This design comes from an exercise in tuning for small area, a short achievable clock period and few clock cycles per item on the open sky130 flow, not from production work. At most, simulation tests tie the RTL to the original design; equivalence was not proved. Not every run is shown, and edits may drop behaviour that the tests do not exercise. No functional check of the RTL was part of runs 7 to 10.

==> design/flow/design.v <==
`resetall
`timescale 1ns/10ps
module Register_selctor
#(
parameter AMBA_WORD = 32
)
(
input wire clk,
input wire rst,
input wire [1:0] PADDR,
input wire [AMBA_WORD-1:0] PWDATA,
input wire PENABLE,
input wire PSEL,
input wire PWRITE,
output reg [AMBA_WORD-1:0] CTRL ,
output reg [AMBA_WORD-1:0] DATA_IN,
output reg [AMBA_WORD-1:0] CODEWORD_WIDTH,
output reg [AMBA_WORD-1:0] NOISE
);
wire start_work;
 assign start_work = PSEL & PENABLE ;
always @(posedge clk or negedge rst) begin : Register_Selction
  if(!rst) 
	  begin
		CTRL <= {AMBA_WORD{1'b0}};
		DATA_IN <= {AMBA_WORD{1'b0}};
		CODEWORD_WIDTH <= {AMBA_WORD{1'b0}};
		NOISE <= {AMBA_WORD{1'b0}};
	  end
  else 
	  begin
		if(start_work) 
			begin
			    if( PWRITE) 
					begin 
						case(PADDR)  
						  2'b00 : CTRL <= PWDATA;
						  2'b01 : DATA_IN <= PWDATA;
						  2'b10 : CODEWORD_WIDTH <= PWDATA;
						  default : NOISE <= PWDATA;
						endcase
					end
			end
	  end
end
endmodule
`resetall
`timescale 1ns/10ps
module Encoder
#(
parameter AMBA_WORD = 32
)
(
input    clk,
input    rst,
input    Small,
input    Medium,
input    Large,
input   [AMBA_WORD-1:0] DATA_IN,
output reg 	[AMBA_WORD-1:0] Enc_Out 
);
wire [31:0] YOUT; 
wire [23:0] xor_gates ;
  assign xor_gates[0]   = DATA_IN[31]^DATA_IN[30];    
  assign xor_gates[1]   = DATA_IN[30]^DATA_IN[29];	 
  assign xor_gates[2]   = DATA_IN[29]^DATA_IN[28];	 
  assign xor_gates[3]   = DATA_IN[27]^DATA_IN[26];	 
  assign xor_gates[4]   = DATA_IN[26]^DATA_IN[25];	 
  assign xor_gates[5]   = DATA_IN[25]^DATA_IN[24];	 
  assign xor_gates[6]   = DATA_IN[24]^DATA_IN[23];	 
  assign xor_gates[7]   = DATA_IN[23]^DATA_IN[22];	 
  assign xor_gates[8]   = DATA_IN[22]^DATA_IN[21];	 
  assign xor_gates[9]   = DATA_IN[21]^DATA_IN[20];	 
  assign xor_gates[10]   = DATA_IN[19]^DATA_IN[18];	 
  assign xor_gates[11]   = DATA_IN[17]^DATA_IN[16];	 
  assign xor_gates[12]   = DATA_IN[16]^DATA_IN[15];	 
  assign xor_gates[13]   = DATA_IN[14]^DATA_IN[13];	 
  assign xor_gates[14]   = DATA_IN[12]^DATA_IN[11];	 
  assign xor_gates[15]   = DATA_IN[9]^DATA_IN[8];	 
  assign xor_gates[16]   = DATA_IN[7]^DATA_IN[6];	 
  assign xor_gates[17]   = DATA_IN[31]^DATA_IN[29]^DATA_IN[27];	 
  assign xor_gates[18]  = xor_gates[0]^xor_gates[2];	 
  assign xor_gates[19]  = xor_gates[0]^xor_gates[3];	 
  assign xor_gates[20]  =xor_gates[7]^xor_gates[9];	 
  assign xor_gates[21]  =xor_gates[12]^xor_gates[13];	 
  assign xor_gates[22] = xor_gates[18]^xor_gates[3];	 
  assign xor_gates[23]= xor_gates[22]^xor_gates[5];	 
    assign YOUT[31:28] = DATA_IN[31:28];
    assign YOUT[27]    = Small ?  xor_gates[1]^DATA_IN[28]  : DATA_IN[27]; 
    assign YOUT[26]    = Small ?  xor_gates[0]^DATA_IN[29]  : DATA_IN[26]; 
    assign YOUT[25]    = Small ?  xor_gates[0]^DATA_IN[28]  : DATA_IN[25]; 
    assign YOUT[24]    = Small ?  xor_gates[2]^DATA_IN[31]  : DATA_IN[24]; 
    assign YOUT[23:21] = DATA_IN[23:21];
    assign YOUT[20] = Medium ?  DATA_IN[31]^DATA_IN[28]^DATA_IN[21]^xor_gates[4]^xor_gates[7]    : DATA_IN[20]; 
    assign YOUT[19] = Medium ?  DATA_IN[25]^xor_gates[22]                         				 : DATA_IN[19]; 
    assign YOUT[18] = Medium ?  xor_gates[0]^xor_gates[2]^xor_gates[6]^DATA_IN[22]               : DATA_IN[18]; 
    assign YOUT[17] = Medium ?  xor_gates[19]^xor_gates[6]^DATA_IN[21]                     	     : DATA_IN[17]; 
    assign YOUT[16] = Medium ?  xor_gates[17]^xor_gates[5]^xor_gates[8]                          : DATA_IN[16]; 
    assign YOUT[15:6] = DATA_IN[15:6];
    assign YOUT[5] = Large ?  xor_gates[1]^xor_gates[6]^xor_gates[11]^xor_gates[16]^DATA_IN[27]^DATA_IN[20]^DATA_IN[18]^DATA_IN[13]^DATA_IN[11]^DATA_IN[10]^DATA_IN[8] 	    			: DATA_IN[5]; 
    assign YOUT[4] = Large ?  xor_gates[23]^xor_gates[20]^xor_gates[10]^DATA_IN[17] 																	  	    			: DATA_IN[4]; 
    assign YOUT[3] = Large ?  xor_gates[23]^xor_gates[21]^xor_gates[14]^DATA_IN[10]																		 	    			: DATA_IN[3]; 
    assign YOUT[2] = Large ?  xor_gates[18]^xor_gates[20]^xor_gates[21]^xor_gates[15]^DATA_IN[7]  													    					: DATA_IN[2]; 
    assign YOUT[1] = Large ?  xor_gates[19]^xor_gates[7]^xor_gates[10]^xor_gates[12]^xor_gates[14]^DATA_IN[8]^DATA_IN[6]^DATA_IN[9]							 		   		: DATA_IN[1]; 
    assign YOUT[0] = Large ?  xor_gates[17]^xor_gates[11]^DATA_IN[9]^DATA_IN[10]^xor_gates[16]^DATA_IN[25]^DATA_IN[23]^DATA_IN[21]^DATA_IN[19]^DATA_IN[14]^DATA_IN[12]   	: DATA_IN[0]; 
always @(posedge clk or negedge rst) begin : Size_Check    
	if(!rst) 
		begin
			Enc_Out <= {AMBA_WORD{1'b0}};
		end
	else 
		begin
			if(Small) 
				begin
					Enc_Out<={YOUT[AMBA_WORD-9:0],YOUT[31:24]};
				end
			else 
				if (Medium) 
					begin
						Enc_Out<={YOUT[AMBA_WORD-17:0],YOUT[31:16]};
					end
				else 
					begin
						Enc_Out<=YOUT;
					end
		end
end
endmodule
`resetall
`timescale 1ns/10ps
module Num_Of_Errors 
(
input [4:0] Yin,  
input [31:0] DATA_IN,  
input  Small,
input  Medium,
output reg [1:0] NOF ,  
output reg [4:0] NOE_Out   
);
reg [4:0] Prity_Y;
reg [5:0] S;
always@(*) begin : Get_S  
    if(Small) 
		begin
		  	S[5] <= ^DATA_IN;
			S[4:3] <= 2'b00;
			S[2] <= Prity_Y[2]^DATA_IN[26];
			S[1] <= Prity_Y[1]^DATA_IN[25];
			S[0] <= Prity_Y[0]^DATA_IN[24];
		end
	else 
		if (Medium) 
			begin
			  	S[5] <= ^DATA_IN;
				S[4] <= 1'b0;
				S[3:0] <= Prity_Y[3:0]^DATA_IN[19:16];
			end
		else 
			begin
			  	S[5] <= ^DATA_IN;
				S[4:0] <= Prity_Y[4:0]^DATA_IN[4:0];
			end
end
always @(*) begin : Check_Number_Of_Errors 
		if(S[5])
		begin
			NOF <= 2'b01 ; 
		end
		else
			begin
				NOF[0] <= S[5];
				NOF[1] <= S[0] | S[1] | S[2] | S[3] | S[4] ;
			end
  end
  always @(*) begin : Index_Of_Errors 
    NOE_Out <= S[4:0];  
  end
always @(*) begin : Get_Both_Parities 
		if(Small) 
			begin
				Prity_Y<={{2'b00},{Yin[2:0]}};
			end
		else 
			if (Medium) 
				begin
					Prity_Y<={{1'b0},{Yin[3:0]}};
				end
			else 
				begin
					Prity_Y<=Yin;
				end
end
endmodule
`resetall
`timescale 1ns/10ps
module Error_fix 
#(
parameter DATA_WIDTH = 32
)
(
input   clk,
input 	rst,
input  [4:0] S,    
input  [1:0] NOF,  
input   Small,
input   Medium,
input  [31:0] DATA_IN,
output reg [DATA_WIDTH-1:0] Dec_Out
);
reg [31:0] Bit_fix; 
wire Enable_Fix; 
assign Enable_Fix = NOF==2'b01 ? 1'b1 : 1'b0 ; 
always @(Enable_Fix or S) begin : Find_Number_Of_Errors  
	if(Enable_Fix) 
		begin
			case(S)
				5'b00001:	Bit_fix <= {{31{1'b0}},{1'b1}};
				5'b00010:	Bit_fix <= {{30{1'b0}},{1'b1},{1'b0}};	
				5'b00100:	Bit_fix <= {{29{1'b0}},{1'b1},{2{1'b0}}};
				5'b01000:	Bit_fix <= {{28{1'b0}},{1'b1},{3{1'b0}}};
				5'b10000:	Bit_fix <= {{27{1'b0}},{1'b1},{4{1'b0}}};
				5'b00000:	Bit_fix <= {{26{1'b0}},{1'b1},{5{1'b0}}};
				5'b00011:	Bit_fix <= {{25{1'b0}},{1'b1},{6{1'b0}}};
				5'b00101:	Bit_fix <= {{24{1'b0}},{1'b1},{7{1'b0}}};
				5'b00110:	Bit_fix <= {{23{1'b0}},{1'b1},{8{1'b0}}};
				5'b00111:	Bit_fix <= {{22{1'b0}},{1'b1},{9{1'b0}}};
				5'b01001:	Bit_fix <= {{21{1'b0}},{1'b1},{10{1'b0}}};
				5'b01010:	Bit_fix <= {{20{1'b0}},{1'b1},{11{1'b0}}};
				5'b01011:	Bit_fix <= {{19{1'b0}},{1'b1},{12{1'b0}}};
				5'b01100:	Bit_fix <= {{18{1'b0}},{1'b1},{13{1'b0}}};
				5'b01101:	Bit_fix <= {{17{1'b0}},{1'b1},{14{1'b0}}};
				5'b01110:	Bit_fix <= {{16{1'b0}},{1'b1},{15{1'b0}}};
				5'b01111:	Bit_fix <= {{15{1'b0}},{1'b1},{16{1'b0}}};
				5'b10001:	Bit_fix <= {{14{1'b0}},{1'b1},{17{1'b0}}};
				5'b10010:	Bit_fix <= {{13{1'b0}},{1'b1},{18{1'b0}}};
				5'b10011:	Bit_fix <= {{12{1'b0}},{1'b1},{19{1'b0}}};
				5'b10100:	Bit_fix <= {{11{1'b0}},{1'b1},{20{1'b0}}};
				5'b10101:	Bit_fix <= {{10{1'b0}},{1'b1},{21{1'b0}}};
				5'b10110:	Bit_fix <= {{9{1'b0}},{1'b1},{22{1'b0}}};
				5'b10111:	Bit_fix <= {{8{1'b0}},{1'b1},{23{1'b0}}};
				5'b11000:	Bit_fix <= {{7{1'b0}},{1'b1},{24{1'b0}}};
				5'b11001:	Bit_fix <= {{6{1'b0}},{1'b1},{25{1'b0}}};
				5'b11010:	Bit_fix <= {{5{1'b0}},{1'b1},{26{1'b0}}};
				5'b11011:	Bit_fix <= {{4{1'b0}},{1'b1},{27{1'b0}}};
				5'b11100:	Bit_fix <= {{3{1'b0}},{1'b1},{28{1'b0}}};
				5'b11101:	Bit_fix <= {{2{1'b0}},{1'b1},{29{1'b0}}};
				5'b11110:	Bit_fix <= {{1'b0},{1'b1},{30{1'b0}}};
				default :	Bit_fix <= {{1'b1},{31{1'b0}}};
			endcase
		end
	else 
		Bit_fix <= {32{1'b0}};
  end
always @(posedge clk or negedge rst) begin : Error_Fix_Out
	if(!rst) 
		begin
			Dec_Out <= {DATA_WIDTH{1'b0}};
		end		
	else 
		begin
		if(Small) 
			begin	
				Dec_Out	<=	DATA_IN[DATA_WIDTH-1:0]^{{2'b00},{Bit_fix[DATA_WIDTH-1:5]},{Bit_fix[2:0]}};
			end
		else 
			if (Medium) 
				begin
					Dec_Out	<=	DATA_IN[DATA_WIDTH-1:0]^{{1'b0},{Bit_fix[DATA_WIDTH-1:5]},{Bit_fix[3:0]}};
				end
			else 
				begin
					Dec_Out	<=	DATA_IN[DATA_WIDTH-1:0]^Bit_fix[DATA_WIDTH-1:0];
				end
		end
end
endmodule
`resetall
`timescale 1ns/10ps
module ECC_ENC_DEC 
#(
parameter DATA_WIDTH = 32,
parameter AMBA_ADDR_WIDTH = 20,
parameter AMBA_WORD = 32
)
(
input wire clk,
input wire rst,
input wire [AMBA_ADDR_WIDTH-1:0] 	PADDR,
input wire [AMBA_WORD-1:0] 			PWDATA,
input wire 							PENABLE,
									PSEL,
									PWRITE,
output reg [AMBA_WORD-1:0] 			PRDATA,
output reg [DATA_WIDTH-1:0] 		data_out,
output reg 							operation_done,
output reg [1:0]					num_of_errors
);
parameter [2:0] IDLE 			= 3'b000,
				ENCODING 		= 3'b001,
				DECODING 		= 3'b010,
				NOISE 			= 3'b011,
				FINISH			= 3'b100;
reg [2:0] current_state,
		  Next_State;
reg [1:0]  next_num_of_errors;
reg [31:0] FC_REG,
		   FC_REG_SAVE;
reg [31:0] DATA_IN_Pad,
		   Dec_in;
wire [AMBA_WORD-1:0] CTRL_REG,
					 DATA_IN_REG,
					 CODEWORD_WIDTH_REG,
					 NOISE_REG;
wire [1:0] NOF;
wire [4:0] NOE_Out;
reg [DATA_WIDTH-1:0] Enc_noise;
wire [AMBA_WORD-1:0] Enc_Out,
					 Dec_Out;
wire  Small ,  
	  Medium ,
	  Large;
reg	 next_operation_done ,
	 Noise_added ,
	 load ,
	 start_work;
Register_selctor #(  .AMBA_WORD(AMBA_WORD) )	Register_selctor(
   .clk            (clk),
   .rst            (rst),
   .PADDR          (PADDR[3:2]),
   .PWDATA         (PWDATA),
   .PENABLE        (PENABLE),
   .PSEL           (PSEL),
   .PWRITE         (PWRITE),
   .CTRL           (CTRL_REG),
   .DATA_IN        (DATA_IN_REG),
   .CODEWORD_WIDTH (CODEWORD_WIDTH_REG),
   .NOISE          (NOISE_REG)
);
Encoder #( .AMBA_WORD(32)) Encoder(
   .clk            (clk),
   .rst            (rst),
   .Small          (Small),
   .Medium         (Medium),
   .Large          (Large),
   .DATA_IN        (FC_REG),
   .Enc_Out         (Enc_Out)
);
Num_Of_Errors Num_Of_Errors(
   .Yin            (Enc_Out[4:0]),
   .DATA_IN        (FC_REG),
   .Small          (Small),
   .Medium         (Medium),
   .NOF            (NOF),
   .NOE_Out        (NOE_Out)
);
Error_fix #(.DATA_WIDTH(DATA_WIDTH)) Error_fix(
   .clk        (clk),
   .rst        (rst),
   .S          (NOE_Out),
   .NOF        (NOF),
   .Small      (Small),
   .Medium     (Medium),
   .DATA_IN    (Dec_in),
   .Dec_Out    (Dec_Out)
);
always@(current_state or CTRL_REG or start_work) 
begin: Top_state_machine  
			case (current_state)
				ENCODING: begin	 
							case (CTRL_REG[1:0])
								2'b00: begin
										Next_State			       	=       FINISH;
									end
								2'b01: begin
										Next_State					= 		 DECODING;
									end
								default: begin
											Next_State	= 		NOISE;
									end
							endcase
						end
				DECODING: begin	 
							Next_State			       	=       FINISH;
						end
				NOISE 	: begin	 
							Next_State			       	=       DECODING;
						end	
				FINISH  :
							Next_State					=      	IDLE;
				default: begin	 
							if(start_work)   
								begin
									Next_State = ENCODING;
								end
							else 
								begin
									Next_State 				= 		IDLE;	
								end
						end
			endcase
end
always@(PENABLE or PWRITE or PADDR) 
begin : Timing_Control 
	start_work = PENABLE & PWRITE & ~PADDR[3] & ~PADDR[2];
end
always@(Next_State or CTRL_REG) 
begin : FC_REG_Control  
	case (Next_State)
		ENCODING: begin	 
					case (CTRL_REG[1:0])
						2'b10: 		load = 1'b0 ;
						default:	load = 1'b0 ;
					endcase
				end
		DECODING: begin	 
					load			       	=       1'b1;
				end
		NOISE 	: begin	 
					load			       	=       1'b1;
				end		
		default: begin	 
					load       = 1'b0 ;
				end
	endcase
end
always@(Enc_Out or NOISE_REG or Small or Medium)
begin : Noise_Adding
	if(Small)
		Enc_noise = {Enc_Out[7:0]^NOISE_REG[7:0],{DATA_WIDTH-8{1'b0}}};
	else if(Medium)
		Enc_noise = {Enc_Out[15:0]^NOISE_REG[15:0],{DATA_WIDTH-16{1'b0}}};
	else
		Enc_noise = Enc_Out[DATA_WIDTH-1:0]^NOISE_REG[DATA_WIDTH-1:0];
end
always@(FC_REG or Small or Medium)
begin : Entering_Dec_data
	if(Small)
		Dec_in = {{32-8{1'b0}},FC_REG[31:32-8]};
	else if(Medium)
		Dec_in = {{32-16{1'b0}},FC_REG[31:32-16]};
	else
		Dec_in = FC_REG;
end
always@(current_state or Enc_noise or FC_REG_SAVE or DATA_IN_Pad) 
begin: FC_control
	case (current_state)
		NOISE   :
				FC_REG  	   = {Enc_noise,{32-DATA_WIDTH{1'b0}}};
		ENCODING: begin	 
					FC_REG         =	 	 DATA_IN_Pad;
				end
		default: begin	 
					FC_REG  = FC_REG_SAVE;
				end
	endcase
end
always@(posedge clk or negedge rst)
begin: Saving_data
	if(!rst)
		FC_REG_SAVE <= {32{1'b0}};
	else
		FC_REG_SAVE <= FC_REG ;
end
always@(current_state) 
begin : Noise_Control 
	case (current_state)
		NOISE 	: begin	 
					Noise_added 				= 		 1'b1;
				end	
		default: begin	 
					Noise_added         =	 	 1'b0;	
				end
	endcase
end
always@(posedge clk or negedge rst) 
begin : DATA_OUT_Control 
	if(!rst)
		data_out <= {DATA_WIDTH{1'b0}};
	else
		begin
			if(CTRL_REG[1:0] == 2'b00)
				data_out						<=		 Enc_Out[DATA_WIDTH-1:0];
			else
				data_out					<=		 Dec_Out[DATA_WIDTH-1:0];
		end
end
always@(current_state) 
begin : Next_operation_done_Control
	case (current_state)
		FINISH: begin	 
					next_operation_done         =	 	 1'b1;
				end
		default: begin	 
					next_operation_done         =	 	 1'b0;
				end
	endcase
end
always@(posedge clk or negedge rst) 
begin: Operation_bit_control
	if(!rst) 
		operation_done<= 1'b0;	
	else 
		operation_done<= next_operation_done;
end
always@(posedge clk or negedge rst) 
begin: State_control
	if(!rst) 
			current_state<= IDLE;
	else 
			current_state <= Next_State;
end
always @(posedge clk or negedge rst) begin : Register_Selction_Read
	if(!rst)
		PRDATA <= {AMBA_WORD{1'b0}};
	else
		begin
		  if(!PWRITE)
			begin
				case(PADDR[3:2])  
				  2'b00 : PRDATA <= CTRL_REG;
				  2'b01 : PRDATA <= DATA_IN_REG;
				  2'b10 : PRDATA <= CODEWORD_WIDTH_REG;
				  default : PRDATA <= NOISE_REG;
				endcase
			end
		end
end
always@(current_state or num_of_errors or NOF) 
begin : N_NOF_CONTROL
	case (current_state)
		NOISE: begin	 
					next_num_of_errors = NOF;
				end	
		DECODING: begin	 
					next_num_of_errors = NOF;
				end			
		ENCODING: begin	 
					next_num_of_errors = 2'b00;
				end							
		default: begin	 
					case(num_of_errors)
						2'b00: next_num_of_errors = 2'b00;
						2'b01: next_num_of_errors = 2'b01;
						default : next_num_of_errors = 2'b10;
					endcase
				end
	endcase
end
always@(posedge clk or negedge rst) 
begin: NOF_control
	if(!rst) 
		num_of_errors <= 2'b00;	
	else 
		num_of_errors<= next_num_of_errors;
end
assign Small  = ~CODEWORD_WIDTH_REG[1] & ~CODEWORD_WIDTH_REG[0];
assign Medium = ~CODEWORD_WIDTH_REG[1] &  CODEWORD_WIDTH_REG[0];
assign Large  =  CODEWORD_WIDTH_REG[1] & ~CODEWORD_WIDTH_REG[0];
always@(CTRL_REG or DATA_IN_REG or Small or Medium)
begin: Zero_padding
	case (CTRL_REG[1:0])
		2'b01: 	
			begin																		 
				if(Small) 
					begin
						DATA_IN_Pad = {{DATA_IN_REG[7:0]},{32-8{1'b0}}};		 
					end
				else 
				if (Medium) 
					begin
						DATA_IN_Pad = {{DATA_IN_REG[15:0]},{32-16{1'b0}}};		 
					end
				else 
					begin
						DATA_IN_Pad = DATA_IN_REG;		 
					end
			end
		default: 
			begin																		 
				if(Small) 
					begin
						DATA_IN_Pad = {{DATA_IN_REG[3:0]},{28{1'b0}}};		 
					end
				else 
				if (Medium) 
					begin
						DATA_IN_Pad = {{DATA_IN_REG[10:0]},{21{1'b0}}};		 
					end
				else 
					begin
						DATA_IN_Pad = {{DATA_IN_REG[25:0]},{6{1'b0}}};		 
					end
			end
	endcase
end
endmodule
==> design/flow/run.sh <==
#!/bin/bash
# synth_recipe.tcl (not shown) runs the flow's synth.tcl, then flattens the netlist and writes it again
# the make line also repeats each setting of config.mk as NAME=value (left out here)
make -C /OpenROAD-flow-scripts/flow DESIGN_CONFIG=/design/flow/config.mk WORK_HOME=/design/flow/orfs CLKGATE_MAP_FILE= SYNTH_SCRIPT=/design/flow/synth_recipe.tcl finish
==> design/flow/config.mk <==
export PLATFORM = sky130hd
export DESIGN_NAME = ECC_ENC_DEC
export DESIGN_NICKNAME = ECC_ENC_DEC
export VERILOG_FILES = /design/flow/design.v
export SDC_FILE = /design/flow/constraint.sdc
export NUM_CORES = 4
export LEC_CHECK = 0
export CAP_MARGIN = 20
export CORE_MARGIN = 2
export CORE_UTILIZATION = 40
export SLEW_MARGIN = 20
==> design/flow/constraint.sdc <==
create_clock -name core_clock -period 5.0 [get_ports {clk}]
set_input_delay 1.0000 -clock core_clock [delete_from_list [all_inputs] [get_ports {clk}]]
set_output_delay 1.0000 -clock core_clock [all_outputs]
set_load 0.01 [all_outputs]
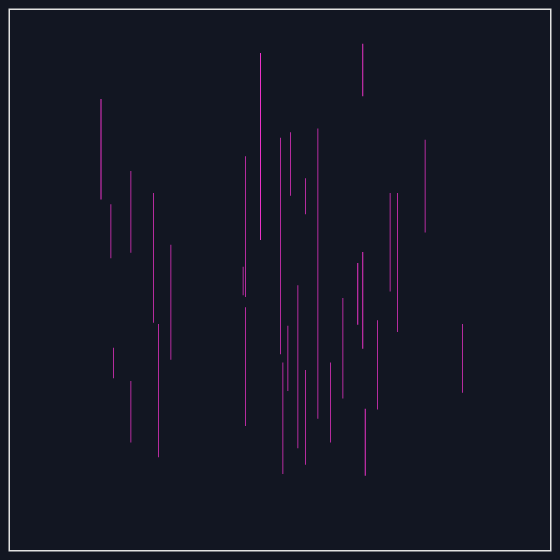
**Above:** run 1 (M4 wires).
nets with wire on the layer	27
share of all routed wire	2.5%

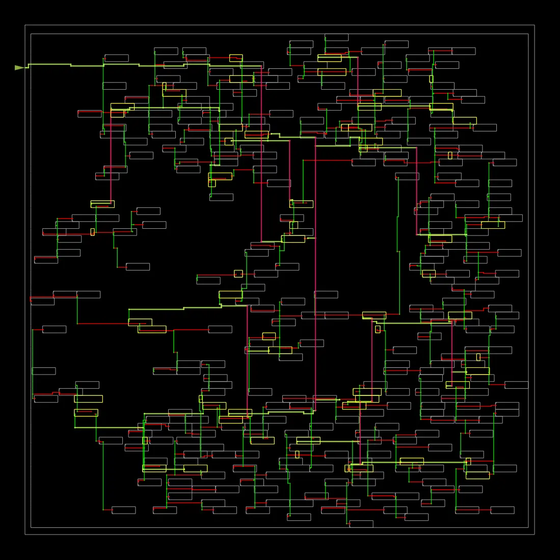
**Above:** run 1 (the clock network).
Clock Skews: 0.0132 ns
clk_buf instances: 49
final sequential cell count: 294
total CTS buffers: 36

==> run notes, run 1 <==
fin. max-slew vios 0; Post-Synth XOR/XNOR Area 0.0928; WP depth 9; Synth Flop Type dfrtp_1; DR iter-0 viols 778; status no timing/DRC/antenna violations; critical path cell sequence buf_4, nand4b_1, o2bb2ai_1, a21o_1, a22oi_1, xnor2_1, nand2_1, nor3_1, mux2i_1; Clock Path Buffers 3; clock latency on the worst-skew pair about 0.53 ns; largest net degree at the start of global routing approximately 120; Worst-Margin Slew 1.02 ns; R2R depth 9; Worst-path clk slew 0.06 ns; Period minus WS final 4.52 ns; Mapped Area 0.0153 mm2; Critical Path Sink Error_fix.Dec_Out[27]$_DFF_PN0_; syn nets 1312; hold_buf cts 0; final worst slack 0.479 ns; met2 wire length 22.0 mm; Die Area roughly 0.040 mm2; global route overflow 0; crit path launch Register_selctor.CODEWORD_WIDTH[1]$_DFFE_PN0P_; remaining antenna violation count after routing 0; CP top delay family simple AND/OR/NAND/NOR gates; number of diodes 0; Area Growth Syn to Fin 19.6%; share of the synthesized area in the top cell type 0.482; first-pass GRT wire length 70.4 mm; CTS Root Cell clkbuf_16; CTS tree yes; initial core utilization 0.406; mux share of post-synthesis cell area 0.225; RSZ-0062 raised after global routing false; Worst EP arrival 4.95 ns; Critical R2R Launch Register_selctor.CODEWORD_WIDTH[1]$_DFFE_PN0P_; post_cts resized 0; Die H 199 um; top layer in use met4
Testbench counts for the RTL of run 1, summed over its fixed seeds: cycles 18,628, ops 1,920.
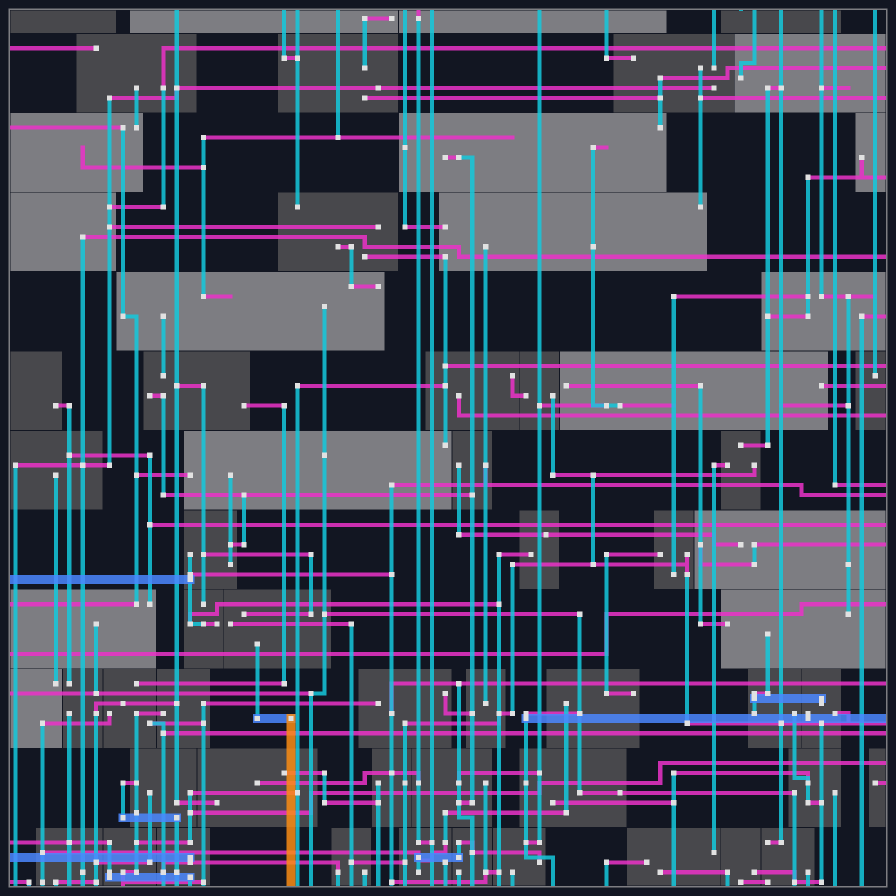
**Above:** run 1 (layout detail).
Region (35, 134) to (65, 164) um. Cells in gray, sequential cells in the stronger gray; small squares are vias.
layer	color
metal 4	orange
metal 2	cyan
metal 3	blue
metal 1	magenta
netlist names of flops here include	Encoder.Enc_Out (4), Error_fix.Dec_Out (4)
sequential cells in the window	9
most frequent	dfrtp_1 (9), nor2_1 (9), mux2_2 (6)
cells with their middle in the window	48

## run 1: cell type report
class	count	area [um2]
clock buffer	49	1010
inverter	13	50.0
multi-input combinational	854	7410
sequential	294	7360
fill	3365	19300
tap	511	639
clock inverter	14	215
timing repair buffer	171	1560
## run 1: registers in the layout (all words and copies together) (netlist names), 32 cells and up
name,cells
PRDATA,32
Register_selctor.CODEWORD_WIDTH,32
Register_selctor.NOISE,32
data_out,32
Register_selctor.CTRL,32
Encoder.Enc_Out,32
FC_REG_SAVE,32
Error_fix.Dec_Out,32
Register_selctor.DATA_IN,32
## run 1: synth_stat cells (4+ instances only)
master / instances
a21oi_1: 37
nor2b_1: 7
a221o_1: 7
xor2_1: 41
o22ai_1: 9
nor4_1: 6
buf_4: 9
nor2_1: 53
a22oi_1: 4
a31oi_1: 4
xnor3_1: 5
buf_2: 16
a211oi_1: 6
o21ai_0: 53
mux2_2: 198
clkbuf_1: 46
mux4_2: 35
and2_1: 4
a21o_1: 4
mux2i_1: 39
or3_1: 4
a211o_1: 6
a32o_1: 10
and3_1: 5
dfrtp_1: 294
o211ai_1: 10
inv_1: 12
xnor2_1: 90
a221oi_1: 5
nand3_1: 21
and3b_1: 7
nand2_1: 97
nor3_1: 18
buf_6: 5
nand2b_1: 8
buf_1: 18
## run 1: per-stage QoR
stage | util | hold WS (ns)
2_1_floorplan | - | 0.456
3_3_place_gp | 0.453 | 0.468
3_5_place_dp | 0.453 | 0.469
4_1_cts | 0.486 | 0.445
5_1_grt | 0.486 | 0.471
6_report | 0.486 | 0.425
## run 1: worst min-delay path by stage
stage,start,to,slack [ns],depth (start not counted)
2_1_floorplan,Error_fix.Dec_Out[0]$_DFF_PN0_,data_out[0]$_DFF_PN0_,0.46,1
3_3_place_gp,Error_fix.Dec_Out[25]$_DFF_PN0_,data_out[25]$_DFF_PN0_,0.47,1
3_5_place_dp,Error_fix.Dec_Out[11]$_DFF_PN0_,data_out[11]$_DFF_PN0_,0.47,1
4_1_cts,rst,PRDATA[10]$_DFFE_PN0N_,0.44,1
5_1_grt,rst,PRDATA[10]$_DFFE_PN0N_,0.47,1
6_report,rst,PRDATA[11]$_DFFE_PN0N_,0.42,1
## Run 2: files that changed since run 1, shown whole
==> design/flow/design.v <==
`resetall
`timescale 1ns/10ps
module ECC_ENC_DEC
#(
parameter DATA_WIDTH = 32,
parameter AMBA_ADDR_WIDTH = 20,
parameter AMBA_WORD = 32
)
(
input wire clk,
input wire rst,
input wire [AMBA_ADDR_WIDTH-1:0] PADDR,
input wire [AMBA_WORD-1:0] PWDATA,
input wire PENABLE,
           PSEL,
           PWRITE,
output reg [AMBA_WORD-1:0] PRDATA,
output reg [DATA_WIDTH-1:0] data_out,
output reg operation_done,
output reg [1:0] num_of_errors
);
reg [31:0] CTRL_REG, DATA_IN_REG, CODEWORD_WIDTH_REG, NOISE_REG;
wire wr = PSEL & PENABLE & PWRITE;
always @(posedge clk or negedge rst) begin : regs
  if (!rst) begin
    CTRL_REG <= 32'd0; DATA_IN_REG <= 32'd0; CODEWORD_WIDTH_REG <= 32'd0; NOISE_REG <= 32'd0;
  end else if (wr) begin
    case (PADDR[3:2])
      2'b00: CTRL_REG <= PWDATA;
      2'b01: DATA_IN_REG <= PWDATA;
      2'b10: CODEWORD_WIDTH_REG <= PWDATA;
      default: NOISE_REG <= PWDATA;
    endcase
  end
end
always @(posedge clk or negedge rst) begin : done_reg
  if (!rst) operation_done <= 1'b0;
  else operation_done <= wr & (PADDR[3:2] == 2'b00);
end
always @(posedge clk) begin : rd
  case (PADDR[3:2])
    2'b00: PRDATA <= CTRL_REG;
    2'b01: PRDATA <= DATA_IN_REG;
    2'b10: PRDATA <= CODEWORD_WIDTH_REG;
    default: PRDATA <= NOISE_REG;
  endcase
end
wire wS = ~CODEWORD_WIDTH_REG[1] & ~CODEWORD_WIDTH_REG[0];
wire wM = ~CODEWORD_WIDTH_REG[1] &  CODEWORD_WIDTH_REG[0];
wire wL =  CODEWORD_WIDTH_REG[1];
wire [31:0] D = DATA_IN_REG;
wire [31:0] N = NOISE_REG;
wire eA0 = D[0] ^ D[1] ^ D[3];
wire eB0 = eA0 ^ D[4] ^ D[6] ^ D[8] ^ D[10];
wire eC0 = eB0 ^ D[11] ^ D[13] ^ D[15] ^ D[17] ^ D[19] ^ D[21] ^ D[23] ^ D[25];
wire eA1 = D[0] ^ D[2] ^ D[3];
wire eB1 = eA1 ^ D[5] ^ D[6] ^ D[9] ^ D[10];
wire eC1 = eB1 ^ D[12] ^ D[13] ^ D[16] ^ D[17] ^ D[20] ^ D[21] ^ D[24] ^ D[25];
wire eA2 = D[1] ^ D[2] ^ D[3];
wire eB2 = eA2 ^ D[7] ^ D[8] ^ D[9] ^ D[10];
wire eC2 = eB2 ^ D[14] ^ D[15] ^ D[16] ^ D[17] ^ D[22] ^ D[23] ^ D[24] ^ D[25];
wire eA3 = 1'b0;
wire eB3 = eA3 ^ D[4] ^ D[5] ^ D[6] ^ D[7] ^ D[8] ^ D[9] ^ D[10];
wire eC3 = eB3 ^ D[18] ^ D[19] ^ D[20] ^ D[21] ^ D[22] ^ D[23] ^ D[24] ^ D[25];
wire eA4 = 1'b0;
wire eB4 = eA4 ^ 1'b0;
wire eC4 = eB4 ^ D[11] ^ D[12] ^ D[13] ^ D[14] ^ D[15] ^ D[16] ^ D[17] ^ D[18] ^ D[19] ^ D[20] ^ D[21] ^ D[22] ^ D[23] ^ D[24] ^ D[25];
wire pA = D[0] ^ D[1] ^ D[2];
wire pB = pA ^ D[4] ^ D[5] ^ D[7] ^ D[10];
wire pC = pB ^ D[11] ^ D[12] ^ D[14] ^ D[17] ^ D[18] ^ D[21] ^ D[23] ^ D[24];
wire [4:0] encC = wS ? {2'b00, eA2, eA1, eA0} : wM ? {1'b0, eB3, eB2, eB1, eB0} : {eC4, eC3, eC2, eC1, eC0};
wire encP = wS ? pA : wM ? pB : pC;
wire sD0_0 = D[0] ^ D[4] ^ D[5] ^ D[7];
wire sD0_1 = D[1] ^ D[4] ^ D[6] ^ D[7];
wire sD0_2 = D[2] ^ D[5] ^ D[6] ^ D[7];
wire sD1_0 = D[0] ^ D[5] ^ D[6] ^ D[8] ^ D[9] ^ D[11] ^ D[13] ^ D[15];
wire sD1_1 = D[1] ^ D[5] ^ D[7] ^ D[8] ^ D[10] ^ D[11] ^ D[14] ^ D[15];
wire sD1_2 = D[2] ^ D[6] ^ D[7] ^ D[8] ^ D[12] ^ D[13] ^ D[14] ^ D[15];
wire sD1_3 = D[3] ^ D[9] ^ D[10] ^ D[11] ^ D[12] ^ D[13] ^ D[14] ^ D[15];
wire sD2_0 = D[0] ^ D[6] ^ D[7] ^ D[9] ^ D[10] ^ D[12] ^ D[14] ^ D[16] ^ D[17] ^ D[19] ^ D[21] ^ D[23] ^ D[25] ^ D[27] ^ D[29] ^ D[31];
wire sD2_1 = D[1] ^ D[6] ^ D[8] ^ D[9] ^ D[11] ^ D[12] ^ D[15] ^ D[16] ^ D[18] ^ D[19] ^ D[22] ^ D[23] ^ D[26] ^ D[27] ^ D[30] ^ D[31];
wire sD2_2 = D[2] ^ D[7] ^ D[8] ^ D[9] ^ D[13] ^ D[14] ^ D[15] ^ D[16] ^ D[20] ^ D[21] ^ D[22] ^ D[23] ^ D[28] ^ D[29] ^ D[30] ^ D[31];
wire sD2_3 = D[3] ^ D[10] ^ D[11] ^ D[12] ^ D[13] ^ D[14] ^ D[15] ^ D[16] ^ D[24] ^ D[25] ^ D[26] ^ D[27] ^ D[28] ^ D[29] ^ D[30] ^ D[31];
wire sD2_4 = D[4] ^ D[17] ^ D[18] ^ D[19] ^ D[20] ^ D[21] ^ D[22] ^ D[23] ^ D[24] ^ D[25] ^ D[26] ^ D[27] ^ D[28] ^ D[29] ^ D[30] ^ D[31];
wire qD0 = ^D[7:0];
wire qD1 = qD0 ^ (^D[15:8]);
wire qD2 = qD1 ^ (^D[31:16]);
wire [4:0] synD = wS ? {2'b00, sD0_2, sD0_1, sD0_0} : wM ? {1'b0, sD1_3, sD1_2, sD1_1, sD1_0} : {sD2_4, sD2_3, sD2_2, sD2_1, sD2_0};
wire parD = wS ? qD0 : wM ? qD1 : qD2;
wire sN0_0 = N[0] ^ N[4] ^ N[5] ^ N[7];
wire sN0_1 = N[1] ^ N[4] ^ N[6] ^ N[7];
wire sN0_2 = N[2] ^ N[5] ^ N[6] ^ N[7];
wire sN1_0 = N[0] ^ N[5] ^ N[6] ^ N[8] ^ N[9] ^ N[11] ^ N[13] ^ N[15];
wire sN1_1 = N[1] ^ N[5] ^ N[7] ^ N[8] ^ N[10] ^ N[11] ^ N[14] ^ N[15];
wire sN1_2 = N[2] ^ N[6] ^ N[7] ^ N[8] ^ N[12] ^ N[13] ^ N[14] ^ N[15];
wire sN1_3 = N[3] ^ N[9] ^ N[10] ^ N[11] ^ N[12] ^ N[13] ^ N[14] ^ N[15];
wire sN2_0 = N[0] ^ N[6] ^ N[7] ^ N[9] ^ N[10] ^ N[12] ^ N[14] ^ N[16] ^ N[17] ^ N[19] ^ N[21] ^ N[23] ^ N[25] ^ N[27] ^ N[29] ^ N[31];
wire sN2_1 = N[1] ^ N[6] ^ N[8] ^ N[9] ^ N[11] ^ N[12] ^ N[15] ^ N[16] ^ N[18] ^ N[19] ^ N[22] ^ N[23] ^ N[26] ^ N[27] ^ N[30] ^ N[31];
wire sN2_2 = N[2] ^ N[7] ^ N[8] ^ N[9] ^ N[13] ^ N[14] ^ N[15] ^ N[16] ^ N[20] ^ N[21] ^ N[22] ^ N[23] ^ N[28] ^ N[29] ^ N[30] ^ N[31];
wire sN2_3 = N[3] ^ N[10] ^ N[11] ^ N[12] ^ N[13] ^ N[14] ^ N[15] ^ N[16] ^ N[24] ^ N[25] ^ N[26] ^ N[27] ^ N[28] ^ N[29] ^ N[30] ^ N[31];
wire sN2_4 = N[4] ^ N[17] ^ N[18] ^ N[19] ^ N[20] ^ N[21] ^ N[22] ^ N[23] ^ N[24] ^ N[25] ^ N[26] ^ N[27] ^ N[28] ^ N[29] ^ N[30] ^ N[31];
wire qN0 = ^N[7:0];
wire qN1 = qN0 ^ (^N[15:8]);
wire qN2 = qN1 ^ (^N[31:16]);
wire [4:0] synN = wS ? {2'b00, sN0_2, sN0_1, sN0_0} : wM ? {1'b0, sN1_3, sN1_2, sN1_1, sN1_0} : {sN2_4, sN2_3, sN2_2, sN2_1, sN2_0};
wire parN = wS ? qN0 : wM ? qN1 : qN2;
reg [4:0] sD, sN, cE;
reg pD, pN, pE;
reg [1:0] mode;
always @(posedge clk) begin : stage1
  sD <= synD; pD <= parD;
  sN <= synN; pN <= parN;
  cE <= encC; pE <= encP;
  mode <= PWDATA[1:0];    
end
wire m_enc = ~mode[1] & ~mode[0];
wire m_dec = ~mode[1] &  mode[0];
wire m_fc  =  mode[1];
wire [4:0] s = m_dec ? sD : m_fc ? sN : 5'd0;
wire p = m_dec ? pD : m_fc ? pN : 1'b0;
wire [1:0] nof = p ? 2'b01 : (|s) ? 2'b10 : 2'b00;
wire [25:0] e;
assign e[0] = p & (s == 5'd3);
assign e[1] = p & (s == 5'd5);
assign e[2] = p & (s == 5'd6);
assign e[3] = p & (s == 5'd7);
assign e[4] = p & (s == 5'd9);
assign e[5] = p & (s == 5'd10);
assign e[6] = p & (s == 5'd11);
assign e[7] = p & (s == 5'd12);
assign e[8] = p & (s == 5'd13);
assign e[9] = p & (s == 5'd14);
assign e[10] = p & (s == 5'd15);
assign e[11] = p & (s == 5'd17);
assign e[12] = p & (s == 5'd18);
assign e[13] = p & (s == 5'd19);
assign e[14] = p & (s == 5'd20);
assign e[15] = p & (s == 5'd21);
assign e[16] = p & (s == 5'd22);
assign e[17] = p & (s == 5'd23);
assign e[18] = p & (s == 5'd24);
assign e[19] = p & (s == 5'd25);
assign e[20] = p & (s == 5'd26);
assign e[21] = p & (s == 5'd27);
assign e[22] = p & (s == 5'd28);
assign e[23] = p & (s == 5'd29);
assign e[24] = p & (s == 5'd30);
assign e[25] = p & (s == 5'd31);
wire [4:0] ec;
assign ec[0] = p & (s == 5'd1);
assign ec[1] = p & (s == 5'd2);
assign ec[2] = p & (s == 5'd4);
assign ec[3] = p & (s == 5'd8);
assign ec[4] = p & (s == 5'd16);
wire e0 = p & (s == 5'd0);
wire [31:0] out0 = {1'b0,
  1'b0,
  1'b0,
  1'b0,
  1'b0,
  1'b0,
  1'b0,
  1'b0,
  1'b0,
  1'b0,
  1'b0,
  1'b0,
  1'b0,
  1'b0,
  1'b0,
  1'b0,
  1'b0,
  1'b0,
  1'b0,
  1'b0,
  1'b0,
  1'b0,
  1'b0,
  1'b0,
  ((m_dec ? D[7] : (D[3] ^ (m_fc & N[7]))) ^ e[3]),
  ((m_dec ? D[6] : (D[2] ^ (m_fc & N[6]))) ^ e[2]),
  ((m_dec ? D[5] : (D[1] ^ (m_fc & N[5]))) ^ e[1]),
  ((m_dec ? D[4] : (D[0] ^ (m_fc & N[4]))) ^ e[0]),
  ((m_dec ? D[3] : (pE ^ (m_fc & N[3]))) ^ e0),
  ((m_dec ? D[2] : (cE[2] ^ (m_fc & N[2]))) ^ ec[2]),
  ((m_dec ? D[1] : (cE[1] ^ (m_fc & N[1]))) ^ ec[1]),
  ((m_dec ? D[0] : (cE[0] ^ (m_fc & N[0]))) ^ ec[0])};
wire [31:0] out1 = {1'b0,
  1'b0,
  1'b0,
  1'b0,
  1'b0,
  1'b0,
  1'b0,
  1'b0,
  1'b0,
  1'b0,
  1'b0,
  1'b0,
  1'b0,
  1'b0,
  1'b0,
  1'b0,
  ((m_dec ? D[15] : (D[10] ^ (m_fc & N[15]))) ^ e[10]),
  ((m_dec ? D[14] : (D[9] ^ (m_fc & N[14]))) ^ e[9]),
  ((m_dec ? D[13] : (D[8] ^ (m_fc & N[13]))) ^ e[8]),
  ((m_dec ? D[12] : (D[7] ^ (m_fc & N[12]))) ^ e[7]),
  ((m_dec ? D[11] : (D[6] ^ (m_fc & N[11]))) ^ e[6]),
  ((m_dec ? D[10] : (D[5] ^ (m_fc & N[10]))) ^ e[5]),
  ((m_dec ? D[9] : (D[4] ^ (m_fc & N[9]))) ^ e[4]),
  ((m_dec ? D[8] : (D[3] ^ (m_fc & N[8]))) ^ e[3]),
  ((m_dec ? D[7] : (D[2] ^ (m_fc & N[7]))) ^ e[2]),
  ((m_dec ? D[6] : (D[1] ^ (m_fc & N[6]))) ^ e[1]),
  ((m_dec ? D[5] : (D[0] ^ (m_fc & N[5]))) ^ e[0]),
  ((m_dec ? D[4] : (pE ^ (m_fc & N[4]))) ^ e0),
  ((m_dec ? D[3] : (cE[3] ^ (m_fc & N[3]))) ^ ec[3]),
  ((m_dec ? D[2] : (cE[2] ^ (m_fc & N[2]))) ^ ec[2]),
  ((m_dec ? D[1] : (cE[1] ^ (m_fc & N[1]))) ^ ec[1]),
  ((m_dec ? D[0] : (cE[0] ^ (m_fc & N[0]))) ^ ec[0])};
wire [31:0] out2 = {((m_dec ? D[31] : (D[25] ^ (m_fc & N[31]))) ^ e[25]),
  ((m_dec ? D[30] : (D[24] ^ (m_fc & N[30]))) ^ e[24]),
  ((m_dec ? D[29] : (D[23] ^ (m_fc & N[29]))) ^ e[23]),
  ((m_dec ? D[28] : (D[22] ^ (m_fc & N[28]))) ^ e[22]),
  ((m_dec ? D[27] : (D[21] ^ (m_fc & N[27]))) ^ e[21]),
  ((m_dec ? D[26] : (D[20] ^ (m_fc & N[26]))) ^ e[20]),
  ((m_dec ? D[25] : (D[19] ^ (m_fc & N[25]))) ^ e[19]),
  ((m_dec ? D[24] : (D[18] ^ (m_fc & N[24]))) ^ e[18]),
  ((m_dec ? D[23] : (D[17] ^ (m_fc & N[23]))) ^ e[17]),
  ((m_dec ? D[22] : (D[16] ^ (m_fc & N[22]))) ^ e[16]),
  ((m_dec ? D[21] : (D[15] ^ (m_fc & N[21]))) ^ e[15]),
  ((m_dec ? D[20] : (D[14] ^ (m_fc & N[20]))) ^ e[14]),
  ((m_dec ? D[19] : (D[13] ^ (m_fc & N[19]))) ^ e[13]),
  ((m_dec ? D[18] : (D[12] ^ (m_fc & N[18]))) ^ e[12]),
  ((m_dec ? D[17] : (D[11] ^ (m_fc & N[17]))) ^ e[11]),
  ((m_dec ? D[16] : (D[10] ^ (m_fc & N[16]))) ^ e[10]),
  ((m_dec ? D[15] : (D[9] ^ (m_fc & N[15]))) ^ e[9]),
  ((m_dec ? D[14] : (D[8] ^ (m_fc & N[14]))) ^ e[8]),
  ((m_dec ? D[13] : (D[7] ^ (m_fc & N[13]))) ^ e[7]),
  ((m_dec ? D[12] : (D[6] ^ (m_fc & N[12]))) ^ e[6]),
  ((m_dec ? D[11] : (D[5] ^ (m_fc & N[11]))) ^ e[5]),
  ((m_dec ? D[10] : (D[4] ^ (m_fc & N[10]))) ^ e[4]),
  ((m_dec ? D[9] : (D[3] ^ (m_fc & N[9]))) ^ e[3]),
  ((m_dec ? D[8] : (D[2] ^ (m_fc & N[8]))) ^ e[2]),
  ((m_dec ? D[7] : (D[1] ^ (m_fc & N[7]))) ^ e[1]),
  ((m_dec ? D[6] : (D[0] ^ (m_fc & N[6]))) ^ e[0]),
  ((m_dec ? D[5] : (pE ^ (m_fc & N[5]))) ^ e0),
  ((m_dec ? D[4] : (cE[4] ^ (m_fc & N[4]))) ^ ec[4]),
  ((m_dec ? D[3] : (cE[3] ^ (m_fc & N[3]))) ^ ec[3]),
  ((m_dec ? D[2] : (cE[2] ^ (m_fc & N[2]))) ^ ec[2]),
  ((m_dec ? D[1] : (cE[1] ^ (m_fc & N[1]))) ^ ec[1]),
  ((m_dec ? D[0] : (cE[0] ^ (m_fc & N[0]))) ^ ec[0])};
always @(posedge clk) begin : stage2
  data_out <= wS ? out0 : wM ? out1 : out2;
  num_of_errors <= nof;
end
endmodule
==> design/flow/config.mk <==
export PLATFORM = sky130hd
export DESIGN_NAME = ECC_ENC_DEC
export DESIGN_NICKNAME = ECC_ENC_DEC
export VERILOG_FILES = /design/flow/design.v
export SDC_FILE = /design/flow/constraint.sdc
export NUM_CORES = 4
export LEC_CHECK = 0
export CAP_MARGIN = 20
export CORE_MARGIN = 2
export CORE_UTILIZATION = 40
export SETUP_SLACK_MARGIN = 3.0
export SLEW_MARGIN = 20
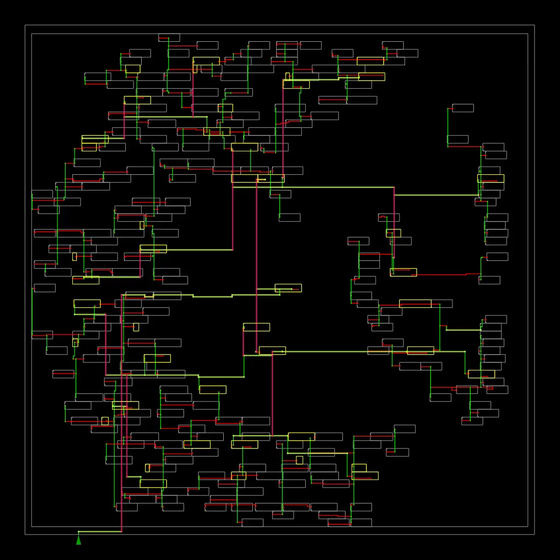
**Above:** run 2 (the clock network).
total CTS buffers: 24
clock latency on the worst-skew pair: 0.53 ns
final sequential cell count: 215

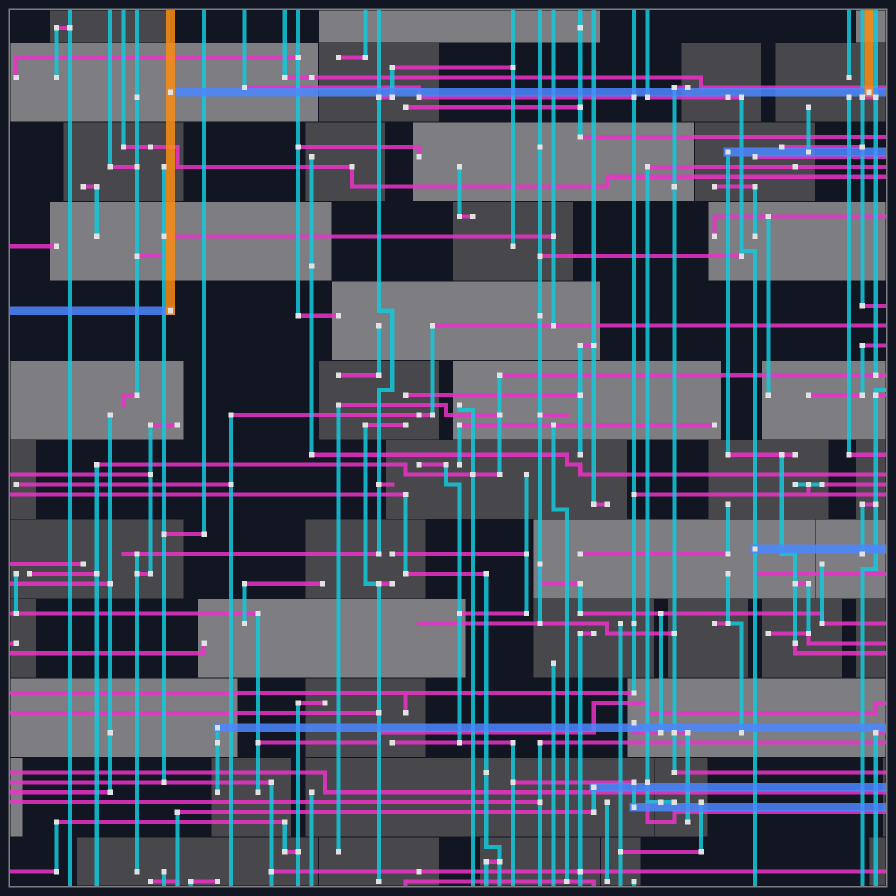
**Above:** run 2 (layout detail).
Region (29, 118) to (59, 148) um. Cells in gray, sequential cells in the stronger gray; small squares are vias.
layer	color
metal 1	magenta
metal 3	blue
metal 4	orange
metal 2	cyan
cells with their middle in the window	33
most frequent	mux2_2 (11), dfrtp_1 (6), buf_4 (5)
sequential cells in the window	11
netlist names of flops here include	NOISE_REG (4), CODEWORD_WIDTH_REG (3), CTRL_REG (2)

==> run notes, run 2 <==
global route overflow 0; initial core utilization 0.406; fin. max-slew vios 0; RSZ-0062 raised after global routing true; syn nets 1120; Hold Crit Start CTRL_REG[31]$_DFFE_PN0P_; CTS tree yes; DR iter-0 viols about 640; most common cell in the netlist xnor2_1; Clock Path Buffers 3; Mapped Area 0.0120 mm2; hold_buf cts 0; crit path launch NOISE_REG[10]$_DFFE_PN0P_; first-pass GRT wire length 49.5 mm; Die H between 150 and 200 um; share of the synthesized area in the top cell type 0.269; critical path cell sequence xor2_1, xnor3_2, xor2_2, xnor3_1, o22ai_2, xor2_2; Critical Path Sink pN$_DFF_P_; hold path endpoint CTRL_REG[31]$_DFFE_PN0P_; Die Area 0.0314 mm2; Clock Skews between 0.015 and 0.02 ns; Worst-Margin Slew 0.707 ns; largest net degree at the start of global routing 65; Area Growth Syn to Fin 24.4%; status no timing/DRC/antenna violations; CTS Root Cell clkbuf_16; Synth Flop Type dfrtp_1; number of diodes 0; hold-critical path depth 1; Critical R2R Launch NOISE_REG[10]$_DFFE_PN0P_; Synth top cells by count xnor2_1 (170), mux2_2 (130), dfrtp_1 (129); fin util 0.504; hold slack 0.498 ns; CP top delay family XOR/XNOR gates
Testbench counts for the RTL of run 2, summed over its fixed seeds: cycles 12,384, ops 1,920.
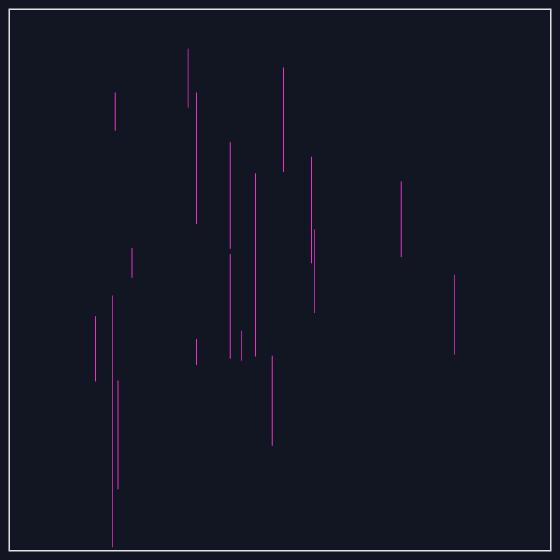
**Above:** run 2 (M4 wires).
share of all routed wire	1.7%
longest straight run	82.3 um

run 2: changes by cell type after synthesis, moves of 13 or more:
| cell | change |
|---|---|
| a211oi_1 | +13 |
| mux2_2 | -68 |
| o31ai_1 | +13 |
| nand2_1 | -49 |
| xnor2_1 | +80 |
| xor2_1 | +49 |
| nor2b_1 | +26 |
| dfrtp_1 | -165 |
| o21ai_0 | -46 |
| mux2i_1 | -27 |
| dfxtp_1 | +86 |
run 2: layer usage:
| layer | up-vias | share of wire | wire [um] | track usage |
|---|---|---|---|---|
| met5 | - | 0 | 0 | 0 |
| met4 | 0 | 0.017 | 544 | 0.0465 |
| met3 | 42 | 0.063 | 2030 | 0.0344 |
| met2 | 229 | 0.45 | 14600 | 0.317 |
| met1 | 4101 | 0.47 | 15200 | 0.305 |
| li1 | 3876 | - | - | - |
run 2: per-stage QoR:
step	area (um2)	setup WS, ns
after global placement	13300	1.87
after floorplan	12200	2.88
after detailed placement	13300	1.86
final	14900	2.86
after CTS	14400	2.91
after global routing	14900	2.79
run 2: repair_timing:
action / CTS / global route
pin swaps: 16 / 6
gates cloned: 2 / 0
buffers inserted: 25 / 33
resized for setup: 356 / 38
setup endpoints to repair: 239 / 41
run 2: cell type report:
type                       instances  area [um2]
clock inverter                     5        52.6
inverter                           2        10.0
fill                            2640       14700
timing repair buffer             177        1420
multi-input combinational        756        7110
clock buffer                      39         802
sequential                       215        5030
tap                              390         488
run 2: cell families after synthesis:
group                     Yosys count  synth area share
DFF                               215             0.413
xor gates and xnor gates          281             0.227
buffers and inverters              92            0.0318
AOI/OAI and AO/OA                 119            0.0607
muxes                             174             0.193
and+or+nand+nor                   182            0.0748
run 2: worst register-to-register path, cell delays in order, from the launching register on:
cell and delay [ns]:
dfrtp_2 0.42, xor2_1 0.17, xnor3_2 0.49, xor2_2 0.20, xnor3_1 0.35, o22ai_2 0.15, xor2_2 0.26
==> inputs of run 3 (changes only) <==
--- a/design/flow/config.mk
+++ b/design/flow/config.mk
@@ -7,2 +7,3 @@
 export LEC_CHECK = 0
+export ABC_CLOCK_PERIOD_IN_PS = 1800
 export CAP_MARGIN = 20
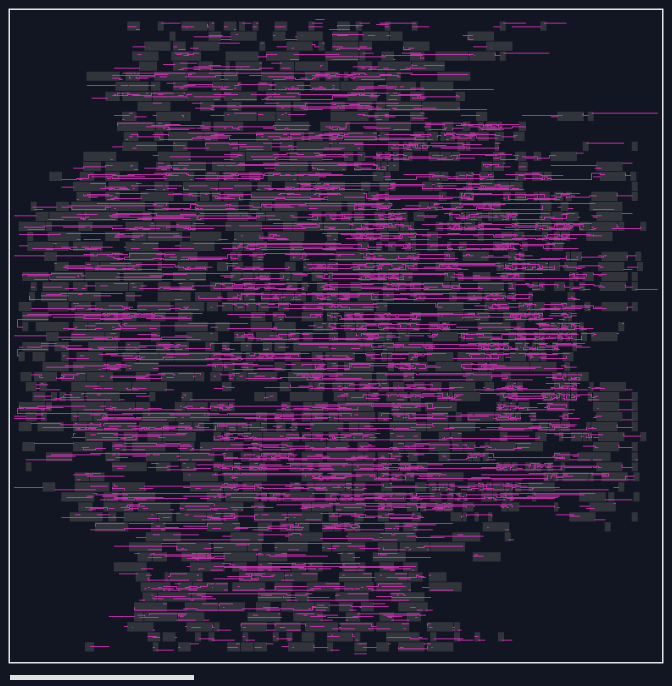
**Above:** run 3 (met1 routing).
Scale bar: 50 um.
wire length on this layer	15200 um
share of all routed wire	47%

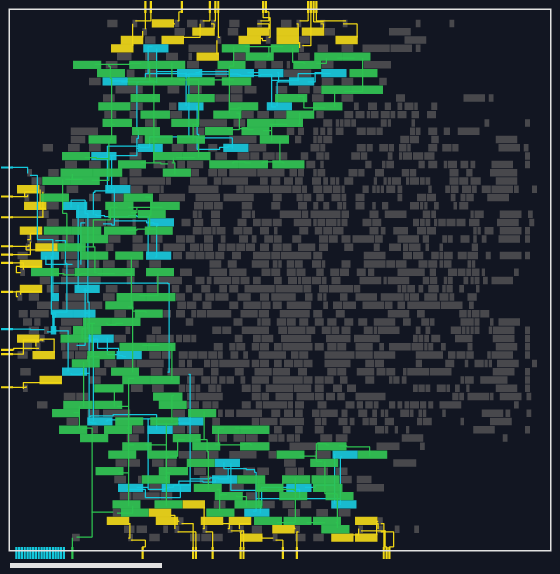
**Above:** run 3 (port wiring).
Scale bar: 50 um.
port	color	bits	direction	end cells	wire
PADDR	cyan	20	input	37	1210 um
PRDATA	yellow	32	output	32	457 um
rst	green	1	input	129	930 um

==> run notes, run 3 <==
remaining antenna violation count after routing 0; Synth top cells by count xnor2_1 (170), mux2_2 (130), dfrtp_1 (129); Post-Synth XOR/XNOR Area 0.227; Worst-Margin Slew 0.707 ns; fin util 0.504; initial core utilization 0.406; RSZ-0062 raised after global routing true; Clock Path Buffers 3; DR iter-0 viols 638; Worst EP arrival 2.57 ns; Critical R2R Launch NOISE_REG[10]$_DFFE_PN0P_; Fmax 466 MHz; data required time of the worst path ~5.4 ns; CTS tree yes; Area Growth Syn to Fin 24.4%; # fillers 2640; clock latency on the worst-skew pair 0.53 ns; Residual DRC 0; first-pass GRT wire length 49.5 mm; CTS Root Cell clkbuf_16; mux share of post-synthesis cell area 0.193; Worst-path clk slew 0.06 ns; R2R depth 6; post-synthesis adder-cell area fraction 0; status no timing/DRC/antenna violations; Die Area 0.0314 mm2; post-synthesis compound-gate area fraction 0.0607; largest net degree at the start of global routing 65; Final Hold Viols 0; total CTS buffers 24; largest family of logic cells by synthesized area XOR/XNOR gates; DP HPWL 21.5 mm; hold path endpoint CTRL_REG[31]$_DFFE_PN0P_; number of diodes 0; Clock Skews 0.0194 ns; most common cell in the netlist xnor2_1; syn nets 1120; Mapped Area ~0.012 mm2; Synth Flop Type dfrtp_1; chip width roughly 180 um; hold-critical path depth 1; share of the synthesized area in the top cell type 0.269; fin. max-slew vios 0; global route overflow 0; Synth Area in Simple Gates 0.0748; Period minus WS final 2.14 ns
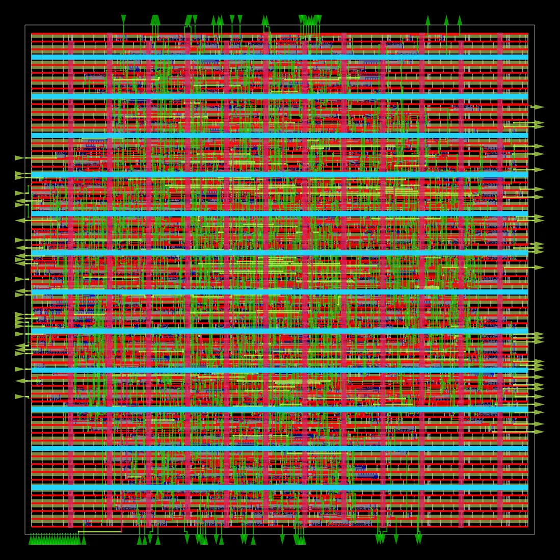
**Above:** run 3 (full-chip view from the flow's report step).
Cell Rows: 63
Die H: 177 um

==> run 3: area by class of cell <==
| class | count | area (um2) | area share |
|---|---|---|---|
| multi-input combinational | 756 | 7110 | 0.477 |
| sequential | 215 | 5030 | 0.337 |
| timing repair buffer | 177 | 1420 | 0.0955 |
| clock buffer | 39 | 802 | 0.0538 |
| tap | 390 | 488 | 0.0327 |
| clock inverter | 5 | 52.6 | 0.00352 |
| inverter | 2 | 10.0 | 0.000671 |
==> run 3: cell families after synthesis <==
logic type      Yosys count
xor+xnor                281
flops                   215
simple gates            182
mux                     174
compound gates          119
buf+inv                  92
==> run 3: per-layer routing <==
metal / global-route usage / wire (um) / part of all wire / up-vias
met3: 0.0344 / 2030 / 0.063 / 42
met4: 0.0465 / 544 / 0.017 / 0
met2: 0.317 / 14600 / 0.45 / 229
met1: 0.305 / 15200 / 0.47 / 4101
li1: - / - / - / 3876
met5: 0 / 0 / 0 / -
==> run 3: repair_timing <==
| item | CTS | global route |
|---|---|---|
| pin swaps | 16 | 6 |
| hold buffers | 0 | 0 |
| gates cloned | 2 | 0 |
| buffers inserted | 25 | 33 |
| endpoints found under the setup margin | 239 | 41 |
| gates resized for setup | 356 | 38 |
==> run 3: worst max-delay path by stage <==
stage | cells past startpoint | slack, ns | from | end
detailed placement | 4 | 1.86 | PADDR[2] | DATA_IN_REG[24]$_DFFE_PN0P_
CTS | 6 | 2.91 | NOISE_REG[10]$_DFFE_PN0P_ | pN$_DFF_P_
global placement | 4 | 1.87 | PADDR[2] | DATA_IN_REG[6]$_DFFE_PN0P_
finish | 6 | 2.86 | NOISE_REG[10]$_DFFE_PN0P_ | pN$_DFF_P_
floorplan | 4 | 2.88 | PADDR[2] | CODEWORD_WIDTH_REG[10]$_DFFE_PN0P_
global route | 6 | 2.79 | DATA_IN_REG[31]$_DFFE_PN0P_ | pD$_DFF_P_
==> run 3: through the flow <==
step,std cells,hold WS [ns],setup WS [ns],cell area [um2]
floorplan,1063,0.472,2.88,12200
global placement,1480,0.482,1.87,13300
detailed placement,1480,0.488,1.86,13300
CTS,1551,0.503,2.91,14400
global route,1584,0.512,2.79,14900
finish,1584,0.498,2.86,14900
==> run 3: worst max-delay path: stages, from the launching register on <==
cell and delay, ns:
dfrtp_2 0.42, xor2_1 0.17, xnor3_2 0.49, xor2_2 0.20
xnor3_1 0.35, o22ai_2 0.15, xor2_2 0.26
==> inputs of run 4 (changes only) <==
--- a/design/flow/config.mk
+++ b/design/flow/config.mk
@@ -7,3 +7,2 @@
 export LEC_CHECK = 0
-export ABC_CLOCK_PERIOD_IN_PS = 1800
 export CAP_MARGIN = 20
@@ -11,3 +10,2 @@
 export CORE_UTILIZATION = 40
-export SETUP_SLACK_MARGIN = 3.0
 export SLEW_MARGIN = 20
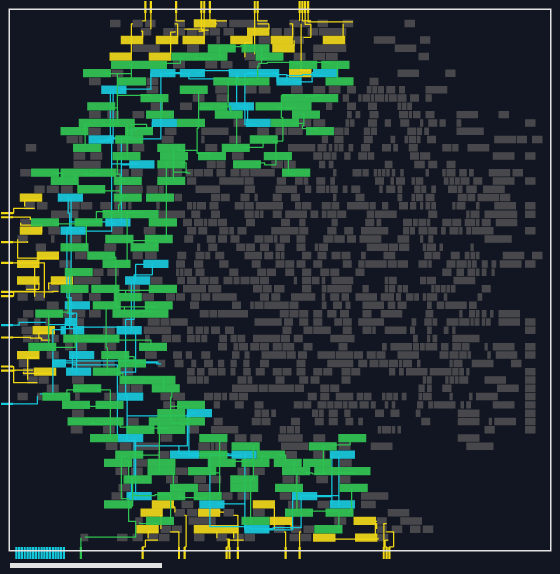
**Above:** run 4 (port wiring).
Scale bar: 50 um.
port	color	bits	direction	end cells	wire
PRDATA	yellow	32	output	32	520 um
rst	green	1	input	129	985 um
PADDR	cyan	20	input	37	1060 um

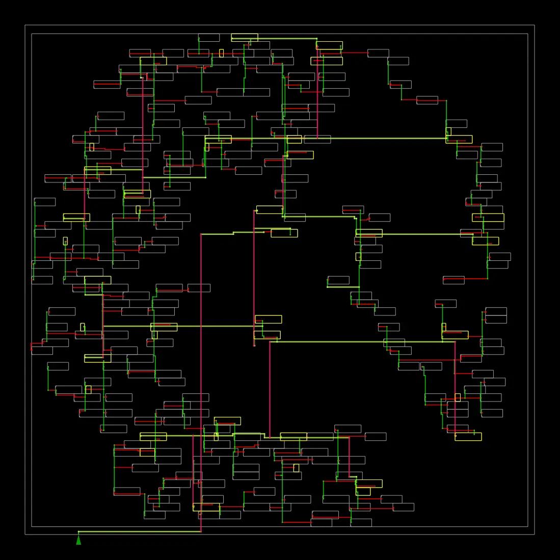
**Above:** run 4 (the clock network).
CTS sink count: 215
Clock Skews: 0.0111 ns

==> run notes, run 4 <==
hold slack 0.498 ns; Mapped Area roughly 0.012 mm2; Cell Rows 63; remaining antenna violation count after routing 0; largest net degree at the start of global routing 75; data required time of the worst path 5.39 ns; status no timing/DRC/antenna violations; Die H about 180 um; Cell Count, Final, Fillers Out around 1500; Final Hold Viols 0; clock latency on the worst-skew pair around 0.53 ns; DR iter-0 viols 565; post_cts resized 0; RSZ-0062 raised after global routing false; cell area after layout 0.0141 mm2; hold_buf cts 0; Synth top cells by count xnor2_1 (170), mux2_2 (130), dfrtp_1 (129); CTS tree yes; Worst-path clk slew roughly 0.060 ns; fin. max-slew vios 0; DP HPWL 21.3 mm; delay of the slowest critical-path stage 0.55 ns; CTS Root Cell clkbuf_16; Buf+Inv Stages, Crit Path 0; Crit-path slowest cell xnor3_1; Area Growth Syn to Fin 17.2%; share of the synthesized area in the top cell type 0.269; Residual DRC 0; dpl cell area 0.0132 mm2; WP depth 6; initial core utilization 0.406; postcts setup bufs 0; Setup WS pre-CTS 1.68 ns; Fmax 386 MHz; final worst slack 2.41 ns; Worst-Margin Slew between 0.9 and 1 ns; chip width 177 um; Inst Count DP ~1500; hold-critical path depth 1; R2R depth 6; most common cell in the netlist xnor2_1; first-pass GRT wire length 47.2 mm; CP top delay family XOR/XNOR gates; total CTS buffers 24; setup TNS 0 ns; Worst EP arrival 2.99 ns; syn nets 1120; Clock Path Buffers 3; Period minus WS final about 2.6 ns; critical path cell sequence xnor2_1, xnor3_1, xor2_1, xnor3_1, o22ai_2, xor2_1; Die Area 0.0314 mm2
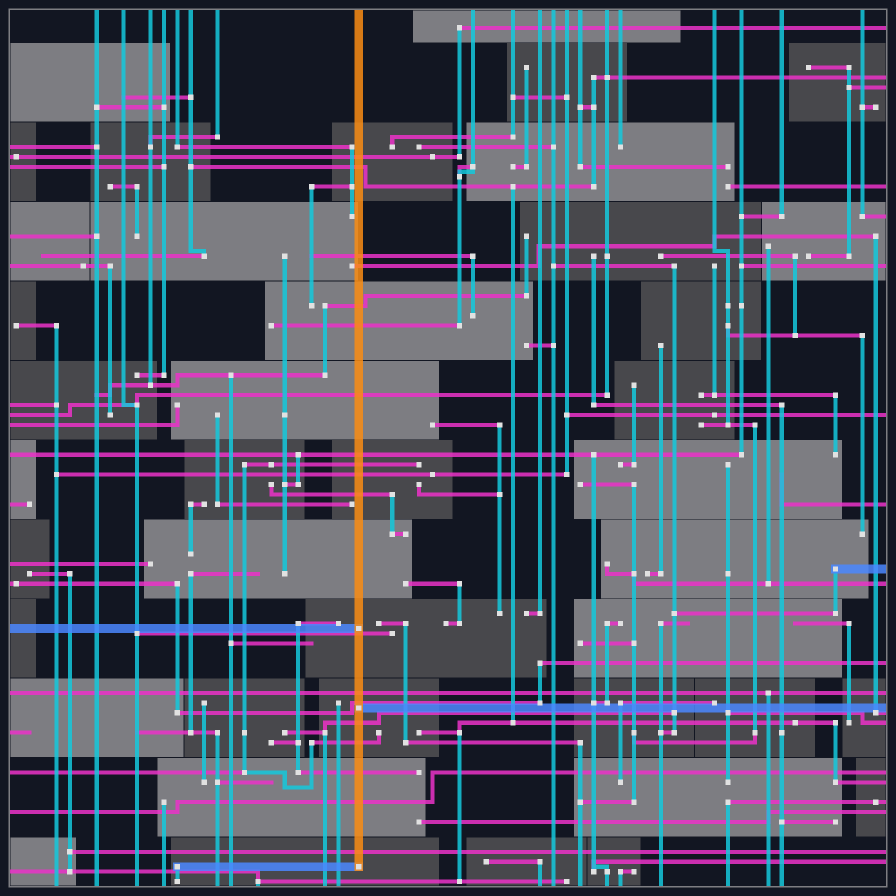
**Above:** run 4 (layout detail).
Region (29, 118) to (59, 148) um. Cells in gray, sequential cells in the stronger gray; small squares are vias.
layer	color
metal 4	orange
metal 1	magenta
metal 3	blue
metal 2	cyan
netlist names of flops here include	DATA_IN_REG (4), NOISE_REG (4), CODEWORD_WIDTH_REG (2)
sequential cells in the window	12
cells with their middle in the window	31
most frequent	mux2_2 (13), dfrtp_1 (12), mux4_2 (3)

## run 4: cell counts after synthesis
No cell type changed its count.
## run 4: cell type report
cell class                 instances  area, um2
clock inverter                     8       90.1
inverter                           2       7.51
fill                            2711      15500
tap                              390        488
clock buffer                      36        697
sequential                       215       4950
timing repair buffer             117       1140
multi-input combinational        756       6670
## run 4: worst register-to-register path, delay by kind of cell (launching register included)
kind | cells | cell delay, ns
XOR/XNOR | 5 | 1.82
AO/OA/AOI/OAI | 1 | 0.13
flip-flops | 1 | 0.51
## run 4: final timing paths
path                                           start                           endpoint  slack (ns)
setup / recovery           NOISE_REG[15]$_DFFE_PN0P_                         pN$_DFF_P_        2.41
hold / removal              CTRL_REG[31]$_DFFE_PN0P_           CTRL_REG[31]$_DFFE_PN0P_        0.50
setup reg to reg           NOISE_REG[15]$_DFFE_PN0P_                         pN$_DFF_P_        2.41
hold reg to reg             CTRL_REG[31]$_DFFE_PN0P_           CTRL_REG[31]$_DFFE_PN0P_        0.50
max in group asynchronous                        rst  CODEWORD_WIDTH_REG[6]$_DFFE_PN0P_        3.40
min in group asynchronous                        rst           CTRL_REG[22]$_DFFE_PN0P_        0.61
## run 4: logic make-up (layout without fill, tap and decap cells)
group,count (synthesis),count (layout),share of synthesized area
buf+inv,92,163,0.0318
simple gates,182,182,0.0748
xor+xnor,281,281,0.227
compound gates,119,119,0.0607
mux,174,174,0.193
flops,215,215,0.413
## run 4: through the flow
step	utilization
6_report	0.475
5_1_grt	0.475
4_1_cts	0.475
3_5_place_dp	0.448
3_3_place_gp	0.448
2_1_floorplan	-
## run 4: layer usage
layer / track usage / vias up / wire, um
li1: - / 3759 / -
met1: 0.296 / 3998 / 14900
met2: 0.305 / 188 / 13600
met3: 0.0258 / 31 / 1500
met4: 0.0420 / 0 / 478
met5: 0 / - / 0
==> inputs of run 5 (changes only) <==
==> design/flow/flow/run.sh (new file) <==
#!/bin/bash
# The standard layout (standard.sh), with the port buffers made from buf_1 cells
# instead of the delay cell that buffer_ports picks by default.
set -euo pipefail
export BUFFER_PORTS_ARGS="-buffer_cell sky130_fd_sc_hd__buf_1"
bash standard.sh > standard.log 2>&1
==> design/flow/standard.sh (new file) <==
#!/bin/bash
# synth_recipe.tcl (not shown) runs the flow's synth.tcl, then flattens the netlist and writes it again
# the make line also repeats each setting of config.mk as NAME=value (left out here)
make -C /OpenROAD-flow-scripts/flow DESIGN_CONFIG=/design/flow/config.mk WORK_HOME=/design/flow/orfs CLKGATE_MAP_FILE= SYNTH_SCRIPT=/design/flow/synth_recipe.tcl "${@:-finish}"
--- a/design/flow/config.mk
+++ b/design/flow/config.mk
@@ -10,2 +10,5 @@
 export CORE_UTILIZATION = 40
+export CTS_CLUSTER_DIAMETER = 100
+export CTS_CLUSTER_SIZE = 25
+export SETUP_SLACK_MARGIN = 3.0
 export SLEW_MARGIN = 20
removed: design/flow/run.sh
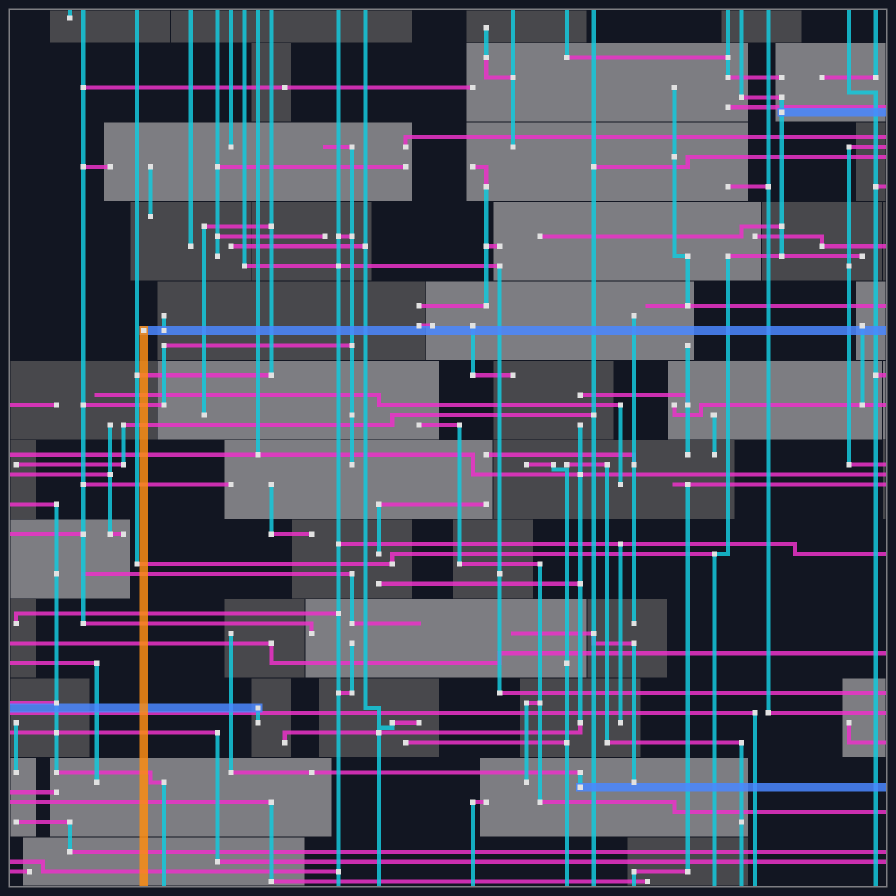
**Above:** run 5 (layout detail).
Region (29, 118) to (59, 148) um. Cells in gray, sequential cells in the stronger gray; small squares are vias.
layer	color
metal 2	cyan
metal 1	magenta
metal 3	blue
metal 4	orange
netlist names of flops here include	DATA_IN_REG (4), NOISE_REG (4), CODEWORD_WIDTH_REG (2)
most frequent	mux2_2 (7), dfrtp_2 (6)
cells with their middle in the window	29
sequential cells in the window	12

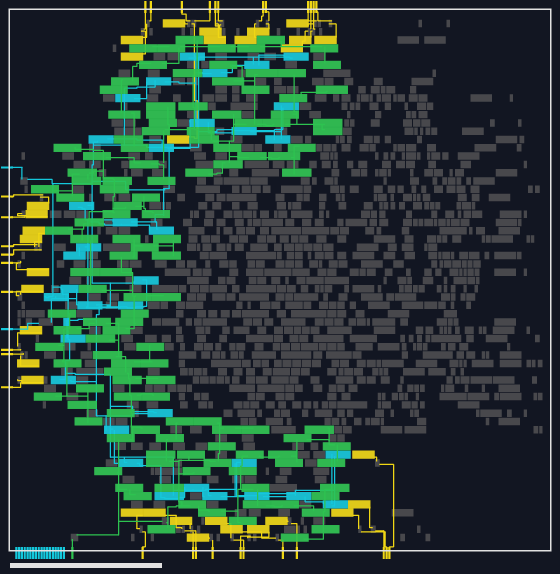
**Above:** run 5 (port wiring).
Scale bar: 50 um.
port	color	bits	direction	end cells	wire
rst	green	1	input	129	934 um
PRDATA	yellow	32	output	32	480 um
PADDR	cyan	20	input	37	1080 um

==> run notes, run 5 <==
status no timing/DRC/antenna violations; DR iter-0 viols around 640; CTS tree yes; Mapped Area 0.0120 mm2; hold slack 0.508 ns; Fmax 477 MHz; chip width 177 um; hold_buf cts 0; number of diodes 0; DP HPWL 21.4 mm; RSZ-0062 raised after global routing true; largest net degree at the start of global routing 89; Worst-path clk slew approximately 0.1 ns; Core ar. roughly 0.030 mm2; Synth Flop Type dfrtp_1; total CTS buffers 12; Residual DRC 0; Clock Path Buffers 3; H-tree depth 1; R2R depth 6; fin. max-slew vios 0; Final Hold Viols 0; Die H 177 um; Synth top cells by count xnor2_1 (170), mux2_2 (130), dfrtp_1 (129); most common cell in the netlist xnor2_1; clock latency on the worst-skew pair 0.49 ns; Worst-Margin Slew 0.779 ns; initial core utilization 0.406; Cell Rows 63; data required time of the worst path around 5.4 ns; final worst slack 2.90 ns; fin util 0.477; syn nets 1120; cell area after layout ~0.014 mm2; most common cell after layout, fill and taps aside xnor2_1; Area Growth Syn to Fin 17.6%; Setup WS pre-CTS 1.94 ns; global route overflow 0; setup TNS 0 ns; share of the synthesized area in the top cell type 0.269; Inst Count DP 1481; first-pass GRT wire length 47.8 mm; Period minus WS final 2.10 ns; CTS sink count 215
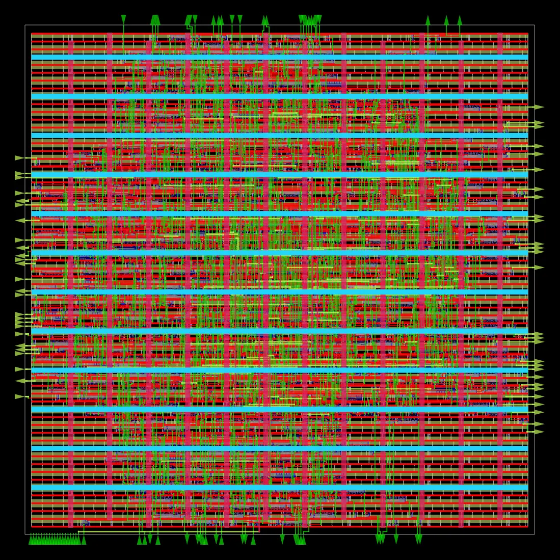
**Above:** run 5 (full-chip view from the flow's report step).
Cell Count, Final, Fillers Out: 1571
Die Area: 0.0314 mm2

run 5: cell types whose count changed in the layout (fill, tap and decap cells not counted), moves of 7 or more:
cell,change
clkdlybuf4s50_1,-102
clkbuf_2,+19
dfrtp_2,+34
xor2_1,-7
xnor2_2,+11
xnor2_1,-15
buf_1,+80
buf_4,+62
dfrtp_1,-40
clkbuf_16,-11
run 5: worst paths after layout:
check                      slack [ns]                                  to                               start
min reg2reg                      0.51  CODEWORD_WIDTH_REG[22]$_DFFE_PN0P_  CODEWORD_WIDTH_REG[22]$_DFFE_PN0P_
max                              2.90                          pN$_DFF_P_           NOISE_REG[10]$_DFFE_PN0P_
max in group asynchronous        3.29          DATA_IN_REG[6]$_DFFE_PN0P_                                 rst
max reg2reg                      2.90                          pN$_DFF_P_           NOISE_REG[10]$_DFFE_PN0P_
min in group asynchronous        0.60            CTRL_REG[22]$_DFFE_PN0P_                                 rst
min                              0.51  CODEWORD_WIDTH_REG[22]$_DFFE_PN0P_  CODEWORD_WIDTH_REG[22]$_DFFE_PN0P_
run 5: cell families after synthesis:
logic type / Yosys count / share of synthesized area
xor+xnor: 281 / 0.227
compound gates: 119 / 0.0607
buf+inv: 92 / 0.0318
mux: 174 / 0.193
flops: 215 / 0.413
simple gates: 182 / 0.0748
run 5: final cells by class:
type	instances	area (um2)
sequential	215	5020
tap	390	488
fill	2761	15500
inverter	2	12.5
clock buffer	18	344
clock inverter	2	13.8
timing repair buffer	188	1150
multi-input combinational	756	7070
run 5: metal layers:
layer | track usage | part of all wire | routed length (um)
met1 | 0.299 | 0.48 | 15100
met2 | 0.310 | 0.45 | 14300
met3 | 0.0260 | 0.057 | 1790
met4 | 0.0413 | 0.016 | 503
met5 | 0 | 0 | 0
run 5: what timing repair did:
| item | 4_1_cts | 5_1_grt |
|---|---|---|
| gates cloned | 1 | 1 |
| setup endpoints to repair | 204 | 55 |
| buffers inserted | 29 | 39 |
| resized for setup | 80 | 52 |
| pin swaps | 16 | 10 |
run 5: critical path, stage by stage, from the launching register on:
cell and delay [ns]:
dfrtp_2 0.43, xor2_1 0.16, xnor3_2 0.49, xor2_2 0.21
xnor3_1 0.36, o22ai_2 0.14, xor2_2 0.23
==> inputs of run 6 (changes only) <==
--- a/design/flow/config.mk
+++ b/design/flow/config.mk
@@ -10,4 +10,2 @@
 export CORE_UTILIZATION = 40
-export CTS_CLUSTER_DIAMETER = 100
-export CTS_CLUSTER_SIZE = 25
 export SETUP_SLACK_MARGIN = 3.0
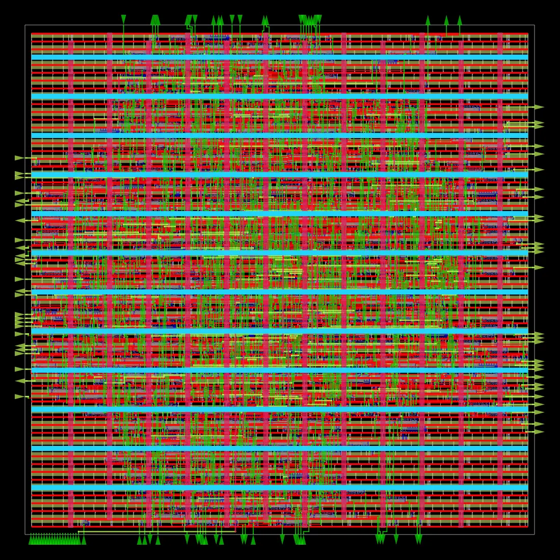
**Above:** run 6 (full-chip view from the flow's report step).
cell area after layout: 0.0145 mm2
total wire length: 31.8 mm
Cell Count, Final, Fillers Out: 1575
I/O pin cnt: 124

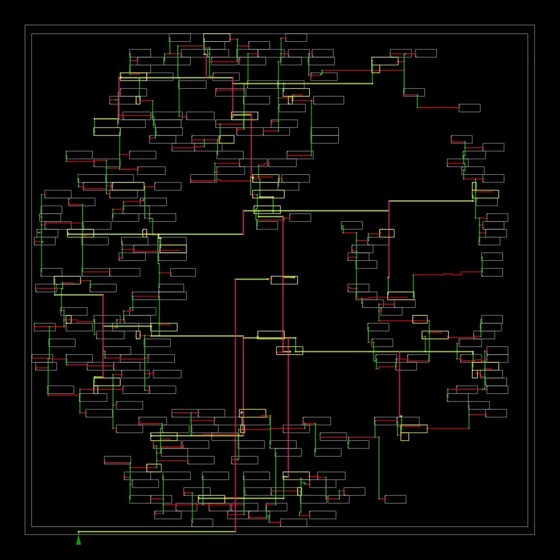
**Above:** run 6 (the clock network).
Clock Skews: 0.00995 ns
clk_buf instances: 37

==> run notes, run 6 <==
status no timing/DRC/antenna violations; Cell Rows 63; critical path cell sequence xnor2_2, xnor3_2, xor2_2, xnor3_1, o22ai_2, xor2_2; hold path endpoint CTRL_REG[12]$_DFFE_PN0P_; CP top delay family XOR/XNOR gates; number of diodes 0; syn nets 1120; initial core utilization 0.406; Crit-path slowest cell dfrtp_2; Clock Path Buffers 3; CTS sink count 215; most common cell after layout, fill and taps aside xnor2_1; WP depth 6; final worst slack around 2.9 ns; chip width 177 um; Die H 177 um; largest net degree at the start of global routing 89; data required time of the worst path around 5.4 ns; H-tree depth 1; RSZ-0062 raised after global routing true; multi-input logic area 0.00705 mm2; sequential cell area 0.00503 mm2; Worst-Margin Slew 0.791 ns; Buf+Inv Stages, Crit Path 0; most common cell in the netlist xnor2_1; DP HPWL 21.4 mm; Period minus WS final 2.08 ns; Hold Crit Start CTRL_REG[12]$_DFFE_PN0P_; clock latency on the worst-skew pair 0.53 ns; Core ar. 0.0296 mm2; share of the synthesized area in the top cell type 0.269; R2R setup slack 2.92 ns; CTS tree yes; R2R depth 6; R2R Path End pN$_DFF_P_; Setup WS pre-CTS 1.94 ns; Area Growth Syn to Fin 20.6%; first-pass GRT wire length about 48 mm; Critical R2R Launch NOISE_REG[13]$_DFFE_PN0P_; Fmax 480 MHz; Synth Flop Type dfrtp_1; Mapped Area around 0.012 mm2; Residual DRC 0; delay of the slowest critical-path stage 0.44 ns
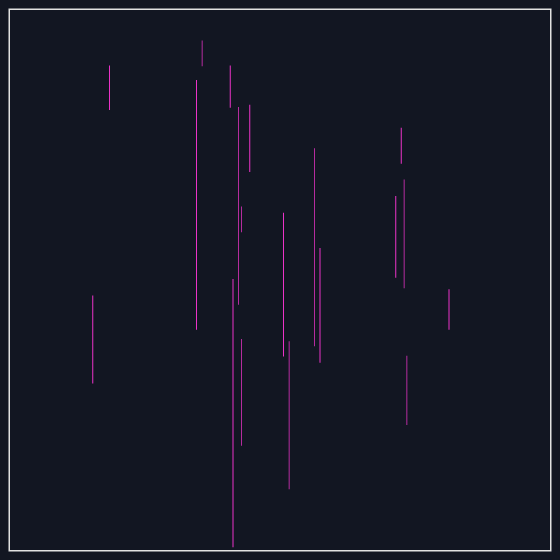
**Above:** run 6 (M4 wires).
nets with wire on the layer	11
wire length on this layer	669 um
main direction	vertical
share of all routed wire	2.1%

==> run 6: worst max-delay path by stage <==
| stage | from | end |
|---|---|---|
| 3_3_place_gp | PADDR[2] | DATA_IN_REG[6]$_DFFE_PN0P_ |
| 5_1_grt | NOISE_REG[10]$_DFFE_PN0P_ | pN$_DFF_P_ |
| 2_1_floorplan | PADDR[2] | CODEWORD_WIDTH_REG[10]$_DFFE_PN0P_ |
| 4_1_cts | NOISE_REG[10]$_DFFE_PN0P_ | pN$_DFF_P_ |
| 6_report | NOISE_REG[13]$_DFFE_PN0P_ | pN$_DFF_P_ |
| 3_5_place_dp | PADDR[2] | DATA_IN_REG[24]$_DFFE_PN0P_ |
==> run 6: logic make-up (layout without fill, tap and decap cells) <==
group / count (synthesis) / after routing / synth area share
xor+xnor: 281 / 281 / 0.227
buf+inv: 92 / 214 / 0.0318
simple gates: 182 / 182 / 0.0748
flops: 215 / 215 / 0.413
mux: 174 / 174 / 0.193
compound gates: 119 / 119 / 0.0607
==> run 6: metrics by stage <==
step / instances / utilization
final: 1575 / 0.489
after global placement: 1481 / 0.429
after CTS: 1556 / 0.477
after detailed placement: 1481 / 0.429
after floorplan: 1063 / -
after global routing: 1575 / 0.489
==> run 6: area by class of cell <==
| cell class | count | share of cell area |
|---|---|---|
| clock buffer | 37 | 0.0492 |
| clock inverter | 6 | 0.00589 |
| inverter | 2 | 0.000866 |
| multi-input combinational | 756 | 0.488 |
| sequential | 215 | 0.348 |
| tap | 390 | 0.0338 |
| timing repair buffer | 169 | 0.0744 |
==> run 6: repair_timing <==
item / 4_1_cts / 5_1_grt
endpoints found under the setup margin: 236 / 64
gates resized for setup: 121 / 64
pin swaps: 17 / 8
gates cloned: 1 / 1
setup buffers: 31 / 18
hold buffers: 0 / 0
==> run 6: per-layer routing <==
layer	vias to the layer above	global-route usage	part of all wire
met5	-	0	0
met4	0	0.0510	0.021
met3	43	0.0284	0.064
met2	246	0.310	0.45
met1	4112	0.301	0.47
li1	3849	-	-
## Run 7: files that changed since run 6, shown whole
==> design/flow/design.v <==
`resetall
`timescale 1ns/10ps
module ECC_ENC_DEC
#(
parameter DATA_WIDTH = 32,
parameter AMBA_ADDR_WIDTH = 20,
parameter AMBA_WORD = 32
)
(
input wire clk,
input wire rst,
input wire [AMBA_ADDR_WIDTH-1:0] PADDR,
input wire [AMBA_WORD-1:0] PWDATA,
input wire PENABLE,
           PSEL,
           PWRITE,
output reg [AMBA_WORD-1:0] PRDATA,
output reg [DATA_WIDTH-1:0] data_out,
output reg operation_done,
output reg [1:0] num_of_errors
);
reg [31:0] CTRL_REG, DATA_IN_REG, CODEWORD_WIDTH_REG, NOISE_REG;
wire wr = PSEL & PENABLE & PWRITE;
always @(posedge clk or negedge rst) begin : regs
  if (!rst) begin
    CTRL_REG <= 32'd0; DATA_IN_REG <= 32'd0; CODEWORD_WIDTH_REG <= 32'd0; NOISE_REG <= 32'd0;
  end else if (wr) begin
    case (PADDR[3:2])
      2'b00: CTRL_REG <= PWDATA;
      2'b01: DATA_IN_REG <= PWDATA;
      2'b10: CODEWORD_WIDTH_REG <= PWDATA;
      default: NOISE_REG <= PWDATA;
    endcase
  end
end
always @(posedge clk or negedge rst) begin : done_reg
  if (!rst) operation_done <= 1'b0;
  else operation_done <= wr & (PADDR[3:2] == 2'b00);
end
always @(posedge clk) begin : rd
  case (PADDR[3:2])
    2'b00: PRDATA <= CTRL_REG;
    2'b01: PRDATA <= DATA_IN_REG;
    2'b10: PRDATA <= CODEWORD_WIDTH_REG;
    default: PRDATA <= NOISE_REG;
  endcase
end
wire wS = ~CODEWORD_WIDTH_REG[1] & ~CODEWORD_WIDTH_REG[0];
wire wM = ~CODEWORD_WIDTH_REG[1] &  CODEWORD_WIDTH_REG[0];
wire wL =  CODEWORD_WIDTH_REG[1];
wire [31:0] D = DATA_IN_REG;
wire [31:0] N = NOISE_REG;
wire ea0 = D[0];
wire eb0 = D[0];
wire eg0 = ea0;
wire ee0 = D[0];
wire ea1 = (D[1] ^ D[3]);
wire eb1 = (D[2] ^ D[3]);
wire eg1 = (ea1 ^ D[2]);
wire ee1 = (D[1] ^ D[2]);
wire ea2 = (D[4] ^ D[6]);
wire eb2 = (D[5] ^ D[6]);
wire eg2 = (ea2 ^ D[5]);
wire ee2 = (D[4] ^ D[5]);
wire ea3 = (D[8] ^ D[10]);
wire eb3 = (D[9] ^ D[10]);
wire eg3 = ((ea3 ^ D[9]) ^ D[7]);
wire ee3 = (D[7] ^ D[10]);
wire ea4 = (D[11] ^ D[13]);
wire eb4 = (D[12] ^ D[13]);
wire eg4 = (ea4 ^ D[12]);
wire ee4 = (D[11] ^ D[12]);
wire ea5 = (D[15] ^ D[17]);
wire eb5 = (D[16] ^ D[17]);
wire eg5 = ((ea5 ^ D[16]) ^ D[14]);
wire ee5 = (D[14] ^ D[17]);
wire ea6 = (D[19] ^ D[21]);
wire eb6 = (D[20] ^ D[21]);
wire eg6 = ((ea6 ^ D[20]) ^ D[18]);
wire ee6 = (D[18] ^ D[21]);
wire ea7 = (D[23] ^ D[25]);
wire eb7 = (D[24] ^ D[25]);
wire eg7 = ((ea7 ^ D[24]) ^ D[22]);
wire ee7 = (D[23] ^ D[24]);
wire eS0 = (ea0 ^ ea1);
wire eM0 = eS0 ^ (ea2 ^ ea3);
wire eL0 = eM0 ^ ((ea4 ^ ea5) ^ (ea6 ^ ea7));
wire eS1 = (eb0 ^ eb1);
wire eM1 = eS1 ^ (eb2 ^ eb3);
wire eL1 = eM1 ^ ((eb4 ^ eb5) ^ (eb6 ^ eb7));
wire eS2 = eg1;
wire eM2 = eS2 ^ eg3;
wire eL2 = eM2 ^ (eg5 ^ eg7);
wire eS3 = 1'b0;
wire eM3 = eS3 ^ (eg2 ^ eg3);
wire eL3 = eM3 ^ (eg6 ^ eg7);
wire eS4 = 1'b0;
wire eM4 = eS4 ^ 1'b0;
wire eL4 = eM4 ^ ((eg4 ^ eg5) ^ (eg6 ^ eg7));
wire pS = (ee0 ^ ee1);
wire pM = pS ^ (ee2 ^ ee3);
wire pL = pM ^ ((ee4 ^ ee5) ^ (ee6 ^ ee7));
wire [4:0] encC = wS ? {2'b00, eS2, eS1, eS0} : wM ? {1'b0, eM3, eM2, eM1, eM0} : {eL4, eL3, eL2, eL1, eL0};
wire encP = wS ? pS : wM ? pM : pL;
wire Dx0 = (wS & D[4]) | (wM & D[5]) | (wL & D[6]);
wire Dx1 = (wS & D[5]) | (wM & D[6]) | (wL & D[7]);
wire Dx2 = (wS & D[6]) | (wM & D[7]) | (wL & D[8]);
wire Dx3 = (wS & D[7]) | (wM & D[8]) | (wL & D[9]);
wire Dx4 = (wM & D[9]) | (wL & D[10]);
wire Dx5 = (wM & D[10]) | (wL & D[11]);
wire Dx6 = (wM & D[11]) | (wL & D[12]);
wire Dx7 = (wM & D[12]) | (wL & D[13]);
wire Dx8 = (wM & D[13]) | (wL & D[14]);
wire Dx9 = (wM & D[14]) | (wL & D[15]);
wire Dx10 = (wM & D[15]) | (wL & D[16]);
wire Dx11 = (wL & D[17]);
wire Dx12 = (wL & D[18]);
wire Dx13 = (wL & D[19]);
wire Dx14 = (wL & D[20]);
wire Dx15 = (wL & D[21]);
wire Dx16 = (wL & D[22]);
wire Dx17 = (wL & D[23]);
wire Dx18 = (wL & D[24]);
wire Dx19 = (wL & D[25]);
wire Dx20 = (wL & D[26]);
wire Dx21 = (wL & D[27]);
wire Dx22 = (wL & D[28]);
wire Dx23 = (wL & D[29]);
wire Dx24 = (wL & D[30]);
wire Dx25 = (wL & D[31]);
wire da0 = Dx0;
wire db0 = Dx0;
wire dg0 = da0;
wire de0 = Dx0;
wire da1 = (Dx1 ^ Dx3);
wire db1 = (Dx2 ^ Dx3);
wire dg1 = (da1 ^ Dx2);
wire de1 = (Dx1 ^ Dx2);
wire da2 = (Dx4 ^ Dx6);
wire db2 = (Dx5 ^ Dx6);
wire dg2 = (da2 ^ Dx5);
wire de2 = (Dx4 ^ Dx5);
wire da3 = (Dx8 ^ Dx10);
wire db3 = (Dx9 ^ Dx10);
wire dg3 = ((da3 ^ Dx9) ^ Dx7);
wire de3 = (Dx7 ^ Dx10);
wire da4 = (Dx11 ^ Dx13);
wire db4 = (Dx12 ^ Dx13);
wire dg4 = (da4 ^ Dx12);
wire de4 = (Dx11 ^ Dx12);
wire da5 = (Dx15 ^ Dx17);
wire db5 = (Dx16 ^ Dx17);
wire dg5 = ((da5 ^ Dx16) ^ Dx14);
wire de5 = (Dx14 ^ Dx17);
wire da6 = (Dx19 ^ Dx21);
wire db6 = (Dx20 ^ Dx21);
wire dg6 = ((da6 ^ Dx20) ^ Dx18);
wire de6 = (Dx18 ^ Dx21);
wire da7 = (Dx23 ^ Dx25);
wire db7 = (Dx24 ^ Dx25);
wire dg7 = ((da7 ^ Dx24) ^ Dx22);
wire de7 = (Dx23 ^ Dx24);
wire sD0 = (((da0 ^ da1) ^ (da2 ^ da3)) ^ ((da4 ^ da5) ^ (da6 ^ da7))) ^ D[0];
wire sD1 = (((db0 ^ db1) ^ (db2 ^ db3)) ^ ((db4 ^ db5) ^ (db6 ^ db7))) ^ D[1];
wire sD2 = ((dg1 ^ dg3) ^ (dg5 ^ dg7)) ^ D[2];
wire sD3 = ((dg2 ^ dg3) ^ (dg6 ^ dg7)) ^ (~wS & D[3]);
wire sD4 = ((dg4 ^ dg5) ^ (dg6 ^ dg7)) ^ (wL & D[4]);
wire parD = ((((dg0 ^ dg1) ^ (dg2 ^ dg3)) ^ ((dg4 ^ dg5) ^ (dg6 ^ dg7))) ^ (((D[0] ^ D[1]) ^ (D[2] ^ D[3])) ^ ((~wS & D[4]) ^ (wL & D[5]))));
wire [4:0] synD = {sD4, sD3, sD2, sD1, sD0};
wire Nx0 = (wS & N[4]) | (wM & N[5]) | (wL & N[6]);
wire Nx1 = (wS & N[5]) | (wM & N[6]) | (wL & N[7]);
wire Nx2 = (wS & N[6]) | (wM & N[7]) | (wL & N[8]);
wire Nx3 = (wS & N[7]) | (wM & N[8]) | (wL & N[9]);
wire Nx4 = (wM & N[9]) | (wL & N[10]);
wire Nx5 = (wM & N[10]) | (wL & N[11]);
wire Nx6 = (wM & N[11]) | (wL & N[12]);
wire Nx7 = (wM & N[12]) | (wL & N[13]);
wire Nx8 = (wM & N[13]) | (wL & N[14]);
wire Nx9 = (wM & N[14]) | (wL & N[15]);
wire Nx10 = (wM & N[15]) | (wL & N[16]);
wire Nx11 = (wL & N[17]);
wire Nx12 = (wL & N[18]);
wire Nx13 = (wL & N[19]);
wire Nx14 = (wL & N[20]);
wire Nx15 = (wL & N[21]);
wire Nx16 = (wL & N[22]);
wire Nx17 = (wL & N[23]);
wire Nx18 = (wL & N[24]);
wire Nx19 = (wL & N[25]);
wire Nx20 = (wL & N[26]);
wire Nx21 = (wL & N[27]);
wire Nx22 = (wL & N[28]);
wire Nx23 = (wL & N[29]);
wire Nx24 = (wL & N[30]);
wire Nx25 = (wL & N[31]);
wire na0 = Nx0;
wire nb0 = Nx0;
wire ng0 = na0;
wire ne0 = Nx0;
wire na1 = (Nx1 ^ Nx3);
wire nb1 = (Nx2 ^ Nx3);
wire ng1 = (na1 ^ Nx2);
wire ne1 = (Nx1 ^ Nx2);
wire na2 = (Nx4 ^ Nx6);
wire nb2 = (Nx5 ^ Nx6);
wire ng2 = (na2 ^ Nx5);
wire ne2 = (Nx4 ^ Nx5);
wire na3 = (Nx8 ^ Nx10);
wire nb3 = (Nx9 ^ Nx10);
wire ng3 = ((na3 ^ Nx9) ^ Nx7);
wire ne3 = (Nx7 ^ Nx10);
wire na4 = (Nx11 ^ Nx13);
wire nb4 = (Nx12 ^ Nx13);
wire ng4 = (na4 ^ Nx12);
wire ne4 = (Nx11 ^ Nx12);
wire na5 = (Nx15 ^ Nx17);
wire nb5 = (Nx16 ^ Nx17);
wire ng5 = ((na5 ^ Nx16) ^ Nx14);
wire ne5 = (Nx14 ^ Nx17);
wire na6 = (Nx19 ^ Nx21);
wire nb6 = (Nx20 ^ Nx21);
wire ng6 = ((na6 ^ Nx20) ^ Nx18);
wire ne6 = (Nx18 ^ Nx21);
wire na7 = (Nx23 ^ Nx25);
wire nb7 = (Nx24 ^ Nx25);
wire ng7 = ((na7 ^ Nx24) ^ Nx22);
wire ne7 = (Nx23 ^ Nx24);
wire sN0 = (((na0 ^ na1) ^ (na2 ^ na3)) ^ ((na4 ^ na5) ^ (na6 ^ na7))) ^ N[0];
wire sN1 = (((nb0 ^ nb1) ^ (nb2 ^ nb3)) ^ ((nb4 ^ nb5) ^ (nb6 ^ nb7))) ^ N[1];
wire sN2 = ((ng1 ^ ng3) ^ (ng5 ^ ng7)) ^ N[2];
wire sN3 = ((ng2 ^ ng3) ^ (ng6 ^ ng7)) ^ (~wS & N[3]);
wire sN4 = ((ng4 ^ ng5) ^ (ng6 ^ ng7)) ^ (wL & N[4]);
wire parN = ((((ng0 ^ ng1) ^ (ng2 ^ ng3)) ^ ((ng4 ^ ng5) ^ (ng6 ^ ng7))) ^ (((N[0] ^ N[1]) ^ (N[2] ^ N[3])) ^ ((~wS & N[4]) ^ (wL & N[5]))));
wire [4:0] synN = {sN4, sN3, sN2, sN1, sN0};
reg [4:0] sD, sN, cE;
reg pD, pN, pE;
reg [1:0] mode;
always @(posedge clk) begin : stage1
  sD <= synD; pD <= parD;
  sN <= synN; pN <= parN;
  cE <= encC; pE <= encP;
  mode <= PWDATA[1:0];    
end
wire m_dec = ~mode[1] & mode[0];
wire m_fc  =  mode[1];
wire [4:0] s = ({5{m_dec}} & sD) | ({5{m_fc}} & sN);
wire p = (m_dec & pD) | (m_fc & pN);
wire [1:0] nof = {~p & (|s), p};
wire [25:0] f;
wire [4:0] fc;
wire f0 = p & (s == 5'd0);
assign f[0] = p & (s == 5'd3);
assign f[1] = p & (s == 5'd5);
assign f[2] = p & (s == 5'd6);
assign f[3] = p & (s == 5'd7);
assign f[4] = p & (s == 5'd9);
assign f[5] = p & (s == 5'd10);
assign f[6] = p & (s == 5'd11);
assign f[7] = p & (s == 5'd12);
assign f[8] = p & (s == 5'd13);
assign f[9] = p & (s == 5'd14);
assign f[10] = p & (s == 5'd15);
assign f[11] = p & (s == 5'd17);
assign f[12] = p & (s == 5'd18);
assign f[13] = p & (s == 5'd19);
assign f[14] = p & (s == 5'd20);
assign f[15] = p & (s == 5'd21);
assign f[16] = p & (s == 5'd22);
assign f[17] = p & (s == 5'd23);
assign f[18] = p & (s == 5'd24);
assign f[19] = p & (s == 5'd25);
assign f[20] = p & (s == 5'd26);
assign f[21] = p & (s == 5'd27);
assign f[22] = p & (s == 5'd28);
assign f[23] = p & (s == 5'd29);
assign f[24] = p & (s == 5'd30);
assign f[25] = p & (s == 5'd31);
assign fc[0] = p & (s == 5'd1);
assign fc[1] = p & (s == 5'd2);
assign fc[2] = p & (s == 5'd4);
assign fc[3] = p & (s == 5'd8);
assign fc[4] = p & (s == 5'd16);
wire [25:0] g = (D[25:0] & {26{~m_dec}}) ^ f;
wire [4:0] lo = (cE & {5{~m_dec}}) ^ fc;
wire pb = (pE & ~m_dec) ^ f0;
wire [31:0] nmask = wS ? 32'h000000ff : wM ? 32'h0000ffff : 32'hffffffff;
wire [31:0] t = (({32{m_dec}} & D) | ({32{m_fc}} & N)) & nmask;
wire [31:0] cw = wS ? {24'd0, g[3:0], pb, lo[2:0]} : wM ? {16'd0, g[10:0], pb, lo[3:0]} : {g, pb, lo};
always @(posedge clk) begin : stage2
  data_out <= cw ^ t;
  num_of_errors <= nof;
end
endmodule
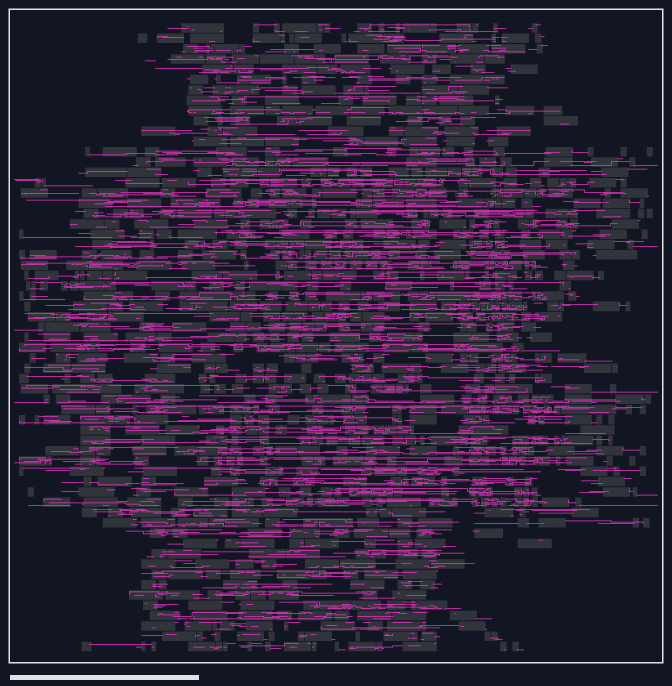
**Above:** run 7 (met1 routing).
Scale bar: 50 um.
longest straight run	77.7 um
wire length on this layer	13800 um
share of all routed wire	47%
main direction	horizontal
nets with wire on the layer	1008

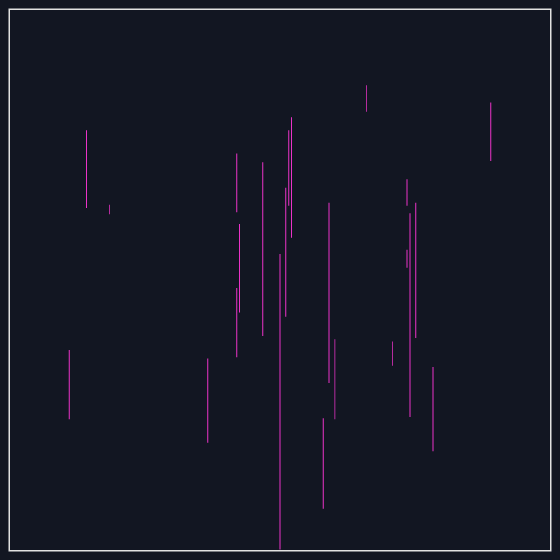
**Above:** run 7 (M4 wires).
nets with wire on the layer	16
longest straight run	93.8 um
share of all routed wire	2.3%
wire length on this layer	688 um

==> run notes, run 7 <==
hold-critical path depth 1; total wire length slightly below 30 mm; DR iter-0 viols 489; Final Hold Viols 0; final worst slack 2.78 ns; R2R depth 7; Area Growth Syn to Fin 22.1%; Most Crowded Layer GR met2; first-pass GRT wire length roughly 45 mm; cell area after layout between 0.01 and 0.015 mm2; share of the synthesized area in the top cell type 0.286; Die H 172 um; hold path endpoint CODEWORD_WIDTH_REG[30]$_DFFE_PN0P_; GR Util met1 0.294; Worst EP arrival approximately 2.6 ns; initial core utilization 0.407; CTS tree yes; met3 Use GR 0.0334; global route overflow 0; crit path launch CODEWORD_WIDTH_REG[1]$_DFFE_PN0P_; Synth top cells by count xnor2_1 (159), mux2_2 (133), dfrtp_1 (129); R2R Path End pN$_DFF_P_; hold slack ~0.5 ns; # fillers 2530; Inst Count DP approximately 1400; status no timing/DRC/antenna violations; fin. max-slew vios 0; Setup WS pre-CTS 2.09 ns; Cell Rows between 60 and 70; fin util 0.497; Mapped Area 0.0113 mm2; dpl cell area 0.0121 mm2; Die Area 0.0296 mm2; Fmax 450 MHz; chip width about 170 um; Residual DRC 0; syn nets 1023
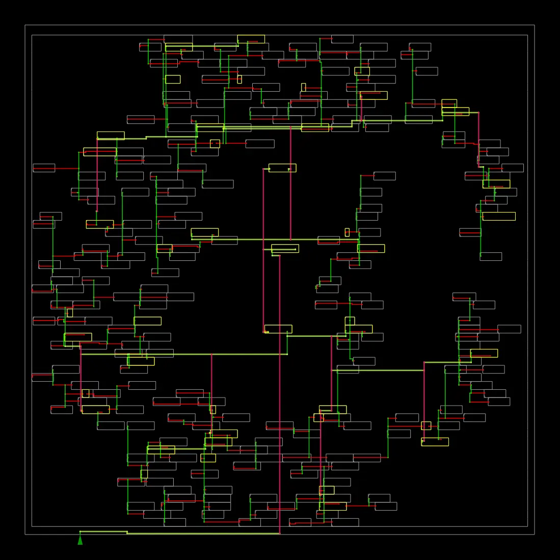
**Above:** run 7 (the clock network).
clock latency on the worst-skew pair: 0.52 ns
Clock Skews: 0.00859 ns
clk_buf instances: 34

==> run 7: cell families after synthesis <==
family / share of synthesized area
and+or+nand+nor: 0.0621
AOI/OAI and AO/OA: 0.0755
buffers and inverters: 0.0305
DFF: 0.438
xor gates and xnor gates: 0.188
muxes: 0.206
==> run 7: critical path, stage by stage, from the launching register on <==
cell and delay (ns):
dfrtp_4 0.51, buf_12 0.19, inv_16 0.11, mux2i_2 0.23, xnor2_1 0.20, xnor2_1 0.17, xnor3_1 0.43, xor3_1 0.24
==> run 7: repair_timing <==
action	in CTS	in global routing
pin swaps	17	18
setup endpoints to repair	218	103
setup buffers	25	17
gates resized for setup	82	80
endpoints found under the hold margin	0	0
gates cloned	2	0
==> run 7: cell type report <==
type | instances | area [um2] | share of cell area
Multi-Input combinational cell | 668 | 6450 | 0.467
Inverter | 2 | 23.8 | 0.00172
Timing Repair Buffer | 159 | 983 | 0.0713
Tap cell | 378 | 473 | 0.0343
Clock buffer | 34 | 741 | 0.0537
Clock inverter | 11 | 121 | 0.00880
Sequential cell | 215 | 4990 | 0.362
Timing Repair inverter | 2 | 17.5 | 0.00127
==> run 7: per-layer routing <==
layer  up-vias  routed length, um
li1       3592                  -
met1      3901              13800
met2       222              13300
met3        52               1770
met4         2                687
met5         -                 13
==> inputs of run 8 (changes only) <==
--- a/design/flow/config.mk
+++ b/design/flow/config.mk
@@ -10,2 +10,4 @@
 export CORE_UTILIZATION = 40
+export CTS_CLUSTER_DIAMETER = 100
+export CTS_CLUSTER_SIZE = 25
 export SETUP_SLACK_MARGIN = 3.0
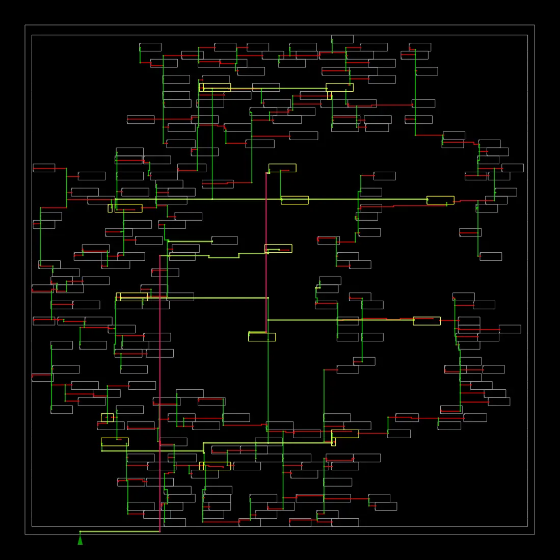
**Above:** run 8 (the clock network).
clk_buf instances: 19
clock latency on the worst-skew pair: 0.49 ns
Clock Skews: 0.0180 ns

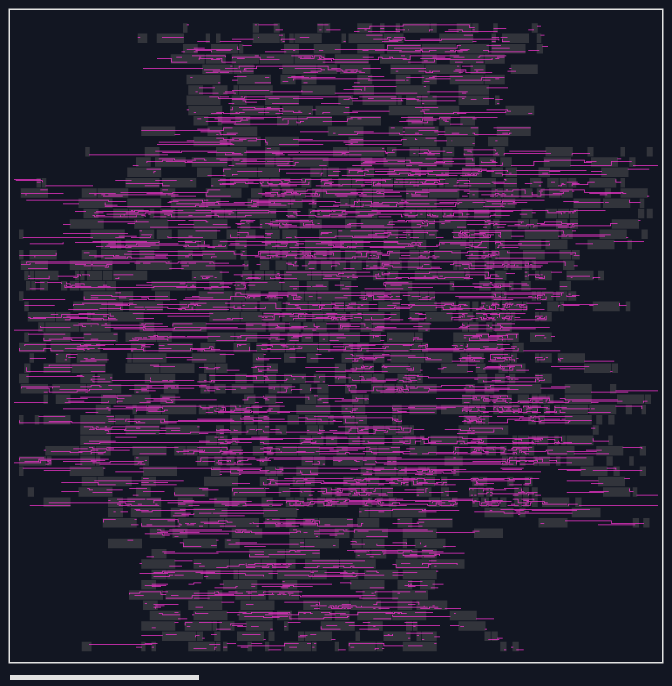
**Above:** run 8 (met1 routing).
Scale bar: 50 um.
main direction	horizontal
longest straight run	77.7 um
nets with wire on the layer	1004
share of all routed wire	46%

==> run notes, run 8 <==
status no timing/DRC/antenna violations; I/O pin cnt 124; Synth Flop Type dfrtp_1; remaining antenna violation count after routing 0; number of diodes 0; Die Area 0.0296 mm2; DR iter-0 viols 502; DP HPWL 20.1 mm; Inst Count DP 1380; Mapped Area 0.0113 mm2; Core ar. around 0.028 mm2; RSZ-0062 raised after global routing true; syn nets a little over 1000; Worst-Margin Slew 0.983 ns; CTS sink count 215; critical path cell sequence mux2_4, mux2i_4, xnor2_2, xnor2_1, xnor3_1, xor3_1; Area Growth Syn to Fin 18.5%; Final Hold Viols 0; first-pass GRT wire length roughly 45 mm; Buf+Inv Stages, Crit Path 0; share of the synthesized area in the top cell type 0.286; most common cell after layout, fill and taps aside xnor2_1; CP top delay family XOR/XNOR gates; Setup WS pre-CTS 2.09 ns; Crit-path slowest cell dfrtp_4
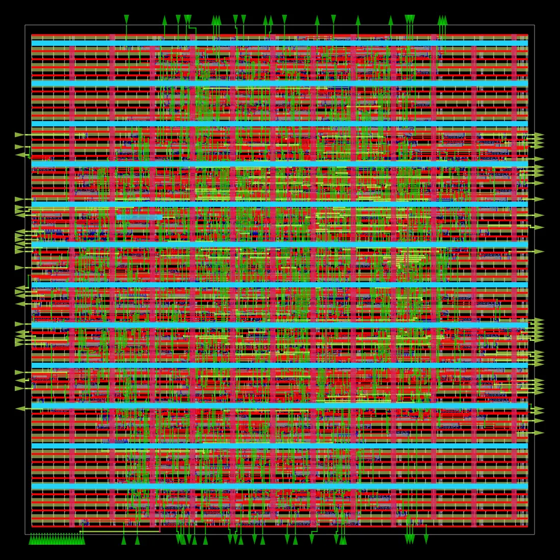
**Above:** run 8 (full-chip view from the flow's report step).
fin util: 0.482
total wire length: 29.6 mm
Cell Count, Final, Fillers Out: 1454
Cell Rows: 61
chip width: 172 um

==> run 8: cell counts after synthesis <==
Identical to the previous run, type by type.
==> run 8: timing repair <==
| item | in CTS | in global routing |
|---|---|---|
| pin swaps | 16 | 25 |
| gates resized for setup | 59 | 89 |
| endpoints found under the setup margin | 198 | 100 |
| cloned | 2 | 1 |
| buffers inserted | 25 | 26 |
| endpoints found under the hold margin | 0 | 0 |
==> run 8: final timing paths <==
path / startpoint / to / slack (ns) / cells after the start
min reg2reg: CODEWORD_WIDTH_REG[30]$_DFFE_PN0P_ / CODEWORD_WIDTH_REG[30]$_DFFE_PN0P_ / 0.51 / 1
max reg2reg: CODEWORD_WIDTH_REG[0]$_DFFE_PN0P_ / pN$_DFF_P_ / 2.83 / 6
max in group asynchronous: rst / DATA_IN_REG[5]$_DFFE_PN0P_ / 3.40 / 2
min in group asynchronous: rst / CTRL_REG[29]$_DFFE_PN0P_ / 0.69 / 1
min: CODEWORD_WIDTH_REG[30]$_DFFE_PN0P_ / CODEWORD_WIDTH_REG[30]$_DFFE_PN0P_ / 0.51 / 1
max: CODEWORD_WIDTH_REG[0]$_DFFE_PN0P_ / pN$_DFF_P_ / 2.83 / 6
==> run 8: metal layers <==
layer / GRT usage / share of wire
met4: 0.0420 / 0.012
met1: 0.295 / 0.46
met3: 0.0330 / 0.066
met5: 0 / 0.00044
met2: 0.310 / 0.46
==> run 8: final cells by class <==
cell class                      instances  area (um2)
Inverter                                2        23.8
Fill cell                            2591       14400
Multi-Input combinational cell        668        6490
Timing Repair inverter                  2        17.5
Timing Repair Buffer                  169        1040
Sequential cell                       215        4990
Clock inverter                          1        11.3
Tap cell                              378         473
Clock buffer                           19         348
==> run 8: cell families after synthesis <==
kind of cell / synth area share
compound gates: 0.0755
xor+xnor: 0.188
buf+inv: 0.0305
flops: 0.438
mux: 0.206
simple gates: 0.0621
==> inputs of run 9 (changes only) <==
==> design/flow/flow/run.sh (replaced) <==
#!/bin/bash
# The standard layout (standard.sh), with the port buffers made from buf_1 cells
# instead of the delay cell that buffer_ports picks by default, and a clock tree with
# larger sink clusters and without dummy loads.
set -euo pipefail
export BUFFER_PORTS_ARGS="-buffer_cell sky130_fd_sc_hd__buf_1"
export CTS_ARGS="-sink_clustering_enable -repair_clock_nets -dont_use_dummy_load -sink_clustering_size 25 -sink_clustering_max_diameter 100"
bash standard.sh > standard.log 2>&1
--- a/design/flow/config.mk
+++ b/design/flow/config.mk
@@ -10,4 +10,2 @@
 export CORE_UTILIZATION = 40
-export CTS_CLUSTER_DIAMETER = 100
-export CTS_CLUSTER_SIZE = 25
 export SETUP_SLACK_MARGIN = 3.0
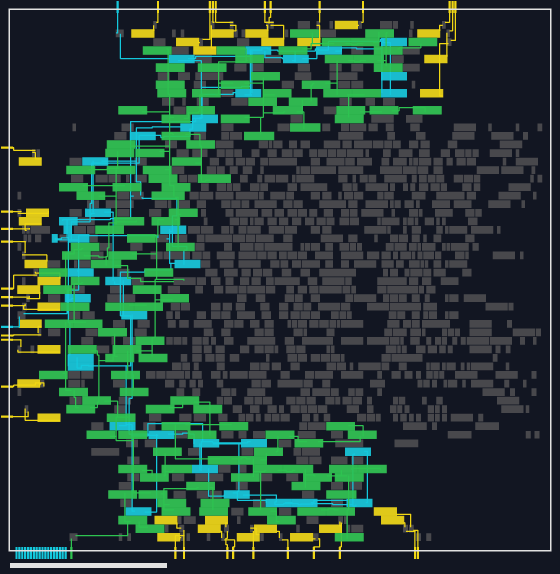
**Above:** run 9 (port wiring).
Scale bar: 50 um.
port	color	bits	direction	end cells	wire
PRDATA	yellow	32	output	32	406 um
PADDR	cyan	20	input	37	1140 um
rst	green	1	input	129	981 um

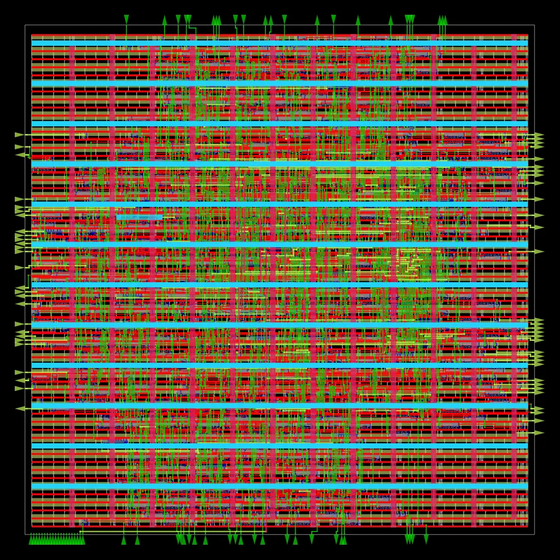
**Above:** run 9 (full-chip view from the flow's report step).
cell area after layout: 0.0134 mm2
Die H: 172 um
fin util: 0.482
Cell Count, Final, Fillers Out: 1450

==> run notes, run 9 <==
Clock Path Buffers 3; R2R setup slack between 2 and 3 ns; Core ar. 0.0278 mm2; initial core utilization 0.407; Synth top cells by count xnor2_1 (159), mux2_2 (133), dfrtp_1 (129); Worst-path clk slew 0.10 ns; critical path cell sequence mux2_4, mux2i_2, xnor2_1, xnor2_1, xnor3_1, xor3_1; Synth Flop Type dfrtp_1; mux share of post-synthesis cell area 0.206; status no timing/DRC/antenna violations; Synth Area in Simple Gates 0.0621; chip width between 150 and 200 um; Mapped Area ~0.011 mm2; setup TNS 0 ns; most common cell after layout, fill and taps aside xnor2_1; share of the synthesized area in the top cell type 0.286; CP top delay family XOR/XNOR gates; fin. max-slew vios 0; Period minus WS final 2.21 ns; R2R Path End pN$_DFF_P_; delay of the slowest critical-path stage 0.56 ns; hold_buf cts 0; Crit-path slowest cell dfrtp_4; H-tree depth 1; Buf+Inv Stages, Crit Path 0; Worst EP arrival approximately 2.6 ns; largest family of logic cells by synthesized area multiplexers; I/O pin cnt between 100 and 150; largest net degree at the start of global routing about 70; Final Hold Viols 0; Residual DRC 0; post_cts resized 60; DR iter-0 viols 520; first-pass GRT wire length 45.2 mm; total wire length 29.9 mm; DP HPWL just over 20 mm; crit path launch CODEWORD_WIDTH_REG[0]$_DFFE_PN0P_; Cell Rows 61; Inst Count DP 1380; CTS sink count between 200 and 250; global route overflow 0; RSZ-0062 raised after global routing true; Fmax 453 MHz; clock latency on the worst-skew pair 0.49 ns; Critical Path Sink pN$_DFF_P_; Worst-Margin Slew 0.983 ns
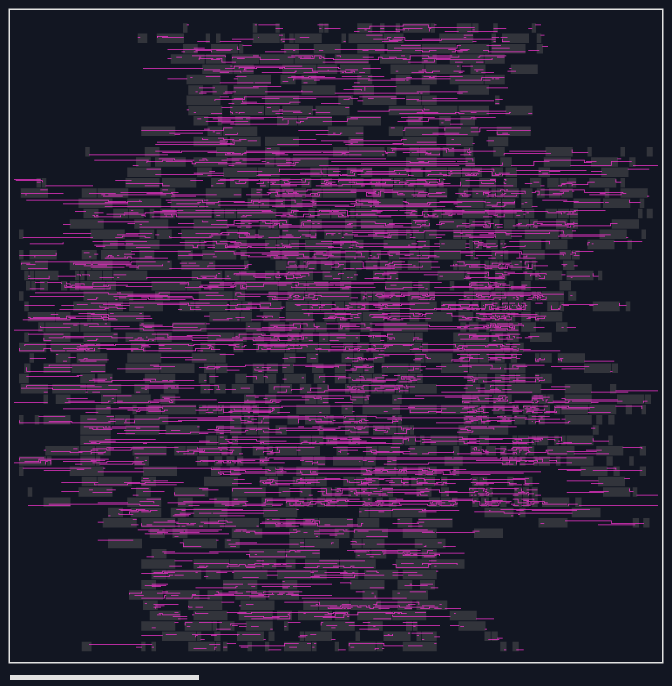
**Above:** run 9 (met1 routing).
Scale bar: 50 um.
wire length on this layer	13900 um
main direction	horizontal
nets with wire on the layer	999
share of all routed wire	47%

## run 9: cells by family (layout without fill, tap and decap cells)
kind of cell           after synthesis  after routing
XOR/XNOR                           232            232
flip-flops                         215            215
multiplexers                       176            176
AND/OR/NAND/NOR                    131            131
AO/OA/AOI/OAI                      129            129
buffers and inverters               83            189
## run 9: worst min path at each step
stage	to	startpoint	cells after the start	slack, ns
2_1_floorplan	CODEWORD_WIDTH_REG[30]$_DFFE_PN0P_	CODEWORD_WIDTH_REG[30]$_DFFE_PN0P_	1	0.48
3_3_place_gp	CODEWORD_WIDTH_REG[31]$_DFFE_PN0P_	CODEWORD_WIDTH_REG[31]$_DFFE_PN0P_	1	0.48
3_5_place_dp	CTRL_REG[5]$_DFFE_PN0P_	CTRL_REG[5]$_DFFE_PN0P_	1	0.49
4_1_cts	CTRL_REG[20]$_DFFE_PN0P_	CTRL_REG[20]$_DFFE_PN0P_	1	0.51
5_1_grt	CTRL_REG[20]$_DFFE_PN0P_	CTRL_REG[20]$_DFFE_PN0P_	1	0.53
6_report	CODEWORD_WIDTH_REG[21]$_DFFE_PN0P_	CODEWORD_WIDTH_REG[21]$_DFFE_PN0P_	1	0.51
## run 9: final cells by class
type / instances / area [um2]
tap: 378 / 473
timing repair inverter: 2 / 17.5
clock buffer: 12 / 300
inverter: 2 / 23.8
sequential: 215 / 4980
timing repair buffer: 173 / 1090
fill: 2584 / 14400
multi-input combinational: 668 / 6520
## run 9: metrics by stage
| step | cell area [um2] | worst slack, ns |
|---|---|---|
| detailed placement | 12100 | 2.09 |
| global placement | 12100 | 2.12 |
| CTS | 12900 | 2.81 |
| floorplan | 11600 | 2.88 |
| global route | 13400 | 2.77 |
| finish | 13400 | 2.79 |
## run 9: metal layers
| layer | track usage | vias to the layer above | part of all wire |
|---|---|---|---|
| li1 | - | 3579 | - |
| met1 | 0.294 | 3915 | 0.47 |
| met2 | 0.311 | 226 | 0.46 |
| met3 | 0.0346 | 35 | 0.063 |
| met4 | 0.0464 | 2 | 0.016 |
| met5 | 0 | - | 0.00043 |
==> inputs of run 10 (changes only) <==
--- a/design/flow/design.v
+++ b/design/flow/design.v
@@ -167,3 +167,4 @@
 wire sD4 = ((dg4 ^ dg5) ^ (dg6 ^ dg7)) ^ (wL & D[4]);
-wire parD = ((((dg0 ^ dg1) ^ (dg2 ^ dg3)) ^ ((dg4 ^ dg5) ^ (dg6 ^ dg7))) ^ (((D[0] ^ D[1]) ^ (D[2] ^ D[3])) ^ ((~wS & D[4]) ^ (wL & D[5]))));
+wire parDa = (((dg0 ^ dg1) ^ (dg2 ^ dg3)) ^ ((D[0] ^ D[1]) ^ (D[2] ^ D[3])));
+wire parDb = (((dg4 ^ dg5) ^ (dg6 ^ dg7)) ^ ((~wS & D[4]) ^ (wL & D[5])));
 wire [4:0] synD = {sD4, sD3, sD2, sD1, sD0};
@@ -232,10 +233,11 @@
 wire sN4 = ((ng4 ^ ng5) ^ (ng6 ^ ng7)) ^ (wL & N[4]);
-wire parN = ((((ng0 ^ ng1) ^ (ng2 ^ ng3)) ^ ((ng4 ^ ng5) ^ (ng6 ^ ng7))) ^ (((N[0] ^ N[1]) ^ (N[2] ^ N[3])) ^ ((~wS & N[4]) ^ (wL & N[5]))));
+wire parNa = (((ng0 ^ ng1) ^ (ng2 ^ ng3)) ^ ((N[0] ^ N[1]) ^ (N[2] ^ N[3])));
+wire parNb = (((ng4 ^ ng5) ^ (ng6 ^ ng7)) ^ ((~wS & N[4]) ^ (wL & N[5])));
 wire [4:0] synN = {sN4, sN3, sN2, sN1, sN0};
 reg [4:0] sD, sN, cE;
-reg pD, pN, pE;
+reg pDa, pDb, pNa, pNb, pE;
 reg [1:0] mode;
 always @(posedge clk) begin : stage1
-  sD <= synD; pD <= parD;
-  sN <= synN; pN <= parN;
+  sD <= synD; pDa <= parDa; pDb <= parDb;
+  sN <= synN; pNa <= parNa; pNb <= parNb;
   cE <= encC; pE <= encP;
@@ -246,3 +248,3 @@
 wire [4:0] s = ({5{m_dec}} & sD) | ({5{m_fc}} & sN);
-wire p = (m_dec & pD) | (m_fc & pN);
+wire p = (m_dec & (pDa ^ pDb)) | (m_fc & (pNa ^ pNb));
 wire [1:0] nof = {~p & (|s), p};
==> design/flow/flow/run.sh (replaced) <==
#!/bin/bash
# The standard layout (standard.sh), with the port buffers made from buf_1 cells
# instead of the delay cell that buffer_ports picks by default.
set -euo pipefail
export BUFFER_PORTS_ARGS="-buffer_cell sky130_fd_sc_hd__buf_1"
bash standard.sh > standard.log 2>&1
--- a/design/flow/config.mk
+++ b/design/flow/config.mk
@@ -10,2 +10,4 @@
 export CORE_UTILIZATION = 40
+export CTS_CLUSTER_DIAMETER = 100
+export CTS_CLUSTER_SIZE = 25
 export SETUP_SLACK_MARGIN = 3.0
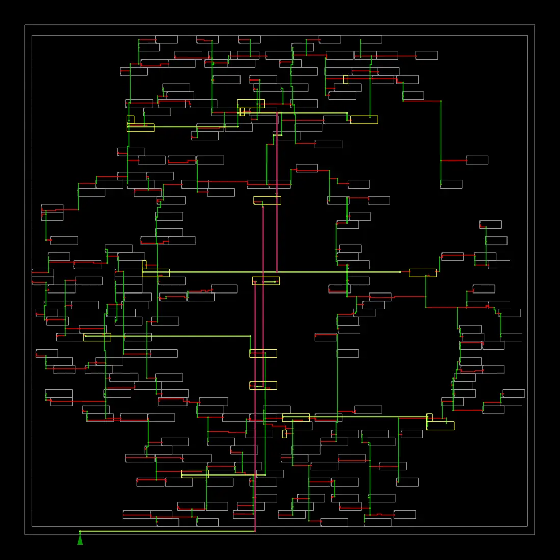
**Above:** run 10 (the clock network).
final sequential cell count: 217
Clock Skews: 0.0309 ns
CTS sink count: 217
total CTS buffers: 12

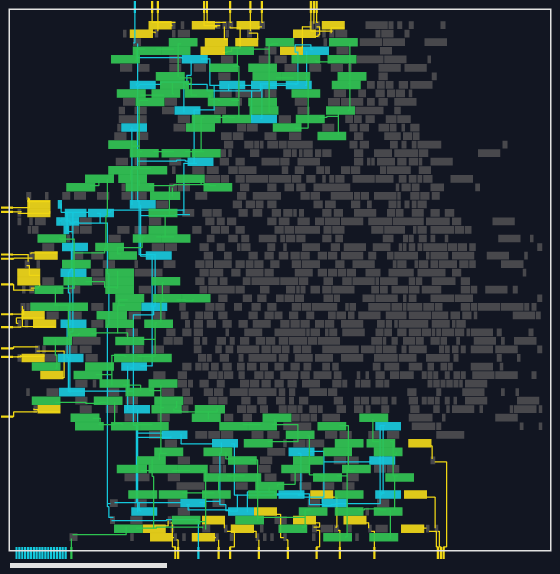
**Above:** run 10 (port wiring).
Scale bar: 50 um.
port	color	bits	direction	end cells	wire
PADDR	cyan	20	input	37	1190 um
rst	green	1	input	129	965 um
PRDATA	yellow	32	output	32	449 um

==> run notes, run 10 <==
WP depth 7; crit path launch mode[1]$_DFF_P_; Crit-path slowest cell dfxtp_4; Critical Path Sink data_out[7]$_DFF_P_; status no timing/DRC/antenna violations; Hold Crit Start CODEWORD_WIDTH_REG[13]$_DFFE_PN0P_; setup TNS 0 ns; CP top delay family compound AO/OA/AOI/OAI gates; Synth top cells by count xnor2_1 (173), mux2_2 (131), dfrtp_1 (129); CTS Root Cell clkbuf_16; Mapped Area 0.0113 mm2; Fmax around 470 MHz; Period minus WS final 2.14 ns; most common cell in the netlist xnor2_1; number of diodes 0; largest net degree at the start of global routing 54; Clock Path Buffers 3; met2 wire length 13.5 mm; DR iter-0 viols 473; Worst-Margin Slew 0.751 ns; GR Util met1 0.301; I/O pin cnt 124; clock latency on the worst-skew pair roughly 0.49 ns; CTS tree yes; Synth Flop Type dfrtp_1; Most Crowded Layer GR met2; Area Growth Syn to Fin 18.9%; hold-critical path depth 1; Final Hold Viols 0; data required time of the worst path 5.43 ns; R2R setup slack 2.86 ns; most common cell after layout, fill and taps aside xnor2_1
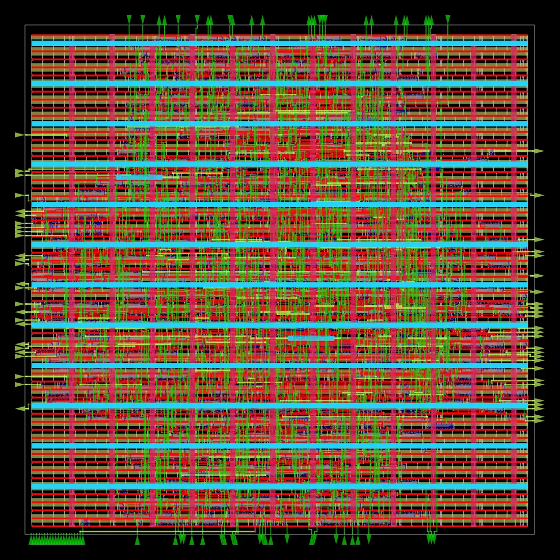
**Above:** run 10 (full-chip view from the flow's report step).
Cell Count, Final, Fillers Out: 1430
chip width: 172 um

==> run 10: cell count changes after synthesis, moves of 8 or more <==
| cell | change |
|---|---|
| and3_1 | -12 |
| or3_1 | +9 |
| nand2_1 | -19 |
| xnor2_1 | +14 |
| nor3_1 | -8 |
| xor2_1 | -9 |
| a21oi_1 | -12 |
==> run 10: per-stage QoR <==
| stage | hold WS [ns] | instances | setup WS, ns | area [um2] | utilization |
|---|---|---|---|---|---|
| finish | 0.510 | 1430 | 2.86 | 13400 | 0.484 |
| global route | 0.524 | 1430 | 2.79 | 13400 | 0.484 |
| CTS | 0.512 | 1421 | 2.90 | 13100 | 0.470 |
| detailed placement | 0.489 | 1369 | 1.96 | 12000 | 0.431 |
| global placement | 0.482 | 1369 | 1.95 | 12000 | 0.431 |
| floorplan | 0.474 | 952 | 2.90 | 11400 | - |
==> run 10: cell families (layout without fill, tap and decap cells) <==
logic type	after synthesis	count (layout)	synth area share
muxes	173	173	0.203
buffers and inverters	84	183	0.0315
AOI/OAI and AO/OA	125	125	0.0780
and+or+nand+nor	120	121	0.0629
xor gates and xnor gates	233	233	0.183
DFF	217	217	0.441
==> run 10: timing repair <==
action,4_1_cts,5_1_grt
resized for setup,82,82
setup buffers,29,9
endpoints found under the setup margin,198,181
gates cloned,4,0
pin swaps,26,22
==> run 10: layout make-up <==
cell class / instances / area [um2] / share of cell area
Inverter: 3 / 20.0 / 0.00149
Clock buffer: 17 / 340 / 0.0253
Tap cell: 378 / 473 / 0.0352
Clock inverter: 2 / 11.3 / 0.000837
Timing Repair Buffer: 160 / 1030 / 0.0764
Multi-Input combinational cell: 652 / 6560 / 0.488
Sequential cell: 217 / 5010 / 0.373
Timing Repair inverter: 1 / 5.00 / 0.000372

==> separate check: timing with driven ports <==
The flow's constraints put no driver on any port. The routed layouts listed below were extracted and timed again, unchanged, in two steps.
Step 1 assumes that a clkbuf_16 drives the clock port and a buf_2 every other input.
Step 2, shift: input delay + t, output delay - t, t = (earliest + latest rising clock arrival at the registers) / 2. This alone moves slack from input paths to output paths.
Slacks: ideal ports / drivers / drivers and shift; pairs: ideal ports / drivers.
| run | shift t [ns] | setup slack, ns | hold slack, ns | worst slew at a driven data input, ns |
|---|---|---|---|---|
| run 1 | 0.573 | 0.479 / 0.479 / 0.479 | 0.425 / 0.429 / 0.479 | 0.07 |
| run 2 | 0.573 | 2.855 / 2.855 / 2.512 | 0.498 / 0.490 / 0.498 | 0.05 |
| run 3 | 0.573 | 2.855 / 2.855 / 2.512 | 0.498 / 0.490 / 0.498 | 0.05 |
| run 4 | 0.573 | 2.409 / 2.409 / 2.014 | 0.498 / 0.498 / 0.498 | 0.05 |
| run 5 | 0.528 | 2.902 / 2.902 / 2.565 | 0.508 / 0.508 / 0.508 | 0.05 |
| run 6 | 0.573 | 2.918 / 2.918 / 2.554 | 0.500 / 0.500 / 0.500 | 0.05 |
| run 7 | 0.564 | 2.779 / 2.779 / 2.529 | 0.501 / 0.501 / 0.501 | 0.07 |
| run 8 | 0.530 | 2.828 / 2.828 / 2.534 | 0.508 / 0.508 / 0.508 | 0.07 |
| run 9 | 0.522 | 2.790 / 2.790 / 2.550 | 0.508 / 0.508 / 0.508 | 0.07 |
| run 10 | 0.523 | 2.856 / 2.856 / 2.541 | 0.510 / 0.510 / 0.510 | 0.06 |
After both steps every run listed still meets setup and hold. The setup slack of run 4, which loses most, moves by 0.000 ns with the drivers and by -0.395 ns with both steps.
